This is an optimization exercise on Yosys and OpenROAD, whose aim is small area, a short achievable clock period and few clock cycles, not a production implementation. Where RTL was checked, it was by simulation tests only, not by an equivalence proof against the original. Not every run is shown, and edits may drop behaviour that the tests do not exercise. Function not checked in runs 5 to 11: the RTL went through the layout flow alone.

Fig. 1: run 1, signal wires on met2
Drawn at 4 px/um. Cells faint in the background.
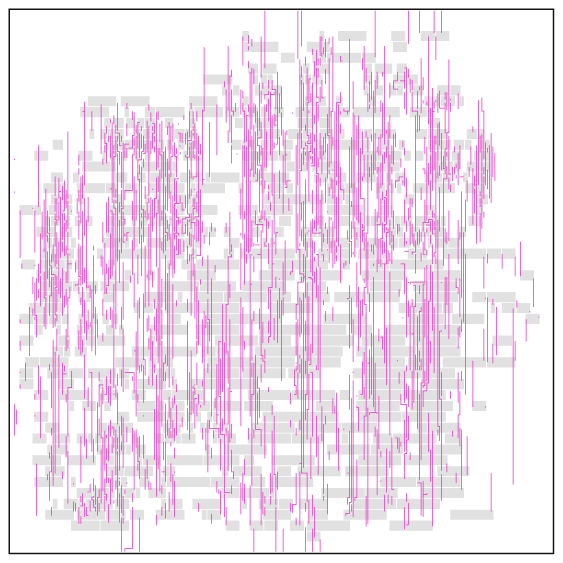
Fig. 2: run 1, wires at chosen ports, followed through buffers
Drawn at 4 px/um.
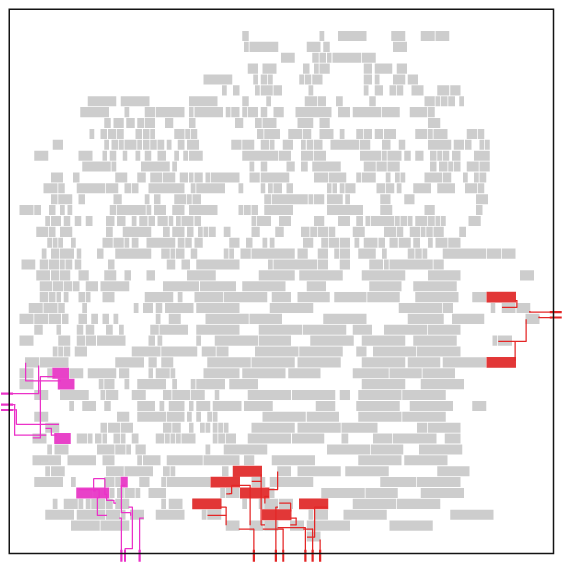
Fig. 3: run 1, top view of the die
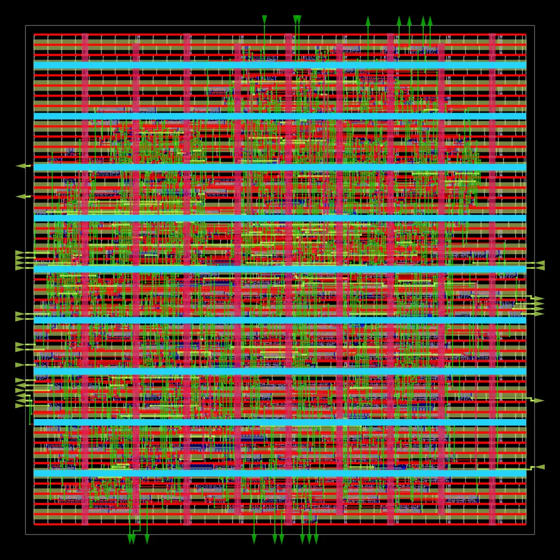
==> design/flow/design.v <==
module flopr # (parameter WIDTH = 8)
(input clk, reset,load,
input [WIDTH-1:0] d,
output [WIDTH-1:0] q);
reg [WIDTH-1:0] data;
assign q = data;
always @ (posedge clk)
begin
if(reset)
	data <= 0;
else if(load)
	data <= d;
end
endmodule 
module mux2 # (parameter WIDTH = 8)
(input [WIDTH-1:0] d0, d1, input s,
output [WIDTH-1:0] y);
assign y = s ? d1 : d0;
endmodule
module acc_mux #(parameter N = 8)
(input [N-1:0]d0,d1,d2,d3,
input [1:0] sel,
output reg [N-1:0] out);
always@(*)
	begin 
		case(sel)
		2'b00: out <= d0;
		2'b01: out <= d1;
		2'b10: out <= d2;
		2'b11: out <= d3;
		default: out <= d0;
		endcase
	end
endmodule
module jump_mux #(parameter N = 6)
(input[N-1:0] d0,d1,d2,d3,
input [1:0] sel,
output reg [N-1:0] out);
always@(*)
 begin
	case(sel)
	2'b00: out <= d0;
	2'b01: out <= d1;
	2'b10: out <= d2;
	2'b11: out <= d3;
	default: out <= d1;
	endcase
 end
endmodule 
module alu (a,b,sel, out);
    input [7:0] a,b;
    input [2:0] sel; 
    output reg [7:0] out;
    always @ (*) 
    begin 
        case(sel) 
            3'b000: out = a; 
		    3'b001: out = a & b; 	
            3'b010: out = a | b;  
			3'b011: out = ~a;    
            3'b100: out = a + b;
			3'b101: out = a - b;
			3'b110: out = a + 8'd1;
			3'b111: out = a - 8'd1;
			default: out = a;  
        endcase
    end
endmodule
module shifter(a,sel,out);
	input [7:0] a;
	input [1:0] sel;
	output reg [7:0] out;
	always@(*)
	begin
		case(sel)
		2'b00:out = a;
		2'b01:out = a << 1;
		2'b10:out = a >> 1;
		2'b11:out = {a[0],a[7:1]};
		default: out = a;
	endcase
	end
endmodule 
module regfile(input[7:0] D,input[2:0] address ,input we,clock,
output [7:0] out);
reg [7:0] register [7:0];
always@(posedge clock)
begin
	if(we)
	begin
		register[address] <= D; 
	end
end
assign out = register[address];
endmodule 
module relplus(input[5:0] a,b,
output[5:0] OUT);
assign OUT =  a + {3'b000,b[2:0]};
endmodule 
module relminus(input[5:0]a,b,
output[5:0] OUT);
assign OUT =  a - {3'b000,b[2:0]};
endmodule 
module pcplus(input[5:0] d,
output [5:0] q);
assign q = d + 6'd1; 
endmodule
module controller(input clk,reset,
			      input [7:0] instr,
			      input [7:0] readdata,
				  output halt,
				  output memWr,
				  output [1:0] Jmpmuxsel,Shiftsel,Asel,
				  output IRload,PCload,MRload,Aload,RFwr,
				  output outen,MemInst,
				  output [2:0] ALUsel,
				  input [7:0] wd
				  );
reg [5:0] present;
reg [5:0] next;
reg [16:0] bits;
localparam FETCH = 6'd0,
		   DECODE = 6'd1,
		   LDA = 6'd2,
		   STA = 6'd3,
		   LDM = 6'd4,
		   STM = 6'd5,
		   LDI = 6'd6,
		   AND = 6'd7,
		   OR = 6'd8,
		   ADD = 6'd9,
		   SUB = 6'd10,
		   NOT = 6'd11,
		   INC = 6'd12,
		   DEC = 6'd13,
		   SHFL = 6'd14,
		   SHFR = 6'd15,
		   ROTR = 6'd16,
		   IN = 6'd17,
		   OUT = 6'd18,
		   HALT = 6'd19,
		   NOP = 6'd20,
		   JMP = 6'd21,
		   JMPR = 6'd22,
		   JZ = 6'd23,
		   JZR = 6'd24,
		   JNZ = 6'd25,
		   JNZR = 6'd26,
		   JP = 6'd27,
		   JPR = 6'd28,
		   LDMC2 = 6'd29,
		   STMC2 = 6'd30;
always@(*)
	present = next;
always@(posedge clk)
begin
		if(reset)
			begin
			next <= FETCH;
			bits <= 17'd0;
		end 
		else 
			begin
			case(present)
				FETCH:
					begin					
						bits <= 17'b10010000000000000;
						next <= DECODE;
					end
				DECODE:
				begin
						bits <= 17'd0;
					if(readdata[7:4] == 4'b0001)
						next <= LDA;
					else if(readdata[7:4] == 4'b0010)
						next <= STA;
					else if(readdata == 8'b0011_0000)
						next <= LDM;
					else if(readdata == 8'b0100_0000)
						next <= STM;
					else if(readdata == 8'b0101_0000)
						next <= LDI;
					else if(readdata[7:4] == 4'b1010)
						next <= AND;
					else if(readdata[7:4] == 4'b1011)
						next <= OR;
					else if(readdata[7:4] == 4'b1100)
						next <= ADD;
					else if(readdata[7:4] == 4'b1101)
						next <= SUB;
					else if(readdata == 8'b1110_0000)
						next <= NOT;
					else if(readdata == 8'b1110_0001)
						next <= INC;
					else if(readdata == 8'b1110_0010)
						next <= DEC;
					else if(readdata == 8'b1110_0011)
						next <= SHFL;
					else if(readdata == 8'b1110_0100)
						next <= SHFR;
					else if(readdata == 8'b1110_0101)
						next <= ROTR;
					else if(readdata == 8'b1111_0000)
						next <= IN;
					else if(readdata == 8'b1111_0001)
						next <= OUT;
					else if(readdata == 8'b1111_0010)
						next <= HALT;
					else if(readdata == 8'b0000_0000)
						next <= NOP;
					else if(readdata == 8'b0110_0000)
						next <= JMP;
					else if(readdata[7:4] == 4'b0110)
						next <= JMPR;
					else if(readdata == 8'b0111_0000)
						next <= JZ;
					else if(readdata[7:4] == 4'b0111)
						next <= JZR;
					else if(readdata[7:4] == 4'b1000)
					begin
						if(readdata[3:0] == 4'd0)
							next <= JNZ;
						else 
							next <= JNZR;
					end
					else if(readdata == 8'b1001_0000)
						next <= JP;
					else if(readdata[7:4] == 4'b1001)
						next <= JPR;
					else 
						next <= FETCH;
				end
				LDA:
					begin
						bits <= 17'b00000000110000000;
						next <= FETCH;
					end
				STA:
					begin
						bits <= 17'b00000000001000000;
						next <= FETCH;
					end
				LDM:
					begin
						bits <= 17'b00010100000000000;
						next <= LDMC2;
					end
				STM:
					begin 
						bits <= 17'b00010100000000000;
						next <= STMC2;
					end
				LDI:
					begin
						bits <= 17'b00010001110000000;
						next <= FETCH;
					end
				AND:
					begin
						bits <= 17'b00000000010001000;
						next <= FETCH;
					end
				OR:
					begin
						bits <= 17'b00000000010010000;
						next <= FETCH;
					end
				ADD:
					begin
						bits <= 17'b00000000010100000;
						next <= FETCH;
					end
				SUB:
					begin
						bits <= 17'b00000000010101000;
						next <= FETCH;
					end
				NOT:
					begin
						bits <= 17'b00000000010011000;
						next <= FETCH;
					end
				INC:
					begin
						bits <= 17'b00000000010110000;
						next <= FETCH;
					end
				DEC:
					begin
						bits <= 17'b00000000010111000;
						next <= FETCH;
					end
				SHFL:
					begin
						bits <= 17'b00000000010000010;
						next <= FETCH;
					end
				SHFR:
					begin
						bits <= 17'b00000000010000100;
						next <= FETCH;
					end
				ROTR:
					begin
						bits <= 17'b00000000010000110;
						next <= FETCH;
					end
				IN:
					begin
						bits <= 17'b00000001010000000;
						next <= FETCH;
					end
				OUT:
					begin
						bits <= 17'b00000000000000001;
						next <= FETCH;
					end
				HALT:
					begin
						bits <= 17'd0;
						next <= HALT;
					end
				NOP:
					begin
						bits <= 17'b00000000000000000;
						next <= FETCH;
					end
				LDMC2:
					begin
						bits <= 17'b00001001110000000;
						next <= FETCH;
					end
				STMC2:
					begin
						bits <= 17'b00001010000000000;
						next <= FETCH;
					end
				JMP:
					begin
						bits <= 17'b00110000000000000;
						next <= FETCH;
					end
				JMPR:
					begin
						if(instr[3:0] == 4'd0)
							bits <= 17'd0;
						else
						begin
							if(instr[3] == 1'd0) 
								bits <= 17'b01110000000000000;
							else 
								bits <= 17'b01010000000000000;
						end
					next <= FETCH;
					end
				JZ:
					begin
						if(wd == 8'b0)
							bits <= 17'b00110000000000000;
						else  
							bits <= 17'b00010000000000000;
						next <= FETCH;
					end
				JZR:
					begin
						if(wd == 8'b0 && instr[3:0]!= 4'd0)
							begin
								if(instr[3] == 1'd0) 
									bits <= 17'b01110000000000000;
								else 
									bits <= 17'b01010000000000000;
							end
						else 
							bits <=17'd0;
						next <= FETCH;
					end
				JNZ:
					begin
						if(wd != 8'b0)
							bits <= 17'b00110000000000000;
						else
							bits <= 17'b00010000000000000;
						next <= FETCH;
					end
				JNZR:
					begin
						if(wd!=8'b0 && instr[3:0] != 4'd0)
							begin
								if(instr[3] == 1'd0) 
									bits <= 17'b01110000000000000;
								else 
									bits <= 17'b01010000000000000;
							end
						else  
							bits <= 17'd0;
						next <= FETCH;
					end
				JP:
					begin
						if(wd[7] == 1'd0 && wd !=8'd0 ) 
							bits <= 17'b00110000000000000;
						else  
							bits <= 17'b00010000000000000;
						next <= FETCH;
					end
				JPR:
					begin
						if(wd[7] == 1'd0 && instr[3:0] != 4'd0)
							begin
								if(instr[3] == 1'd0) 
									bits <= 17'b01110000000000000;
								else 
									bits <= 17'b01010000000000000;
							end
						else  
							bits <= 17'd0;
					next <= FETCH;
					end
			endcase
		end
end
assign IRload = bits[16];
assign Jmpmuxsel = bits[15:14];
assign PCload = bits[13];
assign MemInst = bits[12];
assign MRload = bits[11];
assign memWr = bits[10];
assign Asel = bits[9:8];
assign Aload = bits [7];
assign RFwr = bits [6];
assign ALUsel = bits [5:3];
assign Shiftsel = bits [2:1];
assign outen = bits[0];
assign halt = (present == HALT);	
endmodule 
module datapath(input clk,reset,
				input [7:0] readdata,
				input IRload,
				input [1:0] Jmpmuxsel,
				input PCload,
				input MemInst,
				input MRload,
				input [1:0] Asel,
				input Aload,
				input RFwr,
				input [2:0] ALUsel,
				input [1:0] Shiftsel,
				input outen,
				input [7:0] IN,
				output [7:0] accout,
				output [7:0]OUT,
				output [7:0] INSTR,
				output [5:0] address 
				);				
wire [7:0] result,rfout;
wire [7:0] aluout;
wire [7:0] amux_out; 
wire [5:0] MAout;
wire [5:0] PCout,pos_sign,neg_sign,PCplusone;
wire [5:0] JMPmuxOut; 
wire [7:0] reg_out;
assign OUT = reg_out;
acc_mux #(8) accmux4(result,rfout,IN,readdata,Asel,amux_out);
flopr #(8) accumlator(clk,reset,Aload,amux_out,accout);
regfile RF(accout,INSTR[2:0],RFwr,clk,rfout);
alu ALU(accout,rfout,ALUsel,aluout);
shifter shiftReg(aluout,Shiftsel,result);
flopr #(8) OUTREG(clk,reset,outen,accout,reg_out);
flopr #(8) IR (clk,reset,IRload,readdata,INSTR);
flopr #(6) MA (clk,reset,MRload,readdata[5:0],MAout);
flopr #(6) PC(clk,reset,PCload,JMPmuxOut,PCout);
relplus pos(PCout,INSTR[5:0],pos_sign);
relminus min(PCout,INSTR[5:0],neg_sign);
pcplus pcplusone(PCout,PCplusone);
jump_mux #(6) JMPmux(PCplusone,readdata[5:0],neg_sign,pos_sign,Jmpmuxsel,JMPmuxOut);
mux2 #(6) MemMux(PCout,MAout,MemInst,address);
endmodule
module my_cpu(input clk,reset,
output[5:0] address,
output memWr,
output[7:0] writedata,
input [7:0] readdata,IN,
output [7:0] OUT,
output halt
);
wire IRload,PCload,MRload,RFwr,outen;
wire Aload;
wire MemInst;
wire [1:0] Jmpmuxsel,Shiftsel;
wire [1:0] Asel;
wire [2:0] ALUsel;
wire [7:0] instr;
controller fsm(clk,reset,instr,readdata,halt,memWr,Jmpmuxsel,Shiftsel,Asel,IRload,PCload,MRload,
Aload,RFwr,outen,MemInst,ALUsel,writedata);
datapath DP(clk,reset,readdata,IRload,Jmpmuxsel,PCload,MemInst,MRload,
Asel,Aload,RFwr,ALUsel,Shiftsel,outen,IN,writedata,OUT,instr,address);
endmodule
==> design/flow/run.sh <==
#!/bin/bash
# synth_recipe.tcl (not shown) runs the flow's synth.tcl, then flattens the netlist and writes it again
# the make line also repeats each setting of config.mk as NAME=value (left out here)
make -C /OpenROAD-flow-scripts/flow DESIGN_CONFIG=/design/flow/config.mk WORK_HOME=/design/flow/orfs CLKGATE_MAP_FILE= SYNTH_SCRIPT=/design/flow/synth_recipe.tcl finish
==> design/flow/config.mk <==
export PLATFORM = sky130hd
export DESIGN_NAME = my_cpu
export DESIGN_NICKNAME = my_cpu
export VERILOG_FILES = /design/flow/design.v
export SDC_FILE = /design/flow/constraint.sdc
export NUM_CORES = 4
export LEC_CHECK = 0
export CAP_MARGIN = 20
export CORE_MARGIN = 2
export CORE_UTILIZATION = 40
export SLEW_MARGIN = 20
==> design/flow/constraint.sdc <==
create_clock -name core_clock -period 5.0 [get_ports {clk}]
set_input_delay 1.0000 -clock core_clock [delete_from_list [all_inputs] [get_ports {clk}]]
set_output_delay 1.0000 -clock core_clock [all_outputs]
set_load 0.01 [all_outputs]
==> impl_metrics.py, run 1 <==
metrics = {
    "logic_synthesis": {
        "syn_nets": 744,
        "synthSimpleGateAreaFrac_pct": 16.27,
        "synth_top_family_by_area": "compound AO/OA/AOI/OAI gates",
        "syn_area_um2": 6938,
        "synth_compound_area_share_pct": 17.29,
        "synth_warnings": 8,
        "synth_top_area_share_pct": 27.70,
        "synth.largest_area_cell": "edfxtp_1",
        "muxShareOfSynthArea_pct": 12.46,
    },
    "cts": {
        "clkSinkCount": 121,
        "postCtsResizedCells": 0,
        "clockBufferDepth": 2,
        "clkTransAtPathRegs_ps": 60,
        "cts_tree": "yes",
        "cts_htree_levels": 4,
        "cts-root-buf": "clkbuf_16",
        "clk_latency_ps": 420,
    },
    "grt": {
        "grt_overflow": 0,
        "use_met3_pct": 3.966,
        "grt_use_total_pct": 21.19,
    },
    "timing": {
        "period_minus_slack_ps": 4490,
        "finalSetupViolations": 0,
        "drv_slew": 0,
        "slew_headroom_pct": 35.87,
        "fin_crit_sh_pct": 89.80,
        "final_hold_viol_count": 0,
        "rsz0062_at_grt": "false",
        "fmax_mhz": 222.7,
        "hold_slack_ps": 488.6,
    },
    "route": {
        "drc": 0,
        "antenna_left": 0,
        "drt_iter0_drc": 499,
        "vias_per_cell": 5.883,
        "wl_per_cell_um": 19.76,
        "wl_met1_um": 8421,
        "top_layer": "met4",
    },
    "finish": {
        "layout.nonclk_buf_share_pct": 6.084,
        "area_delta_synth_final_pct": 17.39,
        "nFlopsAndLatches": 121,
        "largest_register_ffs": 64,
        "nClkBuffers": 18,
        "nNonClkInverters": 23,
        "largest_class": "multi-input gates",
        "multi_input_area_share_pct": 43.83,
        "finalNonFillerCells": 968,
        "num-nets-final": 765,
        "nMultiInputCombCells": 514,
        "top_regs": "DP.RF.register x64, fsm.bits x17",
    },
    "outcome": {
        "status": "complete, no violations",
    },
    "worst_setup_path": {
        "slowest_delay_ps": 580,
        "cp_top_family": "simple AND/OR/NAND/NOR gates",
        "rr_endpoint": "DP.accumlator.data[7]",
        "cp.required_ps": 5360,
        "crit_top_cell": "ha_1",
    },
    "worst_hold_path": {
        "holdPathEnd": "DP.MA.data[0]",
        "holdPathStages": 2,
    },
    "placement": {
        "dpl_cell_area_um2": 7496,
    },
}
Testbench counts for the RTL of run 1, summed over its fixed seeds: cycles 59,924.
-- Fig. 1 (at the start) --
longest straight run: 80.2 um
nets with wire on the layer: 643
detailed-route via count: 5695
GR Util met2: 34.37%
final WL: 19130 um

-- Fig. 2 (at the start) --
[address] magenta | direction: output | edge: 3 left, 3 bottom | end cells: 6 | buffers: 6 | wire: 155 um
[OUT] red | direction: output | edge: 6 bottom, 2 right | end cells: 8 | buffers: 8 | wire: 162 um
IO buf count: 41
Top Ports: 42

-- Fig. 3 (at the start) --
die area: 18410 um^2
DIE HEIGHT: 135.7 um
Core Util, Final: 47.58%

--- run 2 (diff from run 1) ---
==> design/flow/design.v (replaced) <==
module my_cpu(input clk, reset,
output [5:0] address,
output memWr,
output [7:0] writedata,
input [7:0] readdata, IN,
output [7:0] OUT,
output halt
);
reg [5:0] pc;
reg [7:0] a;
reg [7:0] outr;
reg [7:0] ir;       
reg       ev;       
reg [7:0] rf [0:7];
reg       haltr;
reg       s_ldi, s_jmp, s_ldm, s_stm, s_dld, s_dst;
wire fetch = ~(s_ldi | s_jmp | s_ldm | s_stm | s_dld | s_dst | haltr);
assign address   = (s_dld | s_dst) ? ir[5:0] : pc;
assign memWr     = s_dst;
assign writedata = a;
assign OUT       = outr;
assign halt      = haltr;
wire [3:0] eh = ir[7:4];
wire [2:0] er = ir[2:0];
wire [7:0] rv = rf[er];
wire e_lda = ev & (eh == 4'h1);
wire e_sta = ev & (eh == 4'h2);
wire e_and = ev & (eh == 4'hA);
wire e_or  = ev & (eh == 4'hB);
wire e_add = ev & (eh == 4'hC);
wire e_sub = ev & (eh == 4'hD);
wire e_e   = ev & (eh == 4'hE) & (ir[3:0] <= 4'd5);
wire e_not = e_e & (ir[2:0] == 3'd0);
wire e_inc = e_e & (ir[2:0] == 3'd1);
wire e_dec = e_e & (ir[2:0] == 3'd2);
wire e_shl = e_e & (ir[2:0] == 3'd3);
wire e_shr = e_e & (ir[2:0] == 3'd4);
wire e_ror = e_e & (ir[2:0] == 3'd5);
wire e_in  = ev & (ir == 8'hF0);
wire e_out = ev & (ir == 8'hF1);
wire e_aw = e_lda | e_and | e_or | e_add | e_sub | e_e | e_in;
reg [7:0] ares;
always @(*) begin
	ares = a;
	if (e_lda) ares = rv;
	if (e_and) ares = a & rv;
	if (e_or)  ares = a | rv;
	if (e_add) ares = a + rv;
	if (e_sub) ares = a - rv;
	if (e_not) ares = ~a;
	if (e_inc) ares = a + 8'd1;
	if (e_dec) ares = a - 8'd1;
	if (e_shl) ares = {a[6:0], 1'b0};
	if (e_shr) ares = {1'b0, a[7:1]};
	if (e_ror) ares = {a[0], a[7:1]};
	if (e_in)  ares = IN;
end
always @(posedge clk)
	if (e_sta)
		rf[er] <= a;
wire [3:0] fh = readdata[7:4];
wire       flo0 = (readdata[3:0] == 4'd0);
wire       f_br = (fh == 4'h6) | (fh == 4'h7) | (fh == 4'h8) | (fh == 4'h9);
wire       f_cond = (fh != 4'h6);
wire       az = (a == 8'd0);
reg        f_take;
always @(*)
	case (fh)
		4'h7:    f_take = az;
		4'h8:    f_take = ~az;
		4'h9:    f_take = ~a[7] & (~flo0 | ~az);
		default: f_take = 1'b1;
	endcase
wire f_stall = f_br & f_cond & e_aw;
wire f_ldm  = (readdata == 8'h30);
wire f_stm  = (readdata == 8'h40);
wire f_ldi  = (readdata == 8'h50);
wire f_halt = (readdata == 8'hF2);
wire f_e    = ~f_br & ~f_ldm & ~f_stm & ~f_ldi & ~f_halt;
wire [5:0] pc1 = pc + 6'd1;
wire [5:0] pc2 = pc + 6'd2;
wire [5:0] pcrel = readdata[3] ? pc1 - {3'd0, readdata[2:0]} : pc1 + {3'd0, readdata[2:0]};
always @(posedge clk) begin
	if (reset) begin
		pc <= 6'd0;
		a <= 8'd0;
		outr <= 8'd0;
		ev <= 1'b0;
		haltr <= 1'b0;
		s_ldi <= 1'b0; s_jmp <= 1'b0; s_ldm <= 1'b0; s_stm <= 1'b0;
		s_dld <= 1'b0; s_dst <= 1'b0;
	end else begin
		a <= ares;
		if (e_out) outr <= a;
		ev <= 1'b0;
		s_ldi <= 1'b0; s_jmp <= 1'b0; s_ldm <= 1'b0; s_stm <= 1'b0;
		s_dld <= 1'b0; s_dst <= 1'b0;
		if (fetch) begin
			ir <= readdata;
			if (f_stall) begin
				pc <= pc;
			end else if (f_halt) begin
				haltr <= 1'b1;
			end else if (f_br) begin
				if (flo0) begin
					if (f_take) begin
						pc <= pc1;
						s_jmp <= 1'b1;
					end else
						pc <= pc2;
				end else
					pc <= f_take ? pcrel : pc1;
			end else begin
				pc <= pc1;
				ev <= f_e;
				s_ldi <= f_ldi;
				s_ldm <= f_ldm;
				s_stm <= f_stm;
			end
		end
		if (s_ldi) begin
			a <= readdata;
			pc <= pc1;
		end
		if (s_jmp)
			pc <= readdata[5:0];
		if (s_ldm | s_stm) begin
			ir <= readdata;
			pc <= pc1;
			s_dld <= s_ldm;
			s_dst <= s_stm;
		end
		if (s_dld)
			a <= readdata;
	end
end
endmodule
--- a/design/flow/config.mk
+++ b/design/flow/config.mk
@@ -6,4 +6,5 @@
 export NUM_CORES = 4
 export LEC_CHECK = 0
+export ABC_AREA = 1
 export CAP_MARGIN = 20
 export CORE_MARGIN = 2
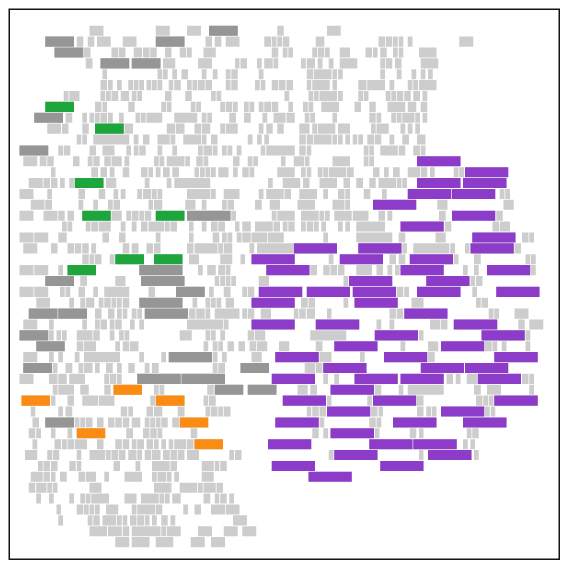
Fig. 4. Register map, names as in the netlist (run 2).
Drawn at 4 px/um. Other sequential cells in the stronger gray, the rest of the logic in the fainter gray.
[rf] purple | sequential cells: 64
[a] green | sequential cells: 8
[pc] orange | sequential cells: 6 | where: lower left
not colored: 27

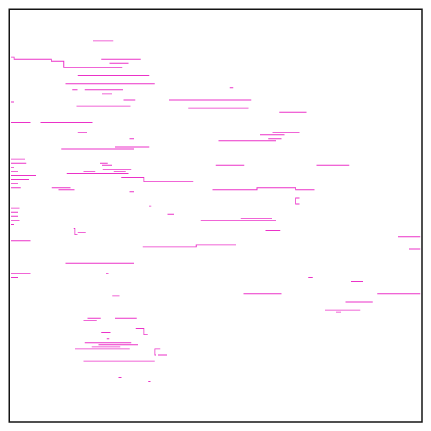
Fig. 5. Signal wires on met3 (run 2).
Drawn at 3 px/um.
longest straight run: 29.4 um
nets with wire on the layer: 75
main direction: horizontal
wire length on this layer: 786 um
share of all routed wire: 4.0%

==> run 2 against run 1 <==
Net effect: still clean; worst setup slack better by 900 ps; first-iteration DRC count up 19%; routed wire length up 3.1%; hold slack worse by 23 ps; area after synthesis up 2.1%; synthesized cell count up 32%; clock-buffer cell count down 9; flip-flop and latch count down 16; critical path type is now input pin to flop; critical endpoint is now pc[5]; largest cell class unchanged.
==> impl_metrics.py, run 2 <==
metrics = {
    "outcome": {
        "status": "complete, no violations",
    },
    "cts": {
        "postCtsResizedCells": 0,
        "clk_latency_ps": 360,
        "cts_htree_levels": 3,
        "cts_tree": "yes",
        "clockBufferDepth": 2,
        "clkSinkCount": 105,
        "cts-root-buf": "clkbuf_16",
        "clkTransAtPathRegs_ps": 70,
    },
    "worst_setup_path": {
        "worst-path-stages": 23,
        "startpoint": "readdata[1]",
        "crit_buf_inv": 3,
        "cp_top_family": "adder cells",
        "slowest_delay_ps": 620,
        "reg2reg_from": "a[0]",
        "cp.required_ps": 5280,
        "crit_top_cell": "nand2_1",
        "rr_endpoint": "a[6]",
    },
    "floorplanning": {
        "io-pin-count": 42,
        "dieArea_um2": 18800,
    },
    "finish": {
        "num-nets-final": 1039,
        "multi_input_area_share_pct": 45.15,
        "area_delta_synth_final_pct": 13.98,
        "seq_share_pct": 34.94,
        "largest_class": "multi-input gates",
        "finalNonFillerCells": 1211,
        "nNonClkInverters": 136,
        "nMultiInputCombCells": 673,
        "layout.nonclk_buf_share_pct": 6.475,
        "nClkBuffers": 9,
        "largest_register_ffs": 64,
        "final_util_pct": 46.70,
        "nFlopsAndLatches": 105,
        "n_fill_cell": 1769,
    },
    "timing": {
        "finalSetupViolations": 0,
        "slew_headroom_pct": 34.30,
        "period_minus_slack_ps": 3590,
        "worst_pin_slew_ps": 978.0,
        "fin_crit_sh_pct": 71.80,
        "rsz0062_at_grt": "false",
        "final_hold_viol_count": 0,
        "drv_slew": 0,
        "fmax_mhz": 278.6,
        "hold_slack_ps": 466.0,
    },
    "logic_synthesis": {
        "synth_warnings": 1,
        "synthSimpleGateAreaFrac_pct": 26.17,
        "synth_top_family_by_area": "simple AND/OR/NAND/NOR gates",
        "synth_top_area_share_pct": 30.51,
        "syn_nets": 994,
        "synth_fa_ha_area_share_pct": 7.274,
        "syn_area_um2": 7087,
        "muxShareOfSynthArea_pct": 0,
        "synth.largest_area_cell": "edfxtp_1",
        "synth_compound_area_share_pct": 16.17,
    },
    "worst_hold_path": {
        "holdPathStages": 2,
        "holdPathEnd": "s_dst",
    },
    "grt": {
        "grt_use_total_pct": 21.97,
        "use_met3_pct": 2.704,
        "grt_overflow": 0,
    },
    "placement": {
        "portBuffers": 41,
        "dpl_cell_area_um2": 7786,
        "dp_slack_ps": 1037,
    },
    "route": {
        "vias_per_cell": 5.267,
        "antenna_left": 0,
        "wl_met1_um": 9183,
        "drt_iter0_drc": 592,
        "drc": 0,
        "top_layer": "met4",
    },
}
Testbench counts for the RTL of run 2, summed over its fixed seeds: cycles 27,619.
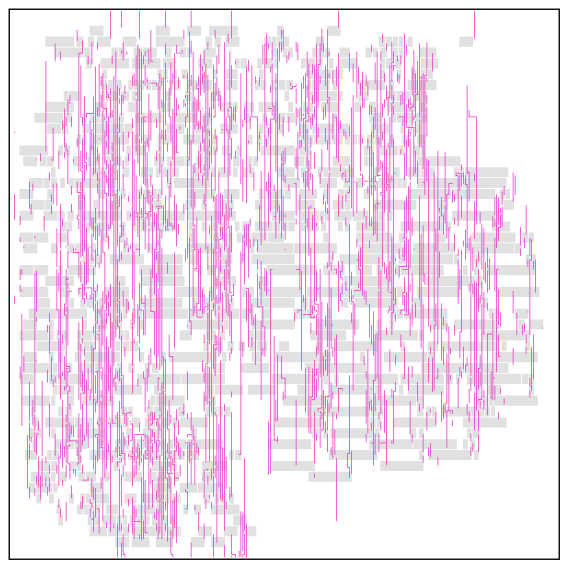
Fig. 6. Signal wires on met2 (run 2).
Drawn at 4 px/um. Cells faint in the background.
share of all routed wire: 48%
longest straight run: 51.0 um
wire length on this layer: 9510 um
nets with wire on the layer: 756
main direction: vertical
detailed-route via count: 6378
final WL: 19730 um
GR Util met2: 36.95%

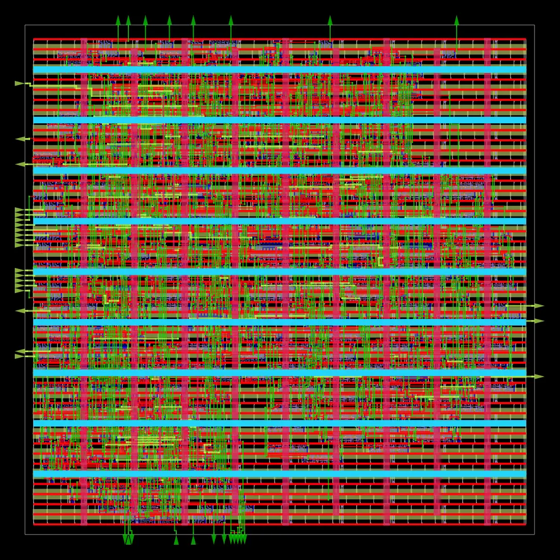
Fig. 7. Top view of the die (run 2).
row count: 48
DIE HEIGHT: 137.1 um

--- run 3 (diff from run 2) ---
--- a/design/flow/config.mk
+++ b/design/flow/config.mk
@@ -6,7 +6,7 @@
 export NUM_CORES = 4
 export LEC_CHECK = 0
-export ABC_AREA = 1
 export CAP_MARGIN = 20
 export CORE_MARGIN = 2
 export CORE_UTILIZATION = 40
+export SETUP_SLACK_MARGIN = 2.0
 export SLEW_MARGIN = 20
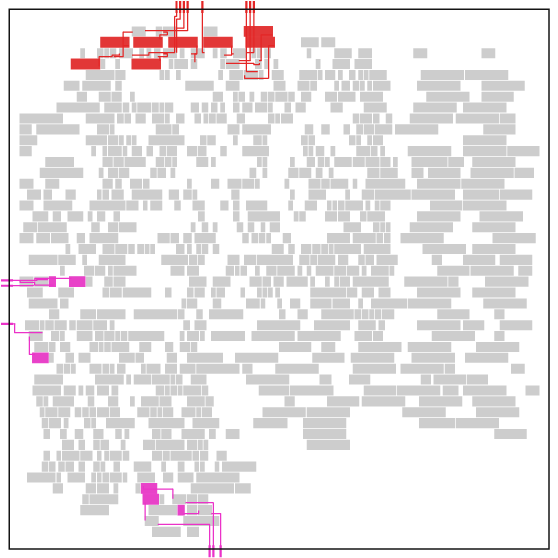
Fig. 8. Wires at chosen ports, followed through buffers (run 3).
Drawn at 4 px/um.
[OUT] red | direction: output | edge: top | end cells: 8 | buffers: 8 | wire: 187 um
[address] magenta | direction: output | edge: 3 bottom, 3 left | end cells: 6 | buffers: 6 | wire: 116 um

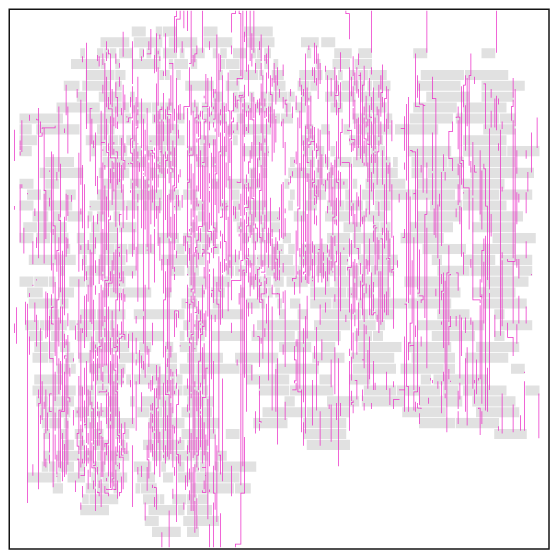
Fig. 9. Signal wires on met2 (run 3).
Drawn at 4 px/um. Cells faint in the background.
share of all routed wire: 49%
nets with wire on the layer: 676

==> run 3 against run 2 <==
Net effect: worst setup slack improved by 470 ps; hold slack better by 22 ps; via count shrank 8.3%; area after synthesis fell by 3.8%; flip-flop and latch count unchanged; register-to-register slack better by 210 ps; clock skew down 4.9 ps; first-iteration DRC count is 26% lower; critical endpoint is now a[7].
==> impl_metrics.py, run 3 <==
metrics = {
    "logic_synthesis": {
        "avgSynthCellArea_um2": 9.838,
        "ys_top_cells_by_area": "edfxtp_1 (32%), dfxtp_1 (9.7%), ha_1 (7.0%), mux4_2 (5.6%), nor2_1 (4.4%)",
        "synth_most_common_cell": "nor2_1",
        "synthSimpleGateAreaFrac_pct": 17.03,
        "syn_area_um2": 6818,
        "synth_warnings": 1,
        "muxShareOfSynthArea_pct": 8.479,
        "syn_nets": 751,
        "netlist_instances": 693,
        "ys_async_sr_fraction_pct": 0,
        "synth.largest_area_cell": "edfxtp_1",
        "ys_ff_latch": 105,
        "seq_area_frac_synth_pct": 41.40,
        "synth_top_area_share_pct": 31.71,
        "synth_cell_types": 75,
        "synth_top_family_by_area": "compound AO/OA/AOI/OAI gates",
        "synth_xor_area_share_pct": 3.212,
        "synth_edf_count": 72,
        "synth_fa_ha_area_share_pct": 7.561,
        "synth_common_cells": "nor2_1 (80), edfxtp_1 (72), a21oi_1 (48)",
        "synth_compound_area_share_pct": 17.60,
        "ys.flop_type": "edfxtp_1",
    },
    "finish": {
        "drive_gt1_share_pct": 21.85,
        "largest_register": "rf",
        "num-nets-final": 808,
        "fin_area_um2": 8337,
        "nClkBuffers": 9,
        "n_fill_cell": 1526,
        "multi_input_area_share_pct": 47.85,
        "nFlopsAndLatches": 105,
        "most-common-layout-cells": "nor2_1 (79), edfxtp_1 (72), nand2_1 (43), a21oi_1 (43)",
        "finalNonFillerCells": 975,
        "nMultiInputCombCells": 511,
        "layout.nonclk_buf_share_pct": 9.140,
        "layout.non_clock_buffers": 83,
        "largest_register_ffs": 64,
        "area_delta_synth_final_pct": 22.28,
        "nNonClkInverters": 40,
        "register_area_um2": 2840,
        "diodes": 0,
        "multi_input_area_um2": 3989,
        "largest_class": "multi-input gates",
        "final-clk-cell-share_pct": 3.512,
    },
    "route": {
        "drc": 0,
        "wl_met1_um": 8912,
        "drt_first_pass_iters": 5,
        "top_layer": "met4",
        "wl_met2_um": 10250,
        "vias": 5847,
        "met3WireLength_um": 1203,
        "wl_per_cell_um": 21.46,
        "vias_per_cell": 5.997,
        "antenna_left": 0,
        "drt_iter0_drc": 440,
    },
    "placement": {
        "place.gp.congestion": 0.9747,
        "dpl_cell_area_um2": 7481,
        "dp.cells": 928,
        "dp_hpwl_um": 14520,
        "portBuffers": 41,
        "dp_slack_ps": 879.7,
    },
    "floorplanning": {
        "initial_utilization_pct": 40.97,
        "core_um2": 16640,
        "io-pin-count": 42,
        "nWellTaps": 220,
    },
    "timing": {
        "period_minus_slack_ps": 3119,
        "clock_skew_ps": 5.722,
        "slew_headroom_pct": 29.66,
        "drv_slew": 0,
        "final_hold_viol_count": 0,
        "fmax_mhz": 320.6,
        "fin_ws_ps": 1881,
        "fin_crit_sh_pct": 62.38,
        "tns_ps": 0,
        "rsz0062_at_grt": "true",
        "finalSetupViolations": 0,
        "hold_slack_ps": 487.6,
        "worst_pin_slew_ps": 1051,
    },
    "worst_setup_path": {
        "cp_max_fo": 8,
        "cp_top_family": "compound AO/OA/AOI/OAI gates",
        "cp_cell_sequence": "mux4_2 > mux2_4 > inv_2 > ha_4 > a211oi_2 > nor2_1 > o21a_1 > o21a_1 > o41ai_2 > xor2_1 > o211ai_1 > o2bb2ai_1",
        "cp.arrival_ps": 3420,
        "rr_endpoint": "a[7]",
        "worst-path-stages": 12,
        "cp.required_ps": 5300,
        "reg2reg_depth": 12,
        "slowest_delay_ps": 510,
        "crit_buf_inv": 1,
        "crit_end": "a[7]",
        "worst-setup-path-type": "flop to flop",
        "crit_top_cell": "o21a_1",
        "cp-end-kind": "flop",
        "start_kind": "flop",
        "ff2ff_setup_slack_ps": 1880,
    },
    "cts": {
        "clk_latency_ps": 360,
        "clockBufferDepth": 2,
        "cts_tree": "yes",
        "clkSinkCount": 105,
        "postCtsResizedCells": 75,
        "ctsHoldBuffers": 0,
        "cts-root-buf": "clkbuf_16",
        "cts_htree_levels": 3,
        "numCtsBuffers": 9,
        "clkTransAtPathRegs_ps": 70,
    },
    "worst_hold_path": {
        "holdPathEnd": "outr[2]",
        "holdPathStages": 2,
        "hp-start": "outr[2]",
        "min_path_type": "flop to flop",
    },
    "grt": {
        "use_met3_pct": 4.017,
        "grt_pass1_vias": 5769,
        "grt_use_total_pct": 23.55,
        "grt_max_degree": 31,
        "grtUsageMet1_pct": 30.51,
        "grt_first_pass_wirelength_um": 32710,
        "grt_overflow": 0,
        "grt_antenna_before_repair": 0,
        "grt_most_used_layer": "met2",
        "gr-usage-met2_pct": 39.88,
    },
    "job": {
        "maxCapViolations": 0,
    },
    "outcome": {
        "status": "complete, no violations",
    },
}
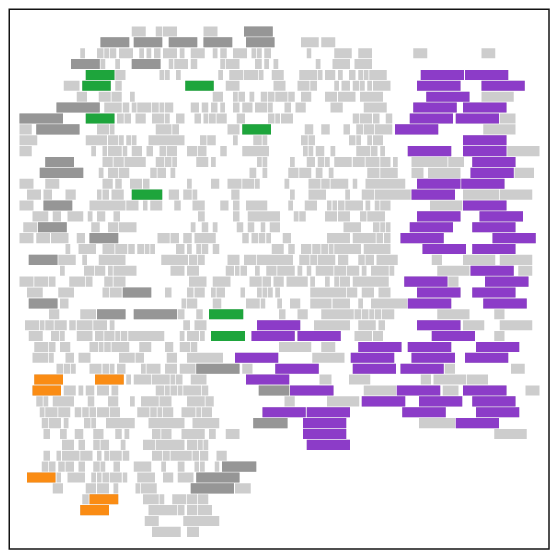
Fig. 10. Register map, names as in the netlist (run 3).
Drawn at 4 px/um. Other sequential cells in the stronger gray, the rest of the logic in the fainter gray.
[rf] purple | sequential cells: 64
[pc] orange | sequential cells: 6 | where: lower left
[a] green | sequential cells: 8
Core Util, Final: 50.09%
sequential cell area share: 34.07%

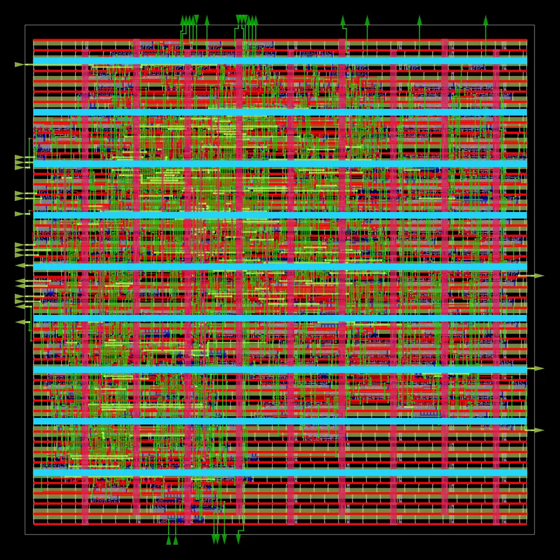
Fig. 11. Top view of the die (run 3).
final WL: 20920 um
DIE HEIGHT: 134.6 um
die area: 18110 um^2
Die X: 134.6 um
row count: 47

--- run 4 (diff from run 3) ---
--- a/design/flow/config.mk
+++ b/design/flow/config.mk
@@ -9,4 +9,3 @@
 export CORE_MARGIN = 2
 export CORE_UTILIZATION = 40
-export SETUP_SLACK_MARGIN = 2.0
 export SLEW_MARGIN = 20
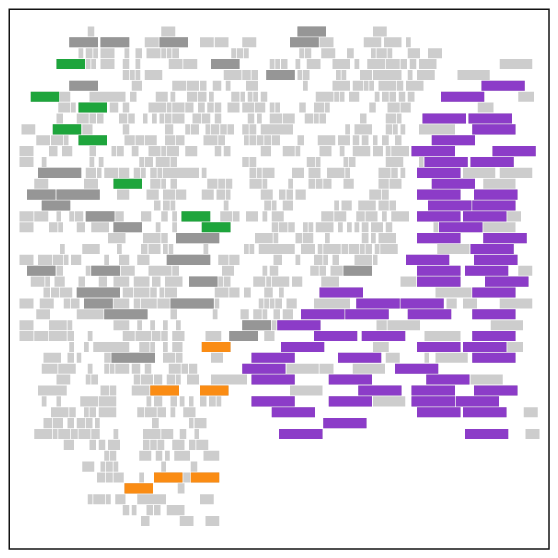
Fig. 12. Register map, names as in the netlist (run 4).
Drawn at 4 px/um. Other sequential cells in the stronger gray, the rest of the logic in the fainter gray.
[a] green | sequential cells: 8 | where: upper left
[pc] orange | sequential cells: 6
[rf] purple | sequential cells: 64
not colored: 27

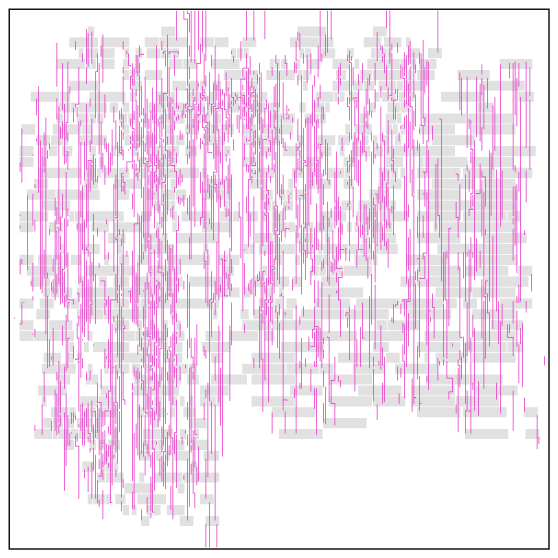
Fig. 13. Signal wires on met2 (run 4).
Drawn at 4 px/um. Cells faint in the background.
longest straight run: 59.8 um
share of all routed wire: 48%

==> run 4 against run 3 <==
Net effect: core utilization decreased by 3.8 points; area after synthesis unchanged; via count decreased by 4.0%; fmax decreased by 21%; routed wire length decreased by 5.7%; still clean on timing, DRC and antenna; clock-buffer cell count increased by 3; register-to-register slack got worse by 640 ps; critical path type is now input pin to flop; hold slack improved by 5.4 ps; first-iteration DRC count increased by 37%.
==> impl_metrics.py, run 4 <==
metrics = {
    "outcome": {
        "status": "complete, no violations",
    },
    "logic_synthesis": {
        "synth.largest_area_cell": "edfxtp_1",
        "synth_top_family_by_area": "compound AO/OA/AOI/OAI gates",
        "netlist_instances": 693,
        "synthSimpleGateAreaFrac_pct": 17.03,
        "syn_nets": 751,
        "avgSynthCellArea_um2": 9.838,
        "syn_area_um2": 6818,
        "synth_common_cells": "nor2_1 (80), edfxtp_1 (72), a21oi_1 (48)",
        "synth_edf_count": 72,
        "ys_ff_latch": 105,
        "muxShareOfSynthArea_pct": 8.479,
        "synth_most_common_cell": "nor2_1",
        "synth_top_area_share_pct": 31.71,
        "seq_area_frac_synth_pct": 41.40,
        "synth_compound_area_share_pct": 17.60,
        "synth_fa_ha_area_share_pct": 7.561,
        "ys.flop_type": "edfxtp_1",
        "synth_cell_types": 75,
        "ys_top_cells_by_area": "edfxtp_1 (32%), dfxtp_1 (9.7%), ha_1 (7.0%), mux4_2 (5.6%), nor2_1 (4.4%)",
        "synth_xor_area_share_pct": 3.212,
        "ys_async_sr_fraction_pct": 0,
    },
    "finish": {
        "multi_input_area_share_pct": 47.68,
        "largest_register": "rf",
        "nFlopsAndLatches": 105,
        "drive_gt1_share_pct": 11.00,
        "final-clk-cell-share_pct": 3.475,
        "layout.non_clock_buffers": 55,
        "largest_register_ffs": 64,
        "most-common-layout-cells": "nor2_1 (80), edfxtp_1 (72), a21oi_1 (48)",
        "num-nets-final": 780,
        "nNonClkInverters": 40,
        "register_area_um2": 2823,
        "nClkBuffers": 12,
        "largest_class": "multi-input gates",
        "diodes": 0,
        "layout.nonclk_buf_share_pct": 6.690,
        "nMultiInputCombCells": 511,
        "area_delta_synth_final_pct": 13.01,
        "seq_share_pct": 36.64,
    },
    "worst_setup_path": {
        "ff2ff_setup_slack_ps": 1240,
        "crit_buf_inv": 3,
        "crit_end": "pc[5]",
        "cp.arrival_ps": 4210,
        "cp_max_fo": 6,
        "cp.required_ps": 5280,
        "cp-end-kind": "flop",
        "rr_endpoint": "a[7]",
        "cp_top_family": "compound AO/OA/AOI/OAI gates",
        "slowest_delay_ps": 620,
        "start_kind": "input pin",
        "reg2reg_depth": 12,
        "startpoint": "readdata[0]",
    },
    "grt": {
        "grt_use_total_pct": 22.28,
        "gr-usage-met2_pct": 36.62,
        "grt_pass1_vias": 5330,
        "grtUsageMet1_pct": 30.50,
        "grt_overflow": 0,
        "grt_antenna_before_repair": 0,
        "grt_max_degree": 31,
        "grt_most_used_layer": "met2",
    },
    "floorplanning": {
        "die_y_um": 134.6,
        "die_w_um": 134.6,
        "io-pin-count": 42,
        "initial_utilization_pct": 40.97,
        "dieArea_um2": 18110,
        "nWellTaps": 220,
        "rows": 47,
        "core_um2": 16640,
    },
    "route": {
        "vias_per_cell": 5.927,
        "wl_met1_um": 8687,
        "drt_first_pass_iters": 5,
        "antenna_left": 0,
        "top_layer": "met4",
        "drt_iter0_drc": 601,
        "met3WireLength_um": 1221,
        "wl_per_cell_um": 20.82,
        "wl_met2_um": 9542,
        "drc": 0,
    },
    "timing": {
        "hold_slack_ps": 493.0,
        "period_minus_slack_ps": 3927,
        "final_hold_viol_count": 0,
        "worst_pin_slew_ps": 919.0,
        "drv_slew": 0,
        "rsz0062_at_grt": "false",
        "finalSetupViolations": 0,
        "slew_headroom_pct": 38.51,
        "fin_ws_ps": 1073,
        "clock_skew_ps": 8.703,
        "fin_crit_sh_pct": 78.53,
    },
    "placement": {
        "dp_slack_ps": 743.3,
        "dp.cells": 931,
        "dp_hpwl_um": 14560,
        "place.gp.congestion": 0.9408,
        "dpl_cell_area_um2": 7437,
        "portBuffers": 41,
    },
    "cts": {
        "clockBufferDepth": 2,
        "clkSinkCount": 105,
        "cts_tree": "yes",
        "clkTransAtPathRegs_ps": 70,
        "ctsHoldBuffers": 0,
        "clk_latency_ps": 360,
    },
    "worst_hold_path": {
        "hp-start": "outr[1]",
        "min_path_type": "flop to flop",
        "holdPathEnd": "outr[1]",
    },
    "job": {
        "maxCapViolations": 0,
    },
}
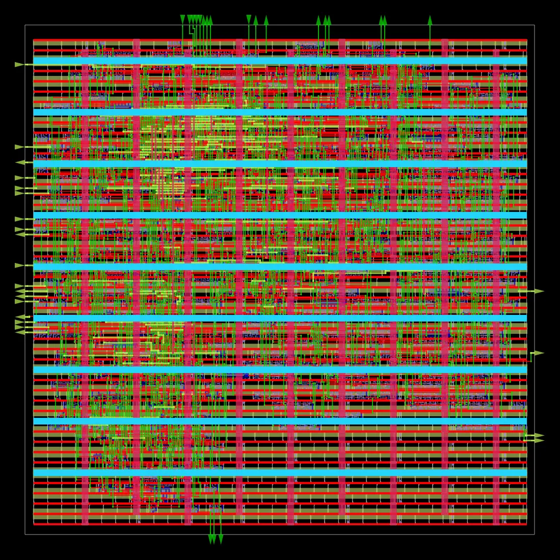
Fig. 14. Top view of the die (run 4).
final WL: 19720 um
Core Util, Final: 46.30%
design area: 7705 um^2
Non-Filler Instances: 947

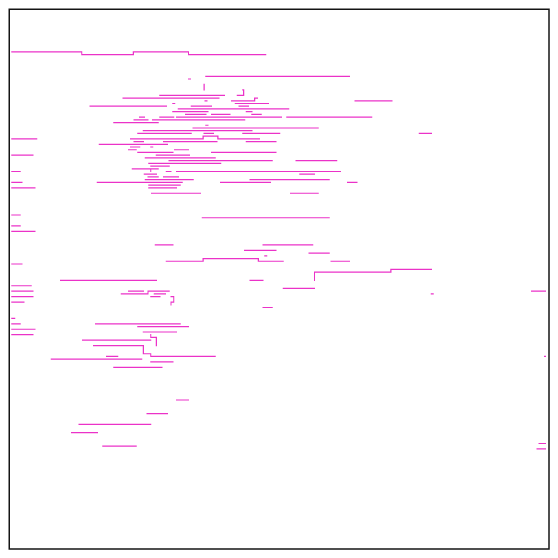
Fig. 15. Signal wires on met3 (run 4).
Drawn at 4 px/um.
longest straight run: 40.9 um
nets with wire on the layer: 90
main direction: horizontal
share of all routed wire: 6.2%
detailed-route via count: 5613
met3 Track Usage GR: 3.829%

--- run 5 (diff from run 4) ---
==> design/flow/design.v (replaced) <==
module my_cpu(input clk, reset,
output [5:0] address,
output memWr,
output [7:0] writedata,
input [7:0] readdata, IN,
output [7:0] OUT,
output halt
);
reg [5:0] pc;
reg [7:0] a;
reg [7:0] outr;
reg [7:0] ir;       
reg       ev;       
reg [7:0] rf [0:7];
reg       haltr;
reg       s_ldi, s_jmp, s_ldm, s_stm, s_dld, s_dst;
wire s_d   = s_dld | s_dst;
wire fetch = ~(s_ldi | s_jmp | s_ldm | s_stm | s_d | haltr);
assign address   = s_d ? ir[5:0] : pc;
assign memWr     = s_dst;
assign writedata = a;
assign OUT       = outr;
assign halt      = haltr;
wire [3:0] eh = ir[7:4];
wire [2:0] er = ir[2:0];
wire [7:0] rv = rf[er];
wire e_lda = ev & (eh == 4'h1);
wire e_sta = ev & (eh == 4'h2);
wire e_and = ev & (eh == 4'hA);
wire e_or  = ev & (eh == 4'hB);
wire e_add = ev & (eh == 4'hC);
wire e_sub = ev & (eh == 4'hD);
wire e_e   = ev & (eh == 4'hE) & ~ir[3] & ~(ir[2] & ir[1]);
wire e_not = e_e & (ir[2:0] == 3'd0);
wire e_inc = e_e & (ir[2:0] == 3'd1);
wire e_dec = e_e & (ir[2:0] == 3'd2);
wire e_shl = e_e & (ir[2:0] == 3'd3);
wire e_shr = e_e & (ir[2:0] == 3'd4);
wire e_ror = e_e & (ir[2:0] == 3'd5);
wire e_in  = ev & (ir == 8'hF0);
wire e_out = ev & (ir == 8'hF1);
wire e_aw = e_lda | e_and | e_or | e_add | e_sub | e_e | e_in;
wire       e_arith = e_add | e_sub | e_inc | e_dec;
wire [7:0] y = ({8{e_add | e_sub}} & rv) ^ {8{e_sub | e_dec}};
wire [7:0] sum = a + y + {7'd0, e_sub | e_inc};
wire       a_mem = s_ldi | s_dld;
wire       a_hold = ~(e_aw | a_mem);
wire [7:0] ares = ({8{e_lda}} & rv)
                | ({8{e_and}} & (a & rv))
                | ({8{e_or}} & (a | rv))
                | ({8{e_arith}} & sum)
                | ({8{e_not}} & ~a)
                | ({8{e_shl}} & {a[6:0], 1'b0})
                | ({8{e_shr}} & {1'b0, a[7:1]})
                | ({8{e_ror}} & {a[0], a[7:1]})
                | ({8{e_in}} & IN)
                | ({8{a_mem}} & readdata)
                | ({8{a_hold}} & a);
always @(posedge clk)
	if (e_sta)
		rf[er] <= a;
wire [3:0] fh = readdata[7:4];
wire       flo0 = (readdata[3:0] == 4'd0);
wire       f_br = (fh[3:2] == 2'b01 & fh[1:0] != 2'b00 & fh[1:0] != 2'b01) | (fh[3:2] == 2'b10 & fh[1] == 1'b0);
wire       az = (a == 8'd0);
reg        f_take;
always @(*)
	case (fh)
		4'h7:    f_take = az;
		4'h8:    f_take = ~az;
		4'h9:    f_take = ~a[7] & (~flo0 | ~az);
		default: f_take = 1'b1;
	endcase
wire f_stall = f_br & (fh != 4'h6) & e_aw;
wire f_ldm  = (readdata == 8'h30);
wire f_stm  = (readdata == 8'h40);
wire f_ldi  = (readdata == 8'h50);
wire f_halt = (readdata == 8'hF2);
wire f_e    = ~f_br & ~f_ldm & ~f_stm & ~f_ldi & ~f_halt;
wire f_go   = fetch & ~f_stall;
wire f_jabs = f_go & f_br & flo0 & f_take;      
wire f_skip = f_go & f_br & flo0 & ~f_take;     
wire f_jrel = f_go & f_br & ~flo0 & f_take;
wire f_next = f_go & ~f_halt & ~f_skip & ~f_jrel;
wire [5:0] pc1 = pc + 6'd1;
wire [5:0] pc2 = pc + 6'd2;
wire [5:0] pcrel = readdata[3] ? pc1 - {3'd0, readdata[2:0]} : pc1 + {3'd0, readdata[2:0]};
wire p_inc  = f_next | s_ldi | s_ldm | s_stm;
wire p_hold = ~(p_inc | f_skip | f_jrel | s_jmp);
wire [5:0] pcn = ({6{p_inc}} & pc1)
               | ({6{f_skip}} & pc2)
               | ({6{f_jrel}} & pcrel)
               | ({6{s_jmp}} & readdata[5:0])
               | ({6{p_hold}} & pc);
always @(posedge clk) begin
	if (~s_d)
		ir <= readdata;
	if (reset) begin
		pc <= 6'd0;
		a <= 8'd0;
		outr <= 8'd0;
		ev <= 1'b0;
		haltr <= 1'b0;
		s_ldi <= 1'b0; s_jmp <= 1'b0; s_ldm <= 1'b0; s_stm <= 1'b0;
		s_dld <= 1'b0; s_dst <= 1'b0;
	end else begin
		a <= ares;
		pc <= pcn;
		if (e_out) outr <= a;
		ev    <= f_go & f_e;
		haltr <= haltr | (f_go & f_halt);
		s_ldi <= f_go & f_ldi;
		s_ldm <= f_go & f_ldm;
		s_stm <= f_go & f_stm;
		s_jmp <= f_jabs;
		s_dld <= s_ldm;
		s_dst <= s_stm;
	end
end
endmodule
--- a/design/flow/config.mk
+++ b/design/flow/config.mk
@@ -9,3 +9,4 @@
 export CORE_MARGIN = 2
 export CORE_UTILIZATION = 40
+export SETUP_SLACK_MARGIN = 2.5
 export SLEW_MARGIN = 20
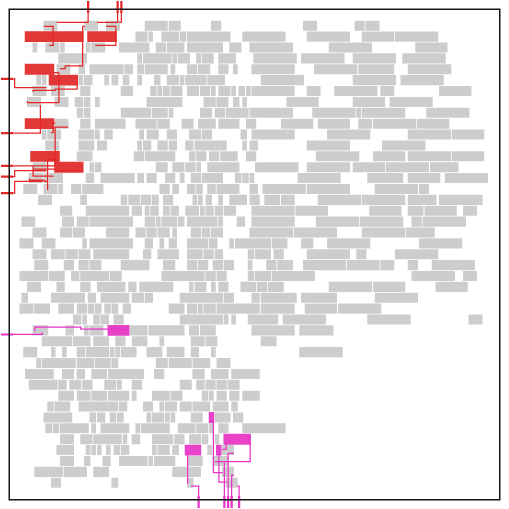
Fig. 16. Wires at chosen ports, followed through buffers (run 5).
Drawn at 4 px/um.
[OUT] red | direction: output | edge: 5 left, 3 top | end cells: 8 | buffers: 8 | wire: 197 um
[address] magenta | direction: output | edge: 5 bottom, 1 left | end cells: 6 | buffers: 6 | wire: 117 um

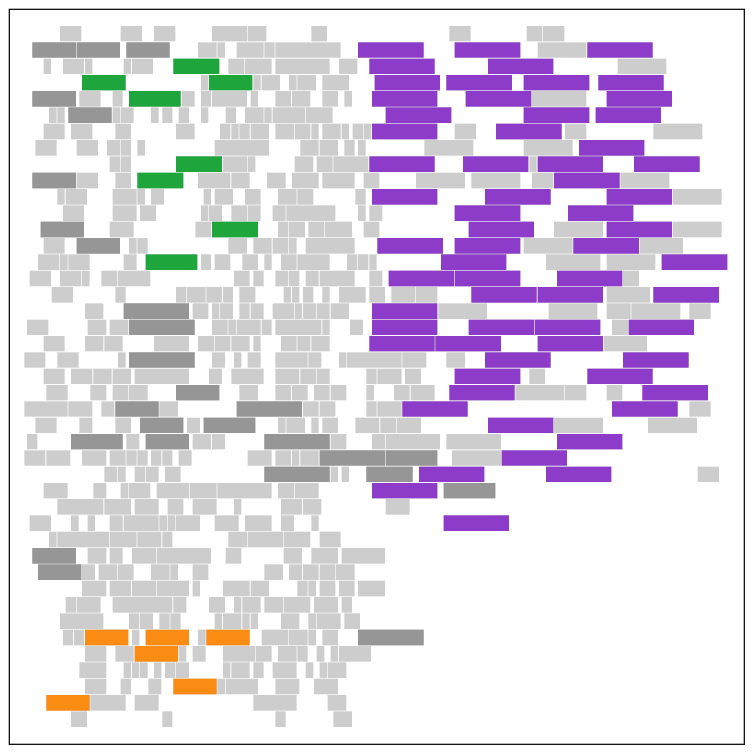
Fig. 17. Register map, names as in the netlist (run 5).
Drawn at 6 px/um. Other sequential cells in the stronger gray, the rest of the logic in the fainter gray.
[rf] purple | sequential cells: 64
[pc] orange | sequential cells: 6 | where: lower left
[a] green | sequential cells: 8 | where: upper left
not colored: 27

==> run 5 against run 4 <==
Net effect: still clean on timing, DRC and antenna; routed wire length down 23%; hold slack worse by 37 ps; synthesized cell count down 30%; worst setup slack better by 840 ps; core utilization up 6.9 points; global-route usage down 1.2 points; first-iteration DRC count down 41%; final area down 4.8%; critical path type is now flop to flop; highest routed layer unchanged.
==> impl_metrics.py, run 5 <==
metrics = {
    "outcome": {
        "status": "complete, no violations",
    },
    "timing": {
        "fin_ws_ps": 1911,
        "fmax_mhz": 323.7,
        "finalSetupViolations": 0,
        "fin_crit_sh_pct": 61.79,
        "period_minus_slack_ps": 3089,
        "tns_ps": 0,
        "drv_slew": 0,
        "slew_headroom_pct": 48.10,
        "clock_skew_ps": 10.79,
        "final_hold_viol_count": 0,
    },
    "route": {
        "wl_met1_um": 6901,
        "drt_iter0_drc": 352,
        "wl_per_cell_um": 20.35,
        "wl_met2_um": 7002,
        "vias_per_cell": 5.760,
        "drt_first_pass_iters": 5,
        "met3WireLength_um": 883,
        "drc": 0,
    },
    "floorplanning": {
        "io-pin-count": 42,
        "die_w_um": 122.3,
        "rows": 43,
        "dieArea_um2": 14950,
        "initial_utilization_pct": 40.62,
    },
    "finish": {
        "layout.non_clock_buffers": 96,
        "diodes": 0,
        "multi_input_area_share_pct": 40.78,
        "final-clk-cell-share_pct": 4.197,
        "nNonClkInverters": 10,
        "seq_share_pct": 38.88,
        "nMultiInputCombCells": 343,
        "finalNonFillerCells": 750,
        "nFlopsAndLatches": 105,
        "final_util_pct": 53.24,
        "nClkBuffers": 10,
        "register_area_um2": 2851,
        "most-common-layout-cells": "edfxtp_1 (72), buf_4 (44), nand2_1 (42)",
        "area_delta_synth_final_pct": 31.09,
        "multi_input_area_um2": 2990,
    },
    "job": {
        "maxCapViolations": 0,
    },
    "placement": {
        "dp.cells": 687,
        "dpl_cell_area_um2": 6287,
        "place.gp.congestion": 0.8275,
        "dp_slack_ps": 1163,
        "dp_hpwl_um": 10000,
    },
    "cts": {
        "cts_tree": "yes",
        "cts-root-buf": "clkbuf_16",
        "ctsHoldBuffers": 0,
        "cts_htree_levels": 3,
        "numCtsBuffers": 9,
        "clkSinkCount": 105,
        "clkTransAtPathRegs_ps": 80,
    },
    "logic_synthesis": {
        "synthSimpleGateAreaFrac_pct": 14.43,
        "netlist_instances": 485,
        "synth_most_common_cell": "edfxtp_1",
        "synth_top_family_by_area": "simple AND/OR/NAND/NOR gates",
        "muxShareOfSynthArea_pct": 10.67,
        "synth_common_cells": "edfxtp_1 (72), nand2_1 (43), nor2_1 (41)",
        "ys_top_cells_by_area": "edfxtp_1 (39%), dfxtp_1 (12%), mux4_2 (6.4%), ha_1 (3.6%), mux2i_1 (3.2%)",
        "synth_warnings": 1,
        "ys.flop_type": "edfxtp_1",
        "synth_compound_area_share_pct": 13.44,
        "synth.largest_area_cell": "edfxtp_1",
        "synth_top_area_share_pct": 38.65,
    },
    "grt": {
        "grtUsageMet1_pct": 30.24,
        "grt_overflow": 0,
        "grt_antenna_before_repair": 0,
        "grt_pass1_vias": 4090,
        "use_met3_pct": 3.485,
        "grt_use_total_pct": 21.11,
        "grt_first_pass_wirelength_um": 23450,
    },
    "worst_setup_path": {
        "cp.required_ps": 5290,
        "worst-path-stages": 13,
        "cp_max_fo": 7,
        "crit_end": "a[6]",
        "worst-setup-path-type": "flop to flop",
        "reg2reg_depth": 13,
    },
    "worst_hold_path": {
        "hp-start": "s_ldm",
    },
}
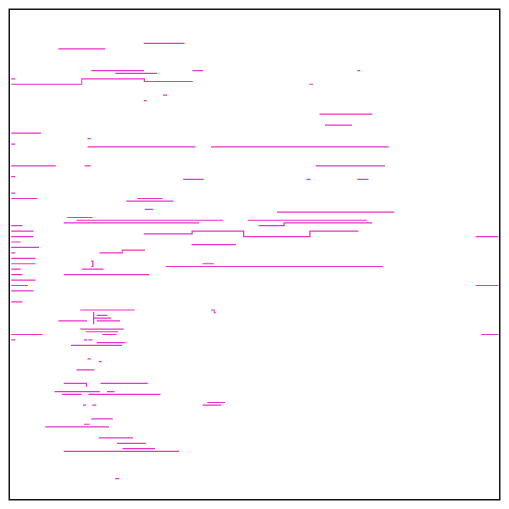
Fig. 18. Signal wires on met3 (run 5).
Drawn at 4 px/um.
longest straight run: 54.1 um
main direction: horizontal
wire length on this layer: 884 um
nets with wire on the layer: 75

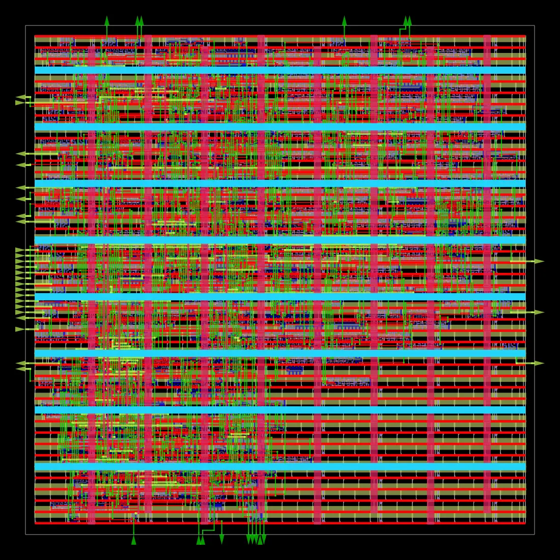
Fig. 19. Top view of the die (run 5).
final WL: 15260 um
DIE HEIGHT: 122.3 um

--- run 6 (diff from run 5) ---
--- a/design/flow/config.mk
+++ b/design/flow/config.mk
@@ -9,4 +9,4 @@
 export CORE_MARGIN = 2
 export CORE_UTILIZATION = 40
-export SETUP_SLACK_MARGIN = 2.5
+export SETUP_SLACK_MARGIN = 2.0
 export SLEW_MARGIN = 20
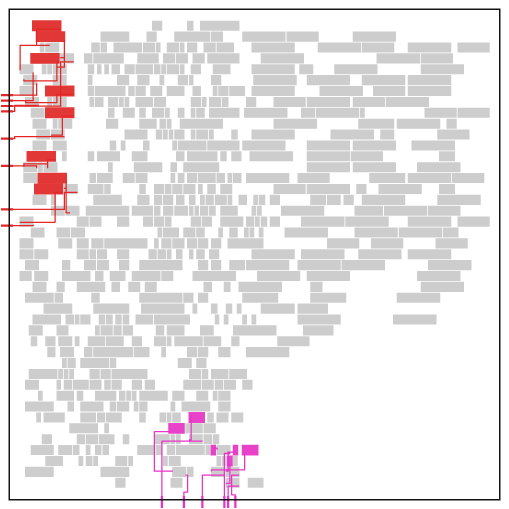
Fig. 20. Wires at chosen ports, followed through buffers (run 6).
Drawn at 4 px/um.
[address] magenta | direction: output | edge: bottom | end cells: 6 | buffers: 6 | wire: 121 um
[OUT] red | direction: output | edge: left | end cells: 8 | buffers: 8 | wire: 212 um

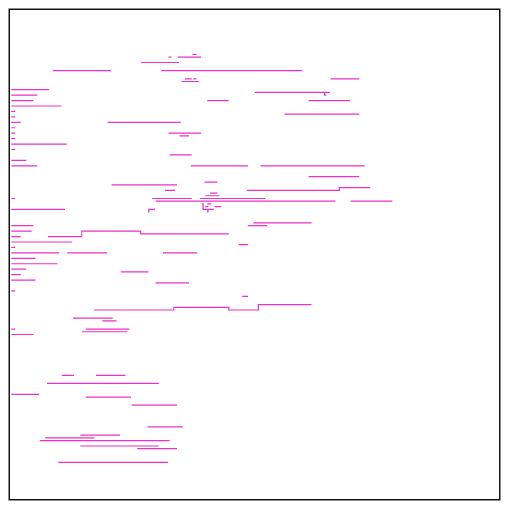
Fig. 21. Signal wires on met3 (run 6).
Drawn at 4 px/um.
nets with wire on the layer: 72
longest straight run: 44.6 um
share of all routed wire: 5.9%
met3 Track Usage GR: 3.857%
detailed-route via count: 4219
final WL: 15080 um

==> run 6 against run 5 <==
Net effect: critical endpoint unchanged; synthesized cell count did not move; register-to-register slack got worse by 70 ps; final cell count fell by 2.7%; clock skew rose by 3.3 ps.
==> impl_metrics.py, run 6 <==
metrics = {
    "grt": {
        "grtUsageMet1_pct": 28.87,
        "grt_first_pass_wirelength_um": 22880,
        "grt_max_degree": 23,
        "grt_most_used_layer": "met2",
        "grt_antenna_before_repair": 0,
        "grt_pass1_vias": 4043,
        "grt_overflow": 0,
        "grt_use_total_pct": 20.63,
    },
    "worst_setup_path": {
        "cp_top_family": "simple AND/OR/NAND/NOR gates",
        "ff2ff_setup_slack_ps": 1840,
        "cp.arrival_ps": 3450,
        "start_kind": "flop",
        "slowest_delay_ps": 420,
        "reg2reg_depth": 14,
        "crit_end": "a[6]",
        "worst-path-stages": 14,
        "cp_cell_sequence": "nand4_1 > nor4_2 > nand2_1 > and2_4 > xnor2_2 > fa_2 > fa_2 > a21o_1 > a21oi_2 > o21bai_1 > a21oi_1 > xnor2_1 > nand2_1 > a41oi_2",
        "slowest_stage": "edfxtp_1",
        "cp-end-kind": "flop",
        "crit_buf_inv": 0,
        "cp.required_ps": 5280,
        "rr_endpoint": "a[6]",
        "startpoint": "ir[6]",
        "reg2reg_from": "ir[6]",
        "cp_max_fo": 4,
        "worst-setup-path-type": "flop to flop",
    },
    "finish": {
        "nMultiInputCombCells": 343,
        "layout.nonclk_buf_share_pct": 10.01,
        "seq_share_pct": 40.86,
        "nFlopsAndLatches": 105,
        "largest_register": "rf",
        "num-nets-final": 582,
        "final-clk-cell-share_pct": 4.437,
        "most-common-layout-cells": "edfxtp_1 (72), nand2_1 (43), nor2_1 (38)",
        "layout.non_clock_buffers": 76,
        "nNonClkInverters": 10,
        "fin_area_um2": 6937,
        "multi_input_area_share_pct": 40.87,
        "area_delta_synth_final_pct": 24.00,
        "largest_register_ffs": 64,
        "largest_class": "multi-input gates",
        "final_common_cell": "edfxtp_1",
        "nClkBuffers": 10,
        "register_area_um2": 2834,
        "diodes": 0,
        "multi_input_area_um2": 2835,
        "drive_gt1_share_pct": 24.55,
        "n_fill_cell": 1283,
    },
    "cts": {
        "ctsHoldBuffers": 0,
        "cts_htree_levels": 3,
        "clkTransAtPathRegs_ps": 70,
        "clkSinkCount": 105,
        "cts_tree": "yes",
        "cts-root-buf": "clkbuf_16",
        "clockBufferDepth": 2,
        "clk_latency_ps": 360,
        "numCtsBuffers": 9,
        "post-cts-setup-buffer-count": 13,
        "postCtsResizedCells": 38,
    },
    "outcome": {
        "status": "complete, no violations",
    },
    "route": {
        "vias_per_cell": 5.779,
        "antenna_left": 0,
        "wl_met2_um": 7237,
        "drt_iter0_drc": 490,
        "wl_per_cell_um": 20.66,
        "drc": 0,
        "top_layer": "met4",
        "wl_met1_um": 6748,
        "drt_first_pass_iters": 5,
        "met3WireLength_um": 890,
    },
    "timing": {
        "slew_headroom_pct": 38.33,
        "final_hold_viol_count": 0,
        "drv_slew": 0,
        "hold_slack_ps": 463.9,
        "fin_ws_ps": 1837,
        "tns_ps": 0,
        "finalSetupViolations": 0,
        "clock_skew_ps": 14.13,
        "period_minus_slack_ps": 3163,
        "rsz0062_at_grt": "true",
        "fmax_mhz": 316.2,
        "fin_crit_sh_pct": 63.25,
        "worst_pin_slew_ps": 921.6,
    },
    "logic_synthesis": {
        "syn_area_um2": 5594,
        "syn_nets": 522,
        "synth_cell_types": 63,
        "synth_warnings": 1,
        "synth_most_common_cell": "edfxtp_1",
        "seq_area_frac_synth_pct": 50.46,
        "muxShareOfSynthArea_pct": 10.67,
        "synthSimpleGateAreaFrac_pct": 14.43,
        "synth.largest_area_cell": "edfxtp_1",
        "synth_compound_area_share_pct": 13.44,
        "synth_top_area_share_pct": 38.65,
        "ys_ff_latch": 105,
        "ys_async_sr_fraction_pct": 0,
        "synth_edf_count": 72,
        "synth_common_cells": "edfxtp_1 (72), nand2_1 (43), nor2_1 (41)",
        "ys_top_cells_by_area": "edfxtp_1 (39%), dfxtp_1 (12%), mux4_2 (6.4%), ha_1 (3.6%), mux2i_1 (3.2%)",
        "synth_fa_ha_area_share_pct": 4.652,
        "ys.flop_type": "edfxtp_1",
        "synth_xor_area_share_pct": 3.758,
        "netlist_instances": 485,
        "synth_top_family_by_area": "simple AND/OR/NAND/NOR gates",
        "avgSynthCellArea_um2": 11.53,
    },
    "floorplanning": {
        "rows": 43,
        "nWellTaps": 180,
        "core_um2": 13770,
        "io-pin-count": 42,
        "initial_utilization_pct": 40.62,
    },
    "worst_hold_path": {
        "holdPathEnd": "s_dld",
        "holdPathStages": 1,
        "min_path_type": "flop to flop",
        "hp-start": "s_ldm",
    },
    "job": {
        "maxCapViolations": 0,
    },
    "placement": {
        "portBuffers": 41,
        "dpl_cell_area_um2": 6202,
        "place.gp.congestion": 0.8460,
        "dp.cells": 686,
        "dp_slack_ps": 1140,
        "dp_hpwl_um": 10210,
    },
}
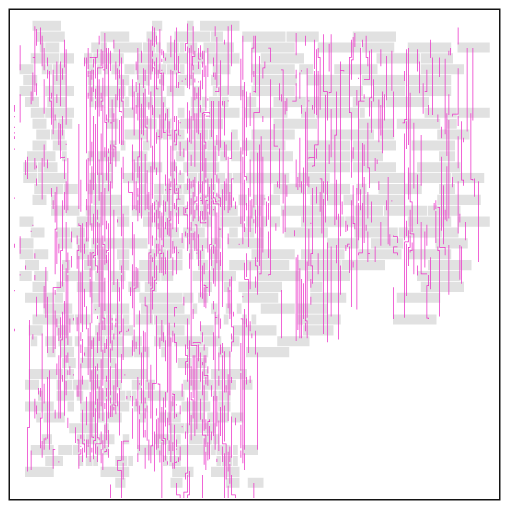
Fig. 22. Signal wires on met2 (run 6).
Drawn at 4 px/um. Cells faint in the background.
main direction: vertical
nets with wire on the layer: 498
longest straight run: 52.2 um
GR Util met2: 33.33%

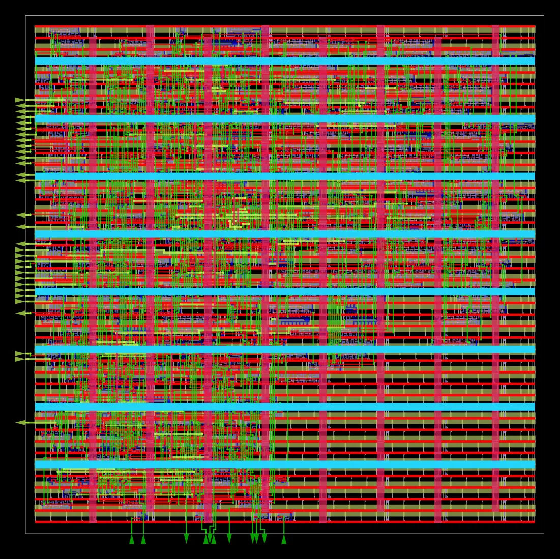
Fig. 23. Top view of the die (run 6).
Core Util, Final: 50.36%
Die X: 122.3 um
die area: 14950 um^2
Non-Filler Instances: 730

--- run 7 (diff from run 6) ---
--- a/design/flow/design.v
+++ b/design/flow/design.v
@@ -1,2 +1,23 @@
+module fastadd #(parameter N = 8)
+(input [N-1:0] x, y,
+input ci,
+output [N-1:0] s);
+reg [N:0] G, P;
+integer i, d;
+always @(*) begin
+	G[0] = ci;
+	P[0] = 1'b0;
+	for (i = 0; i < N; i = i + 1) begin
+		G[i+1] = x[i] & y[i];
+		P[i+1] = x[i] ^ y[i];
+	end
+	for (d = 1; d <= N; d = d * 2)
+		for (i = N; i >= d; i = i - 1) begin
+			G[i] = G[i] | (P[i] & G[i-d]);
+			P[i] = P[i] & P[i-d];
+		end
+end
+assign s = x ^ y ^ G[N-1:0];
+endmodule
 module my_cpu(input clk, reset,
 output [5:0] address,
@@ -43,5 +64,6 @@
 wire       e_arith = e_add | e_sub | e_inc | e_dec;
 wire [7:0] y = ({8{e_add | e_sub}} & rv) ^ {8{e_sub | e_dec}};
-wire [7:0] sum = a + y + {7'd0, e_sub | e_inc};
+wire [7:0] sum;
+fastadd #(8) adder(a, y, e_sub | e_inc, sum);
 wire       a_mem = s_ldi | s_dld;
 wire       a_hold = ~(e_aw | a_mem);
@@ -85,5 +107,6 @@
 wire [5:0] pc1 = pc + 6'd1;
 wire [5:0] pc2 = pc + 6'd2;
-wire [5:0] pcrel = readdata[3] ? pc1 - {3'd0, readdata[2:0]} : pc1 + {3'd0, readdata[2:0]};
+wire [5:0] pcrel;
+fastadd #(6) reladd(pc1, {{3{readdata[3]}}, readdata[2:0] ^ {3{readdata[3]}}}, readdata[3], pcrel);
 wire p_inc  = f_next | s_ldi | s_ldm | s_stm;
 wire p_hold = ~(p_inc | f_skip | f_jrel | s_jmp);
@@ -94,6 +117,5 @@
                | ({6{p_hold}} & pc);
 always @(posedge clk) begin
-	if (~s_d)
-		ir <= readdata;
+	ir <= readdata;
 	if (reset) begin
 		pc <= 6'd0;
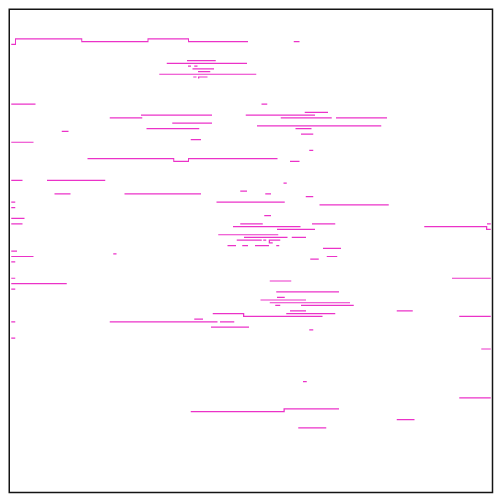
Fig. 24. Signal wires on met3 (run 7).
Drawn at 4 px/um.
wire length on this layer: 773 um
share of all routed wire: 5.5%
main direction: horizontal
longest straight run: 30.8 um
nets with wire on the layer: 74
final WL: 14130 um
met3 Track Usage GR: 4.151%
detailed-route via count: 4166

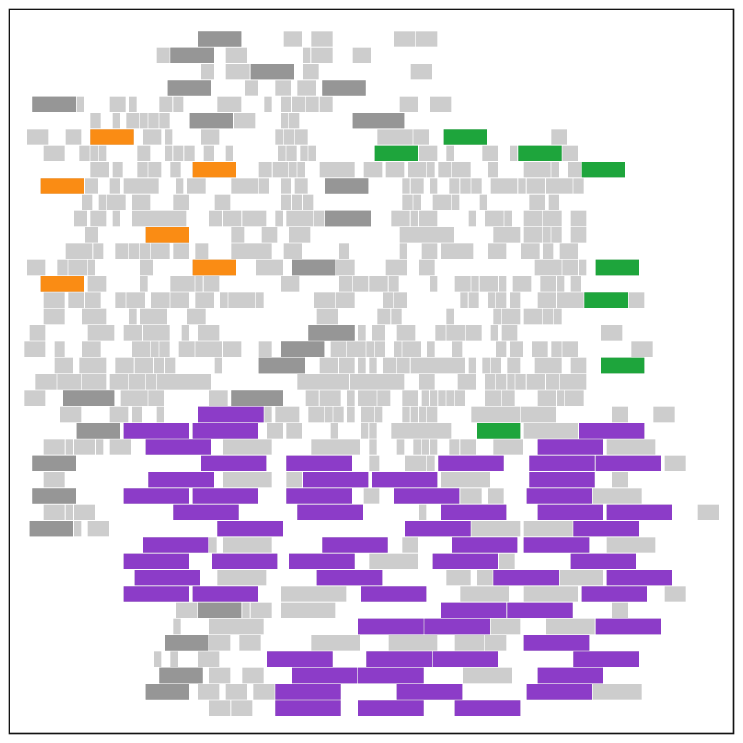
Fig. 25. Register map, names as in the netlist (run 7).
Drawn at 6 px/um. Other sequential cells in the stronger gray, the rest of the logic in the fainter gray.
[a] green | sequential cells: 8
[rf] purple | sequential cells: 64
[pc] orange | sequential cells: 6 | where: upper left

==> run 7 against run 6 <==
Net effect: flip-flop and latch count fell by 3; core utilization fell by 0.71 points; synthesized cell count grew 0.21%; clock skew is 5.2 ps lower; largest cell class is now sequential cells.
==> impl_metrics.py, run 7 <==
metrics = {
    "worst_setup_path": {
        "worst-path-stages": 13,
        "reg2reg_depth": 13,
        "cp.required_ps": 5230,
        "slowest_delay_ps": 570,
        "crit_buf_inv": 1,
        "cp.arrival_ps": 3250,
        "worst-setup-path-type": "flop to flop",
        "slowest_stage": "mux4_2",
        "cp-end-kind": "flop",
        "ff2ff_setup_slack_ps": 1980,
        "rr_endpoint": "a[5]",
        "crit_end": "a[5]",
        "cp_max_fo": 5,
        "cp_top_family": "compound AO/OA/AOI/OAI gates",
        "reg2reg_from": "ir[0]",
        "cp_cell_sequence": "mux4_2 > mux2i_4 > nor2_2 > xnor2_2 > fa_2 > a21o_1 > a21oi_2 > o21bai_1 > a21oi_2 > buf_4 > xnor2_1 > a211oi_2 > nor2_1",
        "start_kind": "flop",
    },
    "logic_synthesis": {
        "syn_area_um2": 5424,
        "synth.largest_area_cell": "edfxtp_1",
        "avgSynthCellArea_um2": 11.16,
        "synthSimpleGateAreaFrac_pct": 14.09,
        "synth_cell_types": 65,
        "ys.flop_type": "edfxtp_1",
        "synth_fa_ha_area_share_pct": 3.829,
        "synth_compound_area_share_pct": 13.96,
        "synth_xor_area_share_pct": 4.683,
        "synth_warnings": 3,
        "synth_top_family_by_area": "simple AND/OR/NAND/NOR gates",
        "ys_ff_latch": 102,
        "synth_most_common_cell": "edfxtp_1",
        "ys_top_cells_by_area": "edfxtp_1 (35%), dfxtp_1 (14%), mux4_2 (6.6%), nor2_1 (3.9%), xnor2_1 (3.6%)",
        "synth_top_area_share_pct": 35.43,
        "ys_async_sr_fraction_pct": 0,
        "synth_common_cells": "edfxtp_1 (64), nor2_1 (56), dfxtp_1 (38)",
        "syn_nets": 520,
    },
    "grt": {
        "grt_most_used_layer": "met2",
        "gr-usage-met2_pct": 30.97,
        "grt_use_total_pct": 20.00,
        "grt_pass1_vias": 3989,
        "grt_antenna_before_repair": 0,
        "grt_max_degree": 31,
        "grt_first_pass_wirelength_um": 22000,
    },
    "floorplanning": {
        "dieArea_um2": 14510,
        "io-pin-count": 42,
        "initial_utilization_pct": 40.96,
        "nWellTaps": 176,
        "core_um2": 13240,
    },
    "route": {
        "met3WireLength_um": 772,
        "drc": 0,
        "vias_per_cell": 5.786,
        "drt_iter0_drc": 394,
        "wl_met2_um": 6581,
        "wl_per_cell_um": 19.63,
        "drt_first_pass_iters": 5,
        "top_layer": "met4",
        "wl_met1_um": 6414,
    },
    "cts": {
        "clk_latency_ps": 350,
        "cts_tree": "yes",
        "post-cts-setup-buffer-count": 8,
        "numCtsBuffers": 9,
        "cts-root-buf": "clkbuf_16",
        "clockBufferDepth": 2,
        "cts_htree_levels": 3,
        "ctsHoldBuffers": 0,
        "clkSinkCount": 102,
        "clkTransAtPathRegs_ps": 70,
    },
    "outcome": {
        "status": "complete, no violations",
    },
    "finish": {
        "largest_class": "sequential cells",
        "final-clk-cell-share_pct": 4.681,
        "multi_input_area_share_pct": 40.91,
        "drive_gt1_share_pct": 19.12,
        "diodes": 0,
        "final_common_cell": "edfxtp_1",
        "seq_share_pct": 41.03,
        "register_area_um2": 2698,
        "most-common-layout-cells": "edfxtp_1 (64), nor2_1 (53), nand2_1 (34)",
        "nClkBuffers": 11,
        "nMultiInputCombCells": 346,
        "multi_input_area_um2": 2690,
        "largest_register": "rf",
        "area_delta_synth_final_pct": 21.22,
        "nFlopsAndLatches": 102,
        "n_fill_cell": 1208,
        "layout.non_clock_buffers": 69,
        "num-nets-final": 573,
        "largest_register_ffs": 64,
    },
    "timing": {
        "fin_crit_sh_pct": 60.42,
        "final_hold_viol_count": 0,
        "tns_ps": 0,
        "drv_slew": 0,
        "slew_headroom_pct": 29.32,
        "rsz0062_at_grt": "true",
        "worst_pin_slew_ps": 1052,
        "fmax_mhz": 331.0,
        "finalSetupViolations": 0,
        "fin_ws_ps": 1979,
        "period_minus_slack_ps": 3021,
        "clock_skew_ps": 8.961,
        "hold_slack_ps": 486.5,
    },
    "worst_hold_path": {
        "holdPathStages": 1,
        "holdPathEnd": "s_dst",
        "hp-start": "s_stm",
        "min_path_type": "flop to flop",
    },
    "placement": {
        "dp.cells": 686,
        "dp_slack_ps": 1077,
        "dp_hpwl_um": 9646,
        "dpl_cell_area_um2": 6012,
        "place.gp.congestion": 0.9151,
    },
    "job": {
        "maxCapViolations": 0,
    },
}
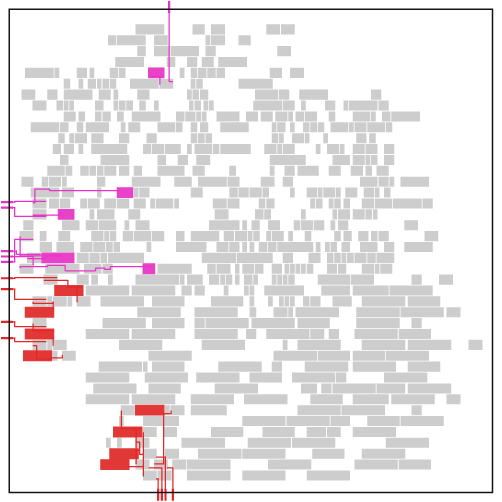
Fig. 26. Wires at chosen ports, followed through buffers (run 7).
Drawn at 4 px/um.
[OUT] red | direction: output | edge: 4 bottom, 4 left | end cells: 8 | buffers: 8 | wire: 170 um
[address] magenta | direction: output | edge: 5 left, 1 top | end cells: 6 | buffers: 6 | wire: 158 um

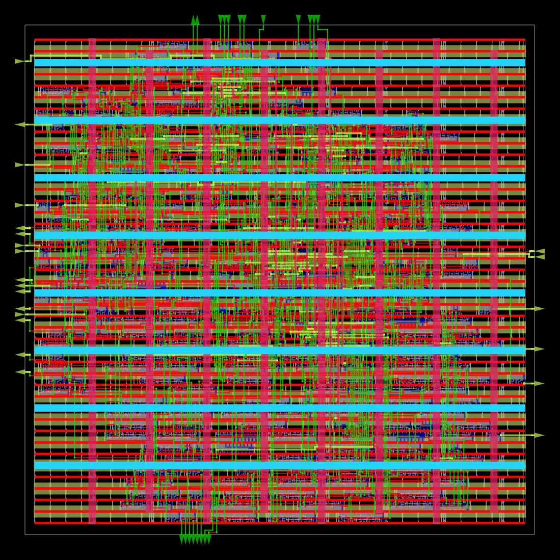
Fig. 27. Top view of the die (run 7).
design area: 6575 um^2
Non-Filler Instances: 720
Die X: 120.4 um
row count: 42
Core Util, Final: 49.65%

--- run 8 (diff from run 7) ---
--- a/design/flow/design.v
+++ b/design/flow/design.v
@@ -45,5 +45,7 @@
 wire [3:0] eh = ir[7:4];
 wire [2:0] er = ir[2:0];
-wire [7:0] rv = rf[er];
+reg  [7:0] b;
+reg        fwd;
+wire [7:0] rv = fwd ? a : b;
 wire e_lda = ev & (eh == 4'h1);
 wire e_sta = ev & (eh == 4'h2);
@@ -118,4 +120,6 @@
 always @(posedge clk) begin
 	ir <= readdata;
+	b <= rf[readdata[2:0]];
+	fwd <= e_sta & (er == readdata[2:0]);
 	if (reset) begin
 		pc <= 6'd0;
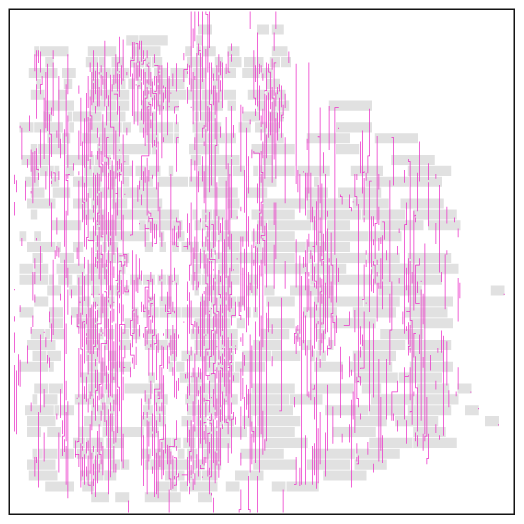
Fig. 28. Signal wires on met2 (run 8).
Drawn at 4 px/um. Cells faint in the background.
wire length on this layer: 7730 um
main direction: vertical

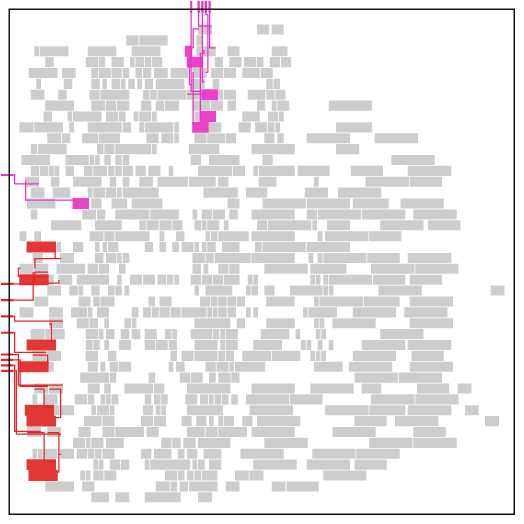
Fig. 29. Wires at chosen ports, followed through buffers (run 8).
Drawn at 4 px/um.
[address] magenta | direction: output | edge: 5 top, 1 left | end cells: 6 | buffers: 6 | wire: 149 um
[OUT] red | direction: output | edge: left | end cells: 8 | buffers: 8 | wire: 223 um

==> run 8 against run 7 <==
Net effect: hold slack worse by 2.3 ps; still clean on timing, DRC and antenna; routed wire length rose by 16%; non-clock buffer count up 5; highest routed layer unchanged; area after synthesis up 9.6%; final area rose by 9.2%; largest cell class is now multi-input gates; worst setup slack better by 110 ps; synthesized cell count grew 13%.
==> impl_metrics.py, run 8 <==
metrics = {
    "outcome": {
        "status": "complete, no violations",
    },
    "timing": {
        "fin_crit_sh_pct": 58.21,
        "hold_slack_ps": 484.3,
        "fmax_mhz": 343.6,
        "worst_pin_slew_ps": 970.8,
        "rsz0062_at_grt": "false",
        "drv_slew": 0,
        "fin_ws_ps": 2090,
        "clock_skew_ps": 12.28,
        "slew_headroom_pct": 34.78,
        "period_minus_slack_ps": 2910,
        "finalSetupViolations": 0,
        "final_hold_viol_count": 0,
    },
    "cts": {
        "clk_latency_ps": 360,
        "cts_tree": "yes",
        "cts-root-buf": "clkbuf_16",
        "clkTransAtPathRegs_ps": 80,
        "ctsHoldBuffers": 0,
        "postCtsResizedCells": 31,
        "cts_htree_levels": 3,
        "numCtsBuffers": 9,
        "post-cts-setup-buffer-count": 13,
        "clockBufferDepth": 2,
    },
    "worst_hold_path": {
        "holdPathEnd": "s_dld",
        "holdPathStages": 1,
        "hp-start": "s_ldm",
        "min_path_type": "flop to flop",
    },
    "route": {
        "wirelength_um": 16400,
        "drt_first_pass_iters": 5,
        "drc": 0,
        "drt_iter0_drc": 546,
        "vias_per_cell": 6.041,
        "antenna_left": 0,
        "top_layer": "met4",
        "vias": 4742,
        "wl_met1_um": 7151,
    },
    "worst_setup_path": {
        "worst-setup-path-type": "flop to output pin",
        "cp_cell_sequence": "nor2_2 > mux2_2 > clkdlybuf4s50_1",
        "reg2reg_depth": 12,
        "cp.arrival_ps": 1910,
        "worst-path-stages": 3,
        "cp_top_family": "buffers and inverters",
        "startpoint": "s_dld",
        "cp.required_ps": 4000,
        "crit_buf_inv": 1,
        "reg2reg_from": "ir[3]",
        "ff2ff_setup_slack_ps": 2120,
        "start_kind": "flop",
        "crit_end": "address[0]",
        "cp_max_fo": 7,
        "slowest_stage": "clkdlybuf4s50_1",
        "slowest_delay_ps": 480,
        "cp-end-kind": "output pin",
    },
    "logic_synthesis": {
        "synth_top_family_by_area": "simple AND/OR/NAND/NOR gates",
        "syn_nets": 584,
        "netlist_instances": 550,
        "synth_xor_area_share_pct": 4.567,
        "synth_compound_area_share_pct": 13.83,
        "seq_area_frac_synth_pct": 48.16,
        "syn_area_um2": 5944,
        "synth_top_area_share_pct": 32.33,
        "synthSimpleGateAreaFrac_pct": 17.72,
        "synth.largest_area_cell": "edfxtp_1",
        "ys_ff_latch": 111,
        "synth_warnings": 3,
        "ys_top_cells_by_area": "edfxtp_1 (32%), dfxtp_1 (16%), mux4_2 (6.1%), nand2_1 (3.5%), ha_1 (3.2%)",
        "muxShareOfSynthArea_pct": 8.735,
        "avgSynthCellArea_um2": 10.81,
        "synth_edf_count": 64,
        "synth_common_cells": "edfxtp_1 (64), nand2_1 (55), dfxtp_1 (47)",
        "synth_most_common_cell": "edfxtp_1",
        "ys.flop_type": "edfxtp_1",
        "synth_fa_ha_area_share_pct": 3.494,
    },
    "placement": {
        "dp_hpwl_um": 10790,
        "place.gp.congestion": 0.8707,
        "dpl_cell_area_um2": 6531,
        "dp.cells": 749,
        "dp_slack_ps": 1121,
    },
    "grt": {
        "grt_antenna_before_repair": 0,
        "grt_overflow": 0,
        "grt_most_used_layer": "met2",
        "grt_pass1_vias": 4544,
        "grtUsageMet1_pct": 28.09,
        "grt_use_total_pct": 20.51,
        "grt_first_pass_wirelength_um": 25150,
    },
    "finish": {
        "nMultiInputCombCells": 389,
        "largest_register_ffs": 64,
        "multi_input_area_um2": 2987,
        "num-nets-final": 630,
        "multi_input_area_share_pct": 41.59,
        "final_common_cell": "edfxtp_1",
        "finalNonFillerCells": 785,
        "nFlopsAndLatches": 111,
        "register_area_um2": 2885,
        "nNonClkInverters": 11,
        "largest_class": "multi-input gates",
        "drive_gt1_share_pct": 19.63,
        "final-clk-cell-share_pct": 4.705,
        "largest_register": "rf",
        "diodes": 0,
        "layout.non_clock_buffers": 74,
        "n_fill_cell": 1332,
    },
    "floorplanning": {
        "nWellTaps": 184,
        "die_w_um": 125.9,
        "io-pin-count": 42,
        "initial_utilization_pct": 40.90,
        "die_y_um": 125.9,
        "rows": 44,
    },
    "job": {
        "maxCapViolations": 0,
    },
}
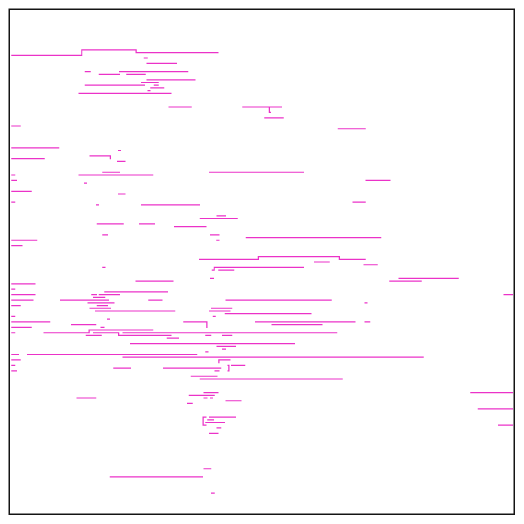
Fig. 30. Signal wires on met3 (run 8).
Drawn at 4 px/um.
nets with wire on the layer: 99
main direction: horizontal
wire length on this layer: 1130 um
share of all routed wire: 6.9%

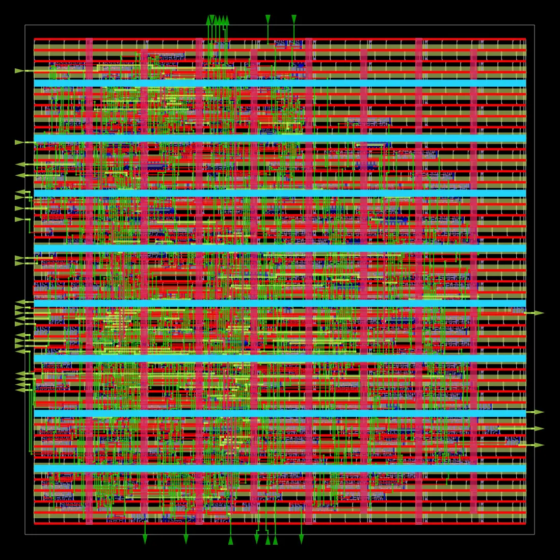
Fig. 31. Top view of the die (run 8).
design area: 7181 um^2
die area: 15850 um^2
Core Util, Final: 49.41%

--- run 9 (diff from run 8) ---
--- a/design/flow/design.v
+++ b/design/flow/design.v
@@ -33,4 +33,5 @@
 reg [7:0] ir;       
 reg       ev;       
+reg       ym, yi, yc;   
 reg [7:0] rf [0:7];
 reg       haltr;
@@ -38,5 +39,5 @@
 wire s_d   = s_dld | s_dst;
 wire fetch = ~(s_ldi | s_jmp | s_ldm | s_stm | s_d | haltr);
-assign address   = s_d ? ir[5:0] : pc;
+assign address   = pc;
 assign memWr     = s_dst;
 assign writedata = a;
@@ -45,7 +46,5 @@
 wire [3:0] eh = ir[7:4];
 wire [2:0] er = ir[2:0];
-reg  [7:0] b;
-reg        fwd;
-wire [7:0] rv = fwd ? a : b;
+wire [7:0] rv = rf[er];
 wire e_lda = ev & (eh == 4'h1);
 wire e_sta = ev & (eh == 4'h2);
@@ -65,7 +64,7 @@
 wire e_aw = e_lda | e_and | e_or | e_add | e_sub | e_e | e_in;
 wire       e_arith = e_add | e_sub | e_inc | e_dec;
-wire [7:0] y = ({8{e_add | e_sub}} & rv) ^ {8{e_sub | e_dec}};
+wire [7:0] y = ({8{ym}} & rv) ^ {8{yi}};
 wire [7:0] sum;
-fastadd #(8) adder(a, y, e_sub | e_inc, sum);
+fastadd #(8) adder(a, y, yc, sum);
 wire       a_mem = s_ldi | s_dld;
 wire       a_hold = ~(e_aw | a_mem);
@@ -86,5 +85,5 @@
 wire [3:0] fh = readdata[7:4];
 wire       flo0 = (readdata[3:0] == 4'd0);
-wire       f_br = (fh[3:2] == 2'b01 & fh[1:0] != 2'b00 & fh[1:0] != 2'b01) | (fh[3:2] == 2'b10 & fh[1] == 1'b0);
+wire       f_br = (fh[3:2] == 2'b01 & fh[1]) | (fh[3:2] == 2'b10 & ~fh[1]);
 wire       az = (a == 8'd0);
 reg        f_take;
@@ -102,4 +101,8 @@
 wire f_halt = (readdata == 8'hF2);
 wire f_e    = ~f_br & ~f_ldm & ~f_stm & ~f_ldi & ~f_halt;
+wire f_add  = (fh == 4'hC);
+wire f_sub  = (fh == 4'hD);
+wire f_inc  = (readdata == 8'hE1);
+wire f_dec  = (readdata == 8'hE2);
 wire f_go   = fetch & ~f_stall;
 wire f_jabs = f_go & f_br & flo0 & f_take;      
@@ -111,15 +114,21 @@
 wire [5:0] pcrel;
 fastadd #(6) reladd(pc1, {{3{readdata[3]}}, readdata[2:0] ^ {3{readdata[3]}}}, readdata[3], pcrel);
-wire p_inc  = f_next | s_ldi | s_ldm | s_stm;
-wire p_hold = ~(p_inc | f_skip | f_jrel | s_jmp);
+wire p_inc  = f_next | s_ldi;
+wire p_rd   = s_jmp | s_ldm | s_stm;
+wire p_hold = ~(p_inc | f_skip | f_jrel | p_rd | s_d);
 wire [5:0] pcn = ({6{p_inc}} & pc1)
                | ({6{f_skip}} & pc2)
                | ({6{f_jrel}} & pcrel)
-               | ({6{s_jmp}} & readdata[5:0])
+               | ({6{p_rd}} & readdata[5:0])
+               | ({6{s_d}} & ir[5:0])
                | ({6{p_hold}} & pc);
 always @(posedge clk) begin
-	ir <= readdata;
-	b <= rf[readdata[2:0]];
-	fwd <= e_sta & (er == readdata[2:0]);
+	if (s_ldm | s_stm)
+		ir <= {2'b00, pc1};
+	else
+		ir <= readdata;
+	ym <= f_add | f_sub;
+	yi <= f_sub | f_dec;
+	yc <= f_sub | f_inc;
 	if (reset) begin
 		pc <= 6'd0;
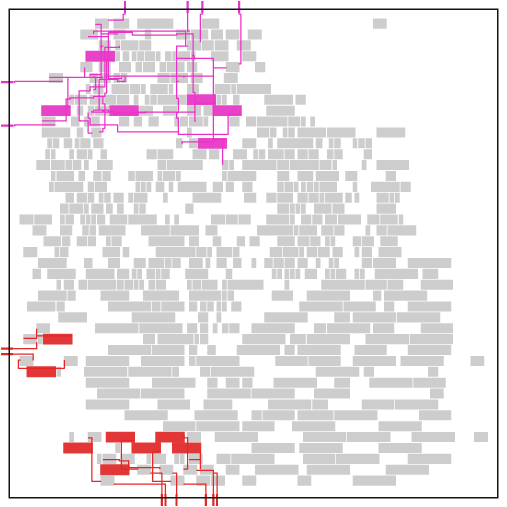
Fig. 32. Wires at chosen ports, followed through buffers (run 9).
Drawn at 4 px/um.
[address] magenta | direction: output | edge: 4 top, 2 left | end cells: 6 | buffers: 6 | wire: 497 um
[OUT] red | direction: output | edge: 6 bottom, 2 left | end cells: 8 | buffers: 8 | wire: 178 um

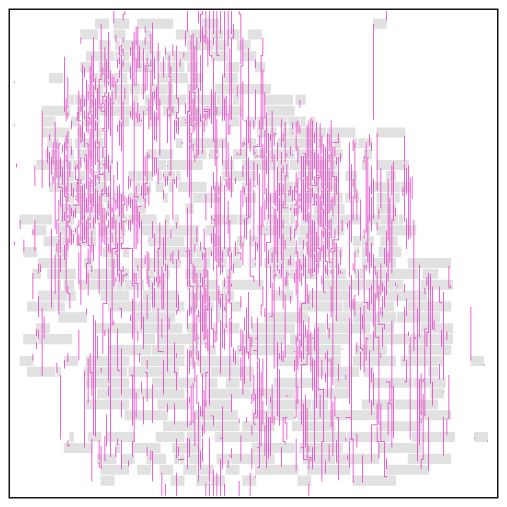
Fig. 33. Signal wires on met2 (run 9).
Drawn at 4 px/um. Cells faint in the background.
longest straight run: 41.0 um
nets with wire on the layer: 509

==> run 9 against run 8 <==
Net effect: still clean; final area down 5.9%; global-route usage up 0.77 points; flip-flop and latch count down 6; highest routed layer unchanged.
==> impl_metrics.py, run 9 <==
metrics = {
    "grt": {
        "grt_overflow": 0,
        "grt_use_total_pct": 21.28,
        "grt_most_used_layer": "met2",
        "grt_max_degree": 28,
    },
    "worst_setup_path": {
        "cp.arrival_ps": 3400,
        "rr_endpoint": "a[2]",
        "crit_end": "a[2]",
        "worst-path-stages": 15,
        "cp_cell_sequence": "buf_12 > mux4_2 > mux2_4 > nand2_2 > xnor2_2 > ha_1 > a21o_1 > a21oi_2 > buf_4 > buf_4 > buf_4 > buf_4 > xnor2_2 > a22oi_1 > a41oi_1",
        "crit_buf_inv": 5,
        "start_kind": "flop",
        "worst-setup-path-type": "flop to flop",
        "cp_top_family": "multiplexers",
        "cp_max_fo": 5,
    },
    "worst_hold_path": {
        "holdPathStages": 1,
        "hp-start": "s_stm",
        "holdPathEnd": "s_dst",
    },
    "finish": {
        "layout.non_clock_buffers": 74,
        "largest_class": "sequential cells",
        "multi_input_area_um2": 2708,
        "area_delta_synth_final_pct": 21.89,
        "n_fill_cell": 1209,
        "final_common_cell": "edfxtp_1",
        "multi_input_area_share_pct": 40.07,
        "nMultiInputCombCells": 347,
        "diodes": 0,
        "nFlopsAndLatches": 105,
        "num-nets-final": 593,
        "layout.nonclk_buf_share_pct": 10.37,
        "final-clk-cell-share_pct": 4.296,
        "drive_gt1_share_pct": 18.97,
    },
    "logic_synthesis": {
        "syn_area_um2": 5544,
        "avgSynthCellArea_um2": 11.00,
        "synthSimpleGateAreaFrac_pct": 14.56,
        "synth.largest_area_cell": "edfxtp_1",
        "ys_async_sr_fraction_pct": 0,
        "synth_edf_count": 64,
        "synth_fa_ha_area_share_pct": 3.746,
        "ys_ff_latch": 105,
        "synth_top_family_by_area": "simple AND/OR/NAND/NOR gates",
        "synth_cell_types": 64,
        "seq_area_frac_synth_pct": 49.47,
        "ys.flop_type": "edfxtp_1",
    },
    "cts": {
        "clk_latency_ps": 350,
        "cts_htree_levels": 3,
        "ctsHoldBuffers": 0,
        "cts_tree": "yes",
        "cts-root-buf": "clkbuf_16",
        "postCtsResizedCells": 27,
    },
    "floorplanning": {
        "core_um2": 13720,
        "die_y_um": 121.7,
        "die_w_um": 121.7,
        "rows": 43,
        "nWellTaps": 180,
        "io-pin-count": 42,
        "dieArea_um2": 14820,
    },
    "route": {
        "top_layer": "met4",
        "antenna_left": 0,
        "wl_met2_um": 7217,
        "wl_met1_um": 6587,
        "vias": 4330,
        "met3WireLength_um": 1010,
        "drt_first_pass_iters": 8,
        "drc": 0,
        "drt_iter0_drc": 589,
    },
    "timing": {
        "worst_pin_slew_ps": 912.0,
        "fin_crit_sh_pct": 62.64,
        "finalSetupViolations": 0,
        "fin_ws_ps": 1868,
        "drv_slew": 0,
        "final_hold_viol_count": 0,
    },
    "job": {
        "maxCapViolations": 0,
    },
    "placement": {
        "dp.cells": 707,
        "dp_hpwl_um": 10100,
        "dpl_cell_area_um2": 6152,
        "dp_slack_ps": 1265,
    },
    "outcome": {
        "status": "complete, no violations",
    },
}
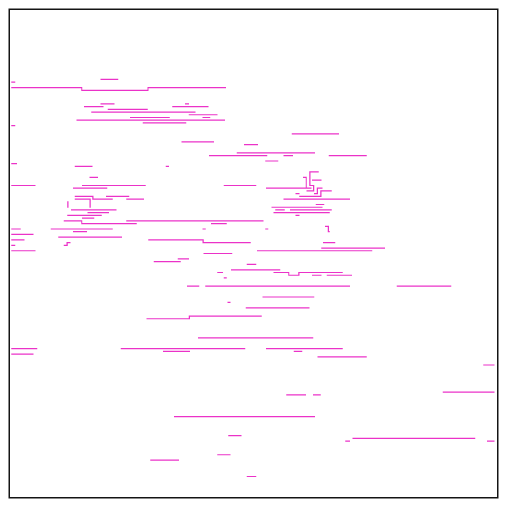
Fig. 34. Signal wires on met3 (run 9).
Drawn at 4 px/um.
share of all routed wire: 6.7%
main direction: horizontal
wire length on this layer: 1010 um
nets with wire on the layer: 71
longest straight run: 36.8 um
final WL: 15190 um
met3 Track Usage GR: 2.996%

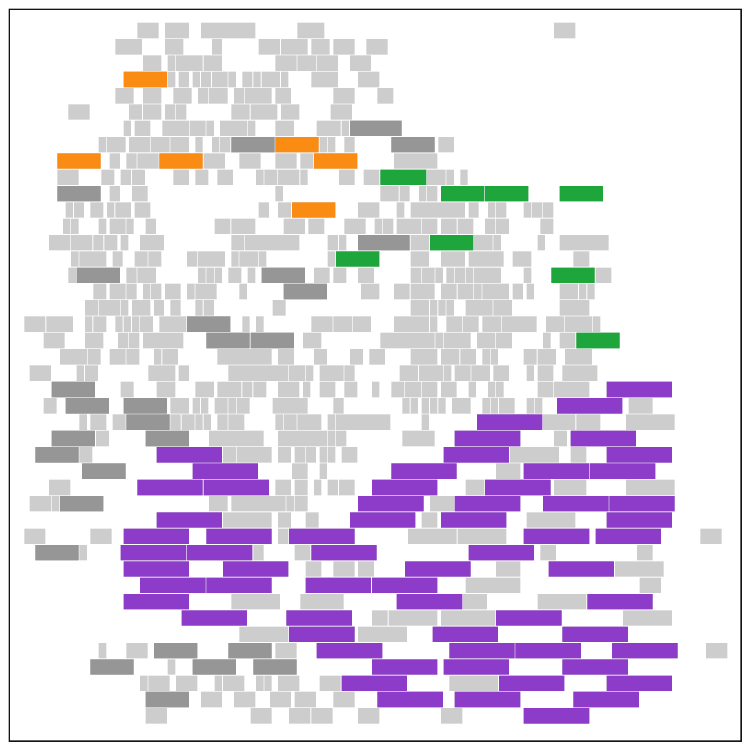
Fig. 35. Register map, names as in the netlist (run 9).
Drawn at 6 px/um. Other sequential cells in the stronger gray, the rest of the logic in the fainter gray.
[rf] purple | sequential cells: 64
[pc] orange | sequential cells: 6
[a] green | sequential cells: 8
not colored: 27

--- run 10 (diff from run 9) ---
--- a/design/flow/config.mk
+++ b/design/flow/config.mk
@@ -9,4 +9,4 @@
 export CORE_MARGIN = 2
 export CORE_UTILIZATION = 40
-export SETUP_SLACK_MARGIN = 2.0
+export SETUP_SLACK_MARGIN = 2.5
 export SLEW_MARGIN = 20
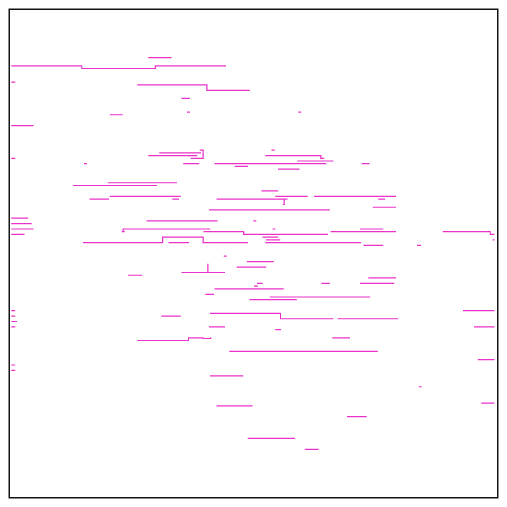
Fig. 36. Signal wires on met3 (run 10).
Drawn at 4 px/um.
share of all routed wire: 5.4%
nets with wire on the layer: 65
wire length on this layer: 831 um
main direction: horizontal

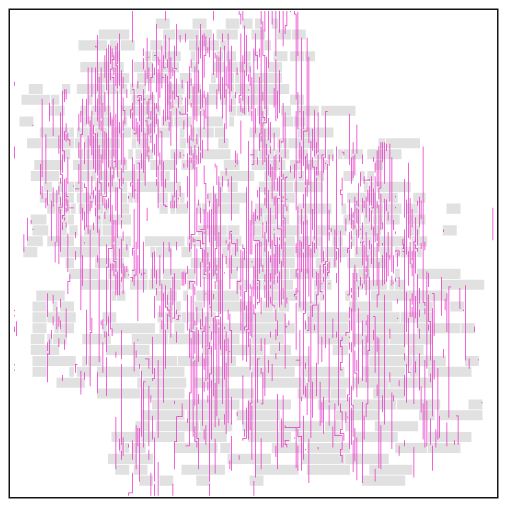
Fig. 37. Signal wires on met2 (run 10).
Drawn at 4 px/um. Cells faint in the background.
wire length on this layer: 7210 um
main direction: vertical

==> run 10 against run 9 <==
Net effect: first-iteration DRC count shrank 32%; final cell count shrank 0.13%; hold slack lost 0.82 ps; core utilization grew 0.83 points; flip-flop and latch count is the same; routed wire length grew 0.54%.
==> impl_metrics.py, run 10 <==
metrics = {
    "logic_synthesis": {
        "synth_edf_count": 64,
        "synthSimpleGateAreaFrac_pct": 14.56,
        "seq_area_frac_synth_pct": 49.47,
        "synth_xor_area_share_pct": 4.581,
        "syn_area_um2": 5544,
        "ys_ff_latch": 105,
        "synth_fa_ha_area_share_pct": 3.746,
        "ys.flop_type": "edfxtp_1",
        "synth_cell_types": 64,
        "synth_warnings": 3,
        "ys_top_cells_by_area": "edfxtp_1 (35%), dfxtp_1 (15%), mux4_2 (6.5%), xnor2_1 (3.6%), nand2_1 (3.5%)",
        "synth.largest_area_cell": "edfxtp_1",
        "netlist_instances": 504,
        "avgSynthCellArea_um2": 11.00,
        "synth_compound_area_share_pct": 13.61,
        "muxShareOfSynthArea_pct": 10.11,
    },
    "grt": {
        "grt_use_total_pct": 21.54,
        "use_met3_pct": 4.167,
        "grt_antenna_before_repair": 0,
        "grt_max_degree": 28,
        "grt_overflow": 0,
        "gr-usage-met2_pct": 34.23,
        "grt_most_used_layer": "met2",
        "grt_first_pass_wirelength_um": 23900,
        "grtUsageMet1_pct": 29.38,
    },
    "cts": {
        "ctsHoldBuffers": 0,
        "clkSinkCount": 105,
        "cts_tree": "yes",
        "numCtsBuffers": 9,
        "postCtsResizedCells": 69,
        "post-cts-setup-buffer-count": 19,
        "clkTransAtPathRegs_ps": 70,
    },
    "route": {
        "wl_met1_um": 6835,
        "drc": 0,
        "vias": 4336,
        "wl_per_cell_um": 20.56,
        "wirelength_um": 15280,
        "met3WireLength_um": 831,
        "top_layer": "met4",
    },
    "finish": {
        "nFlopsAndLatches": 105,
        "largest_register": "rf",
        "nNonClkInverters": 22,
        "finalNonFillerCells": 743,
        "area_delta_synth_final_pct": 23.94,
        "most-common-layout-cells": "edfxtp_1 (64), nand2_1 (50), nor2_1 (39)",
        "register_area_um2": 2780,
        "largest_register_ffs": 64,
        "nClkBuffers": 10,
        "multi_input_area_um2": 2825,
        "layout.non_clock_buffers": 73,
        "drive_gt1_share_pct": 25.04,
        "seq_share_pct": 40.46,
        "diodes": 0,
        "fin_area_um2": 6872,
        "largest_class": "multi-input gates",
        "multi_input_area_share_pct": 41.11,
    },
    "worst_setup_path": {
        "crit_end": "a[5]",
        "reg2reg_from": "ir[0]",
        "reg2reg_depth": 12,
        "slowest_stage": "mux4_2",
        "rr_endpoint": "a[5]",
        "cp.arrival_ps": 3260,
        "cp_cell_sequence": "mux4_2 > mux2_4 > nand2_2 > xnor2_1 > ha_1 > nor2b_4 > o21ai_2 > a21boi_2 > o21a_1 > or3_1 > a32oi_1 > a41oi_1",
        "startpoint": "ir[0]",
        "crit_buf_inv": 0,
        "start_kind": "flop",
        "worst-path-stages": 12,
        "cp_top_family": "multiplexers",
        "cp.required_ps": 5230,
        "worst-setup-path-type": "flop to flop",
        "slowest_delay_ps": 520,
    },
    "timing": {
        "fin_crit_sh_pct": 60.75,
        "period_minus_slack_ps": 3037,
        "worst_pin_slew_ps": 860.6,
        "fin_ws_ps": 1963,
        "hold_slack_ps": 489.5,
        "fmax_mhz": 329.2,
        "rsz0062_at_grt": "true",
        "final_hold_viol_count": 0,
        "drv_slew": 0,
        "clock_skew_ps": 10.48,
        "slew_headroom_pct": 42.15,
    },
    "floorplanning": {
        "dieArea_um2": 14820,
        "io-pin-count": 42,
        "initial_utilization_pct": 40.41,
        "core_um2": 13720,
    },
    "placement": {
        "dpl_cell_area_um2": 6201,
        "place.gp.congestion": 0.8744,
        "dp_hpwl_um": 10030,
        "dp.cells": 705,
        "portBuffers": 41,
    },
    "job": {
        "maxCapViolations": 0,
    },
    "outcome": {
        "status": "complete, no violations",
    },
    "worst_hold_path": {
        "holdPathEnd": "s_dld",
    },
}
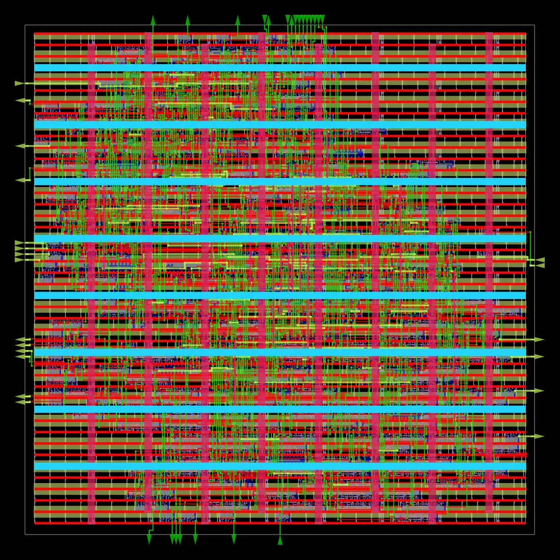
Fig. 38. Top view of the die (run 10).
Core Util, Final: 50.09%
row count: 43
DIE HEIGHT: 121.7 um

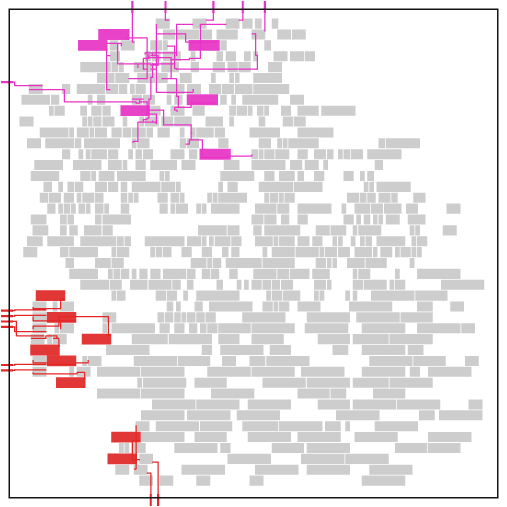
Fig. 39. Wires at chosen ports, followed through buffers (run 10).
Drawn at 4 px/um.
[address] magenta | direction: output | edge: 5 top, 1 left | end cells: 6 | buffers: 6 | wire: 377 um
[OUT] red | direction: output | edge: 6 left, 2 bottom | end cells: 8 | buffers: 8 | wire: 186 um

--- run 11 (diff from run 10) ---
--- a/design/flow/design.v
+++ b/design/flow/design.v
@@ -46,5 +46,7 @@
 wire [3:0] eh = ir[7:4];
 wire [2:0] er = ir[2:0];
-wire [7:0] rv = rf[er];
+reg  [7:0] b;
+reg        fwd;
+wire [7:0] rv = fwd ? a : b;
 wire e_lda = ev & (eh == 4'h1);
 wire e_sta = ev & (eh == 4'h2);
@@ -128,4 +130,6 @@
 	else
 		ir <= readdata;
+	b <= rf[readdata[2:0]];
+	fwd <= e_sta & (er == readdata[2:0]);
 	ym <= f_add | f_sub;
 	yi <= f_sub | f_dec;
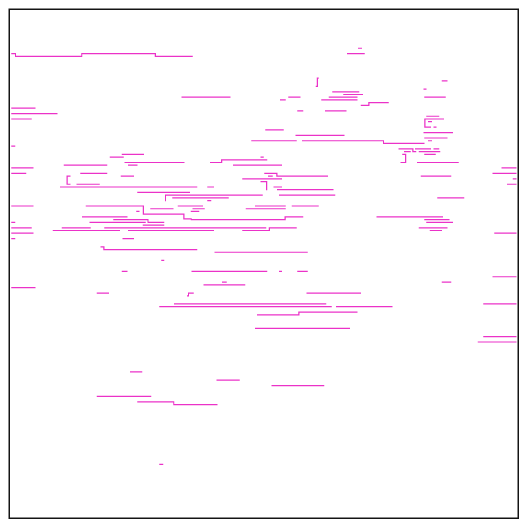
Fig. 40. Signal wires on met3 (run 11).
Drawn at 4 px/um.
longest straight run: 42.8 um
share of all routed wire: 6.4%
nets with wire on the layer: 93

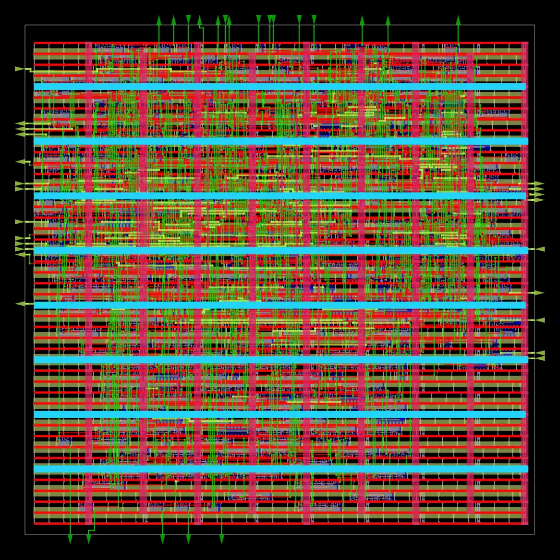
Fig. 41. Top view of the die (run 11).
final WL: 18160 um
row count: 44
Core Util, Final: 53.60%

==> run 11 against run 10 <==
Net effect: final area grew 14%; sequential share of layout area is 2.7 points lower; largest cell class unchanged; clock skew is 2.1 ps lower; hold slack got worse by 16 ps; die area up 8.6%; synthesized cell count is 12% higher; flip-flop and latch count up 9.
==> impl_metrics.py, run 11 <==
metrics = {
    "outcome": {
        "status": "complete, no violations",
    },
    "worst_hold_path": {
        "holdPathEnd": "s_dst",
    },
    "cts": {
        "cts-root-buf": "clkbuf_16",
        "cts_htree_levels": 4,
        "clkTransAtPathRegs_ps": 60,
        "postCtsResizedCells": 75,
        "post-cts-setup-buffer-count": 24,
        "clk_latency_ps": 420,
        "ctsHoldBuffers": 0,
    },
    "placement": {
        "dp_hpwl_um": 10830,
    },
    "finish": {
        "nMultiInputCombCells": 398,
        "most-common-layout-cells": "edfxtp_1 (64), nand2_1 (58), buf_4 (35)",
        "multi_input_area_um2": 3141,
        "area_delta_synth_final_pct": 29.98,
        "nClkBuffers": 17,
        "diodes": 0,
        "nNonClkInverters": 18,
        "final_common_cell": "edfxtp_1",
        "finalNonFillerCells": 831,
        "final-clk-cell-share_pct": 7.445,
        "drive_gt1_share_pct": 29.06,
    },
    "logic_synthesis": {
        "synth_xor_area_share_pct": 3.916,
        "ys_ff_latch": 114,
        "syn_nets": 600,
        "synth_cell_types": 76,
        "seq_area_frac_synth_pct": 48.40,
        "ys.flop_type": "edfxtp_1",
        "synth_warnings": 3,
        "ys_async_sr_fraction_pct": 0,
        "synth_common_cells": "edfxtp_1 (64), nand2_1 (58), dfxtp_1 (50)",
        "synthSimpleGateAreaFrac_pct": 17.22,
        "synth_top_area_share_pct": 31.83,
        "ys_top_cells_by_area": "edfxtp_1 (32%), dfxtp_1 (17%), mux4_2 (6.0%), nand2_1 (3.6%), ha_1 (3.1%)",
    },
    "grt": {
        "grt_overflow": 0,
        "grt_antenna_before_repair": 0,
        "grt_max_degree": 28,
        "gr-usage-met2_pct": 37.03,
    },
    "route": {
        "vias_per_cell": 6.040,
        "drt_iter0_drc": 533,
        "drt_first_pass_iters": 7,
        "top_layer": "met4",
        "antenna_left": 0,
        "wl_met2_um": 8678,
        "drc": 0,
        "met3WireLength_um": 1159,
    },
    "timing": {
        "drv_slew": 0,
        "slew_headroom_pct": 42.92,
        "fin_crit_sh_pct": 50.61,
        "period_minus_slack_ps": 2530,
        "rsz0062_at_grt": "true",
        "hold_slack_ps": 473.2,
        "worst_pin_slew_ps": 849.6,
    },
    "worst_setup_path": {
        "cp_top_family": "compound AO/OA/AOI/OAI gates",
        "cp.arrival_ps": 2870,
        "start_kind": "input pin",
        "slowest_delay_ps": 290,
        "cp_max_fo": 13,
        "reg2reg_from": "pc[0]",
        "crit_top_cell": "ha_4",
    },
    "floorplanning": {
        "core_um2": 14640,
        "io-pin-count": 42,
    },
}
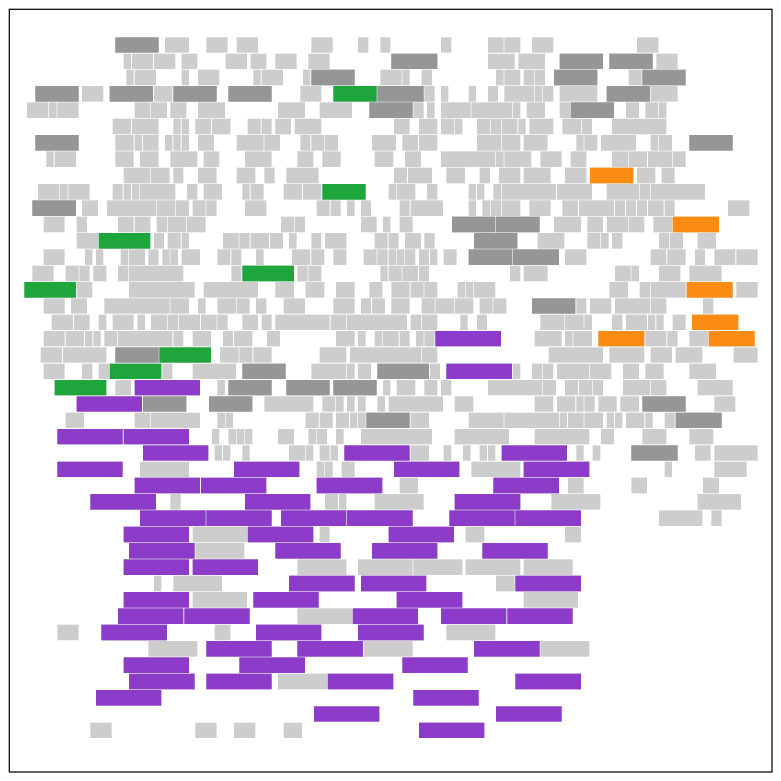
Fig. 42. Register map, names as in the netlist (run 11).
Drawn at 6 px/um. Other sequential cells in the stronger gray, the rest of the logic in the fainter gray.
[pc] orange | sequential cells: 6 | where: middle right
[a] green | sequential cells: 8
[rf] purple | sequential cells: 64
sequential cell area share: 37.73%
storage element area: 2962 um^2

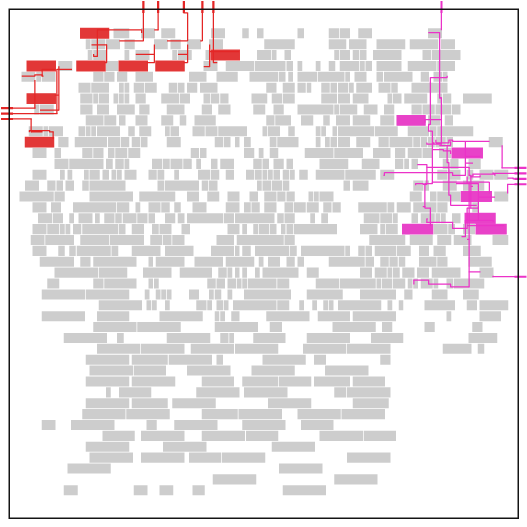
Fig. 43. Wires at chosen ports, followed through buffers (run 11).
Drawn at 4 px/um.
[address] magenta | direction: output | edge: 5 right, 1 top | end cells: 6 | buffers: 6 | wire: 370 um
[OUT] red | direction: output | edge: 5 top, 3 left | end cells: 8 | buffers: 8 | wire: 200 um


==> screenshots <==
Register map, names as in the netlist.
image #1
Drawn at 6 px/um. Other sequential cells in the stronger gray, the rest of the logic in the fainter gray.
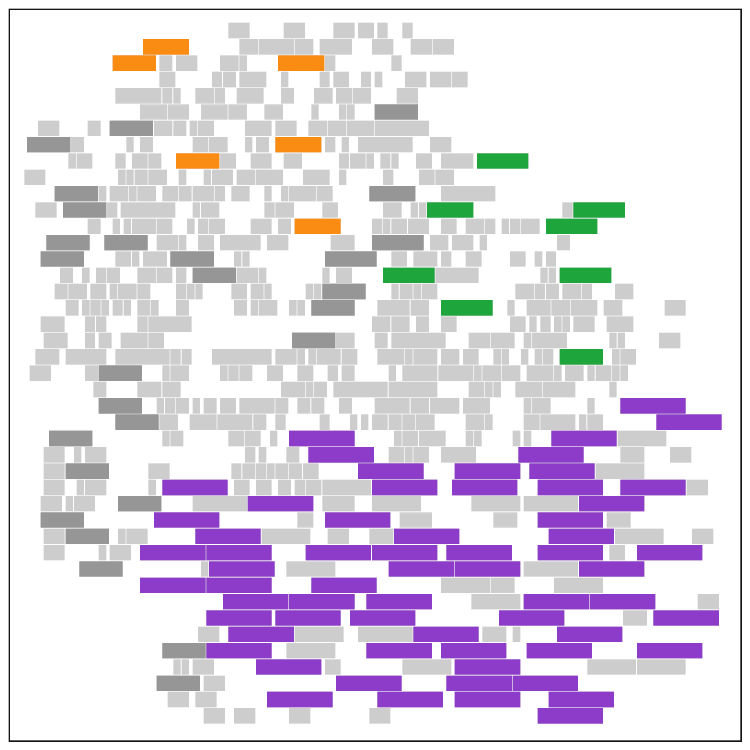
image #2
Drawn at 6 px/um. Other sequential cells in the stronger gray, the rest of the logic in the fainter gray.
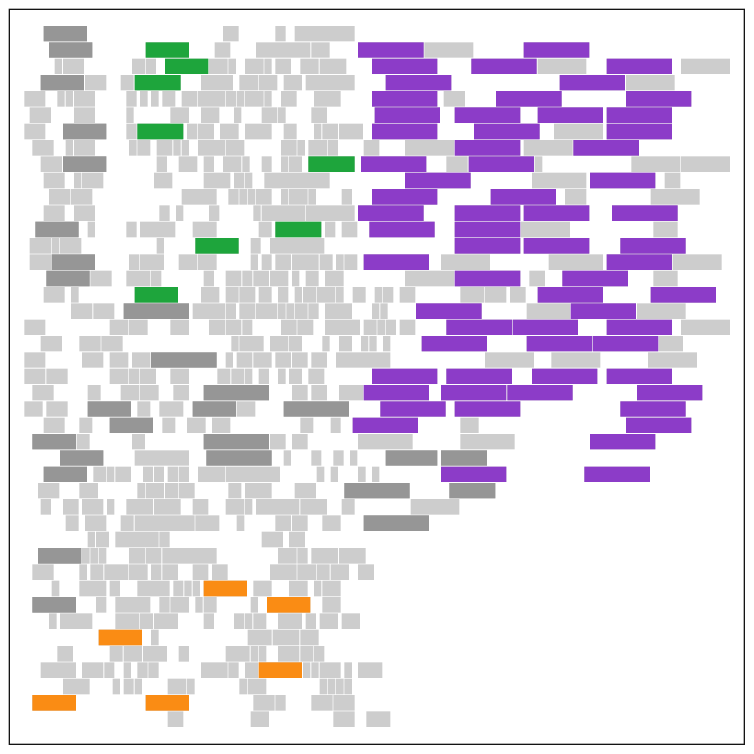
image #3
Drawn at 6 px/um. Other sequential cells in the stronger gray, the rest of the logic in the fainter gray.
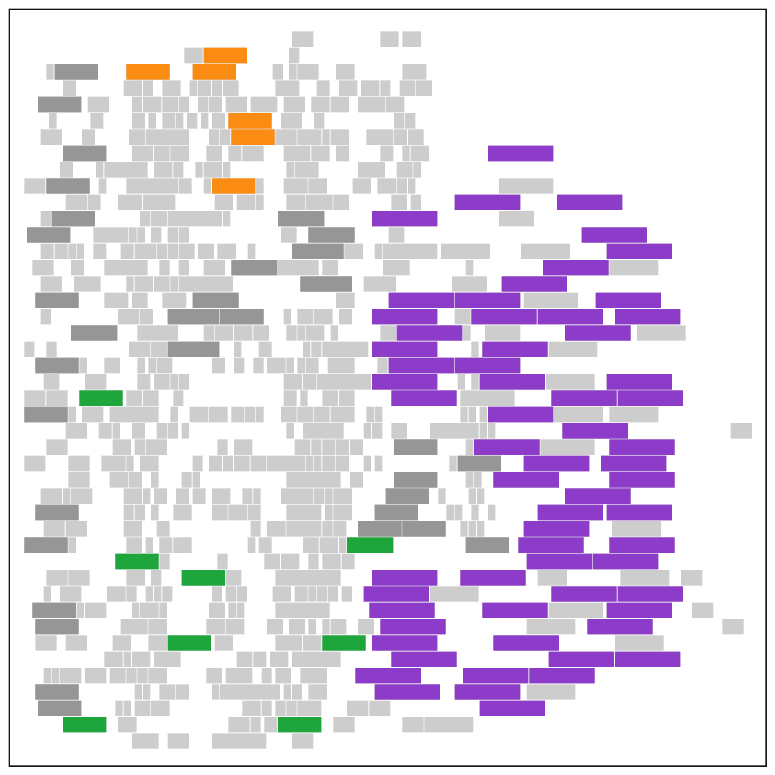
image #4
Drawn at 4 px/um. Other sequential cells in the stronger gray, the rest of the logic in the fainter gray.
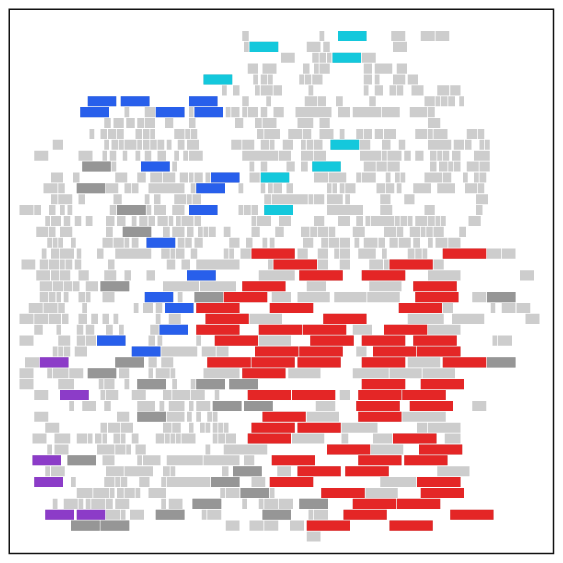
Image #4 comes from run 1.
Image #1 comes from run 10.
Image #2 comes from run 6.
Image #3 comes from run 8.

[what the ideal ports hide]
The results above use ideal ports. As a check the final layouts listed here were re-extracted and re-timed, cells and wires unchanged.
Step 1 assumes that a clkbuf_16 drives the clock port and a buf_2 every other input.
Step 2 times the ports against the registers' clock, not the clock port: input delays grow and output delays shrink by t, the midpoint of the rising clock arrivals with the driver on.
Three values: ideal ports, drivers, drivers and shift; two values: the first two.
| run | t (ns) | setup WS [ns] | worst hold slack (ns) | slew at the worst register clock pin (ns) | worst slew at a driven data input, ns |
|---|---|---|---|---|---|
| run 1 | 0.457 | 0.510 / 0.510 / 0.510 | 0.489 / 0.489 / 0.489 | 0.06 / 0.06 | 0.06 |
| run 2 | 0.393 | 1.410 / 1.429 / 1.036 | 0.466 / 0.466 / 0.466 | 0.08 / 0.08 | 0.03 |
| run 3 | 0.404 | 1.881 / 1.881 / 1.606 | 0.488 / 0.488 / 0.488 | 0.07 / 0.07 | 0.06 |
| run 4 | 0.400 | 1.073 / 1.098 / 0.698 | 0.493 / 0.493 / 0.493 | 0.07 / 0.07 | 0.04 |
| run 5 | 0.397 | 1.911 / 1.911 / 1.827 | 0.456 / 0.456 / 0.456 | 0.08 / 0.08 | 0.06 |
| run 6 | 0.391 | 1.837 / 1.837 / 1.683 | 0.464 / 0.464 / 0.464 | 0.08 / 0.08 | 0.04 |
| run 7 | 0.388 | 1.979 / 1.979 / 1.717 | 0.487 / 0.487 / 0.487 | 0.07 / 0.07 | 0.04 |
| run 8 | 0.398 | 2.090 / 2.048 / 1.732 | 0.484 / 0.484 / 0.484 | 0.08 / 0.08 | 0.03 |
| run 9 | 0.388 | 1.868 / 1.868 / 1.715 | 0.490 / 0.490 / 0.490 | 0.08 / 0.08 | 0.03 |
| run 10 | 0.396 | 1.963 / 1.963 / 1.963 | 0.489 / 0.489 / 0.489 | 0.08 / 0.08 | 0.04 |
| run 11 | 0.460 | 2.470 / 2.471 / 2.011 | 0.473 / 0.473 / 0.473 | 0.06 / 0.06 | 0.06 |
After both steps every run listed still meets setup and hold. The setup slack of run 11, which loses most, moves by +0.001 ns with the drivers and by -0.459 ns with both steps.
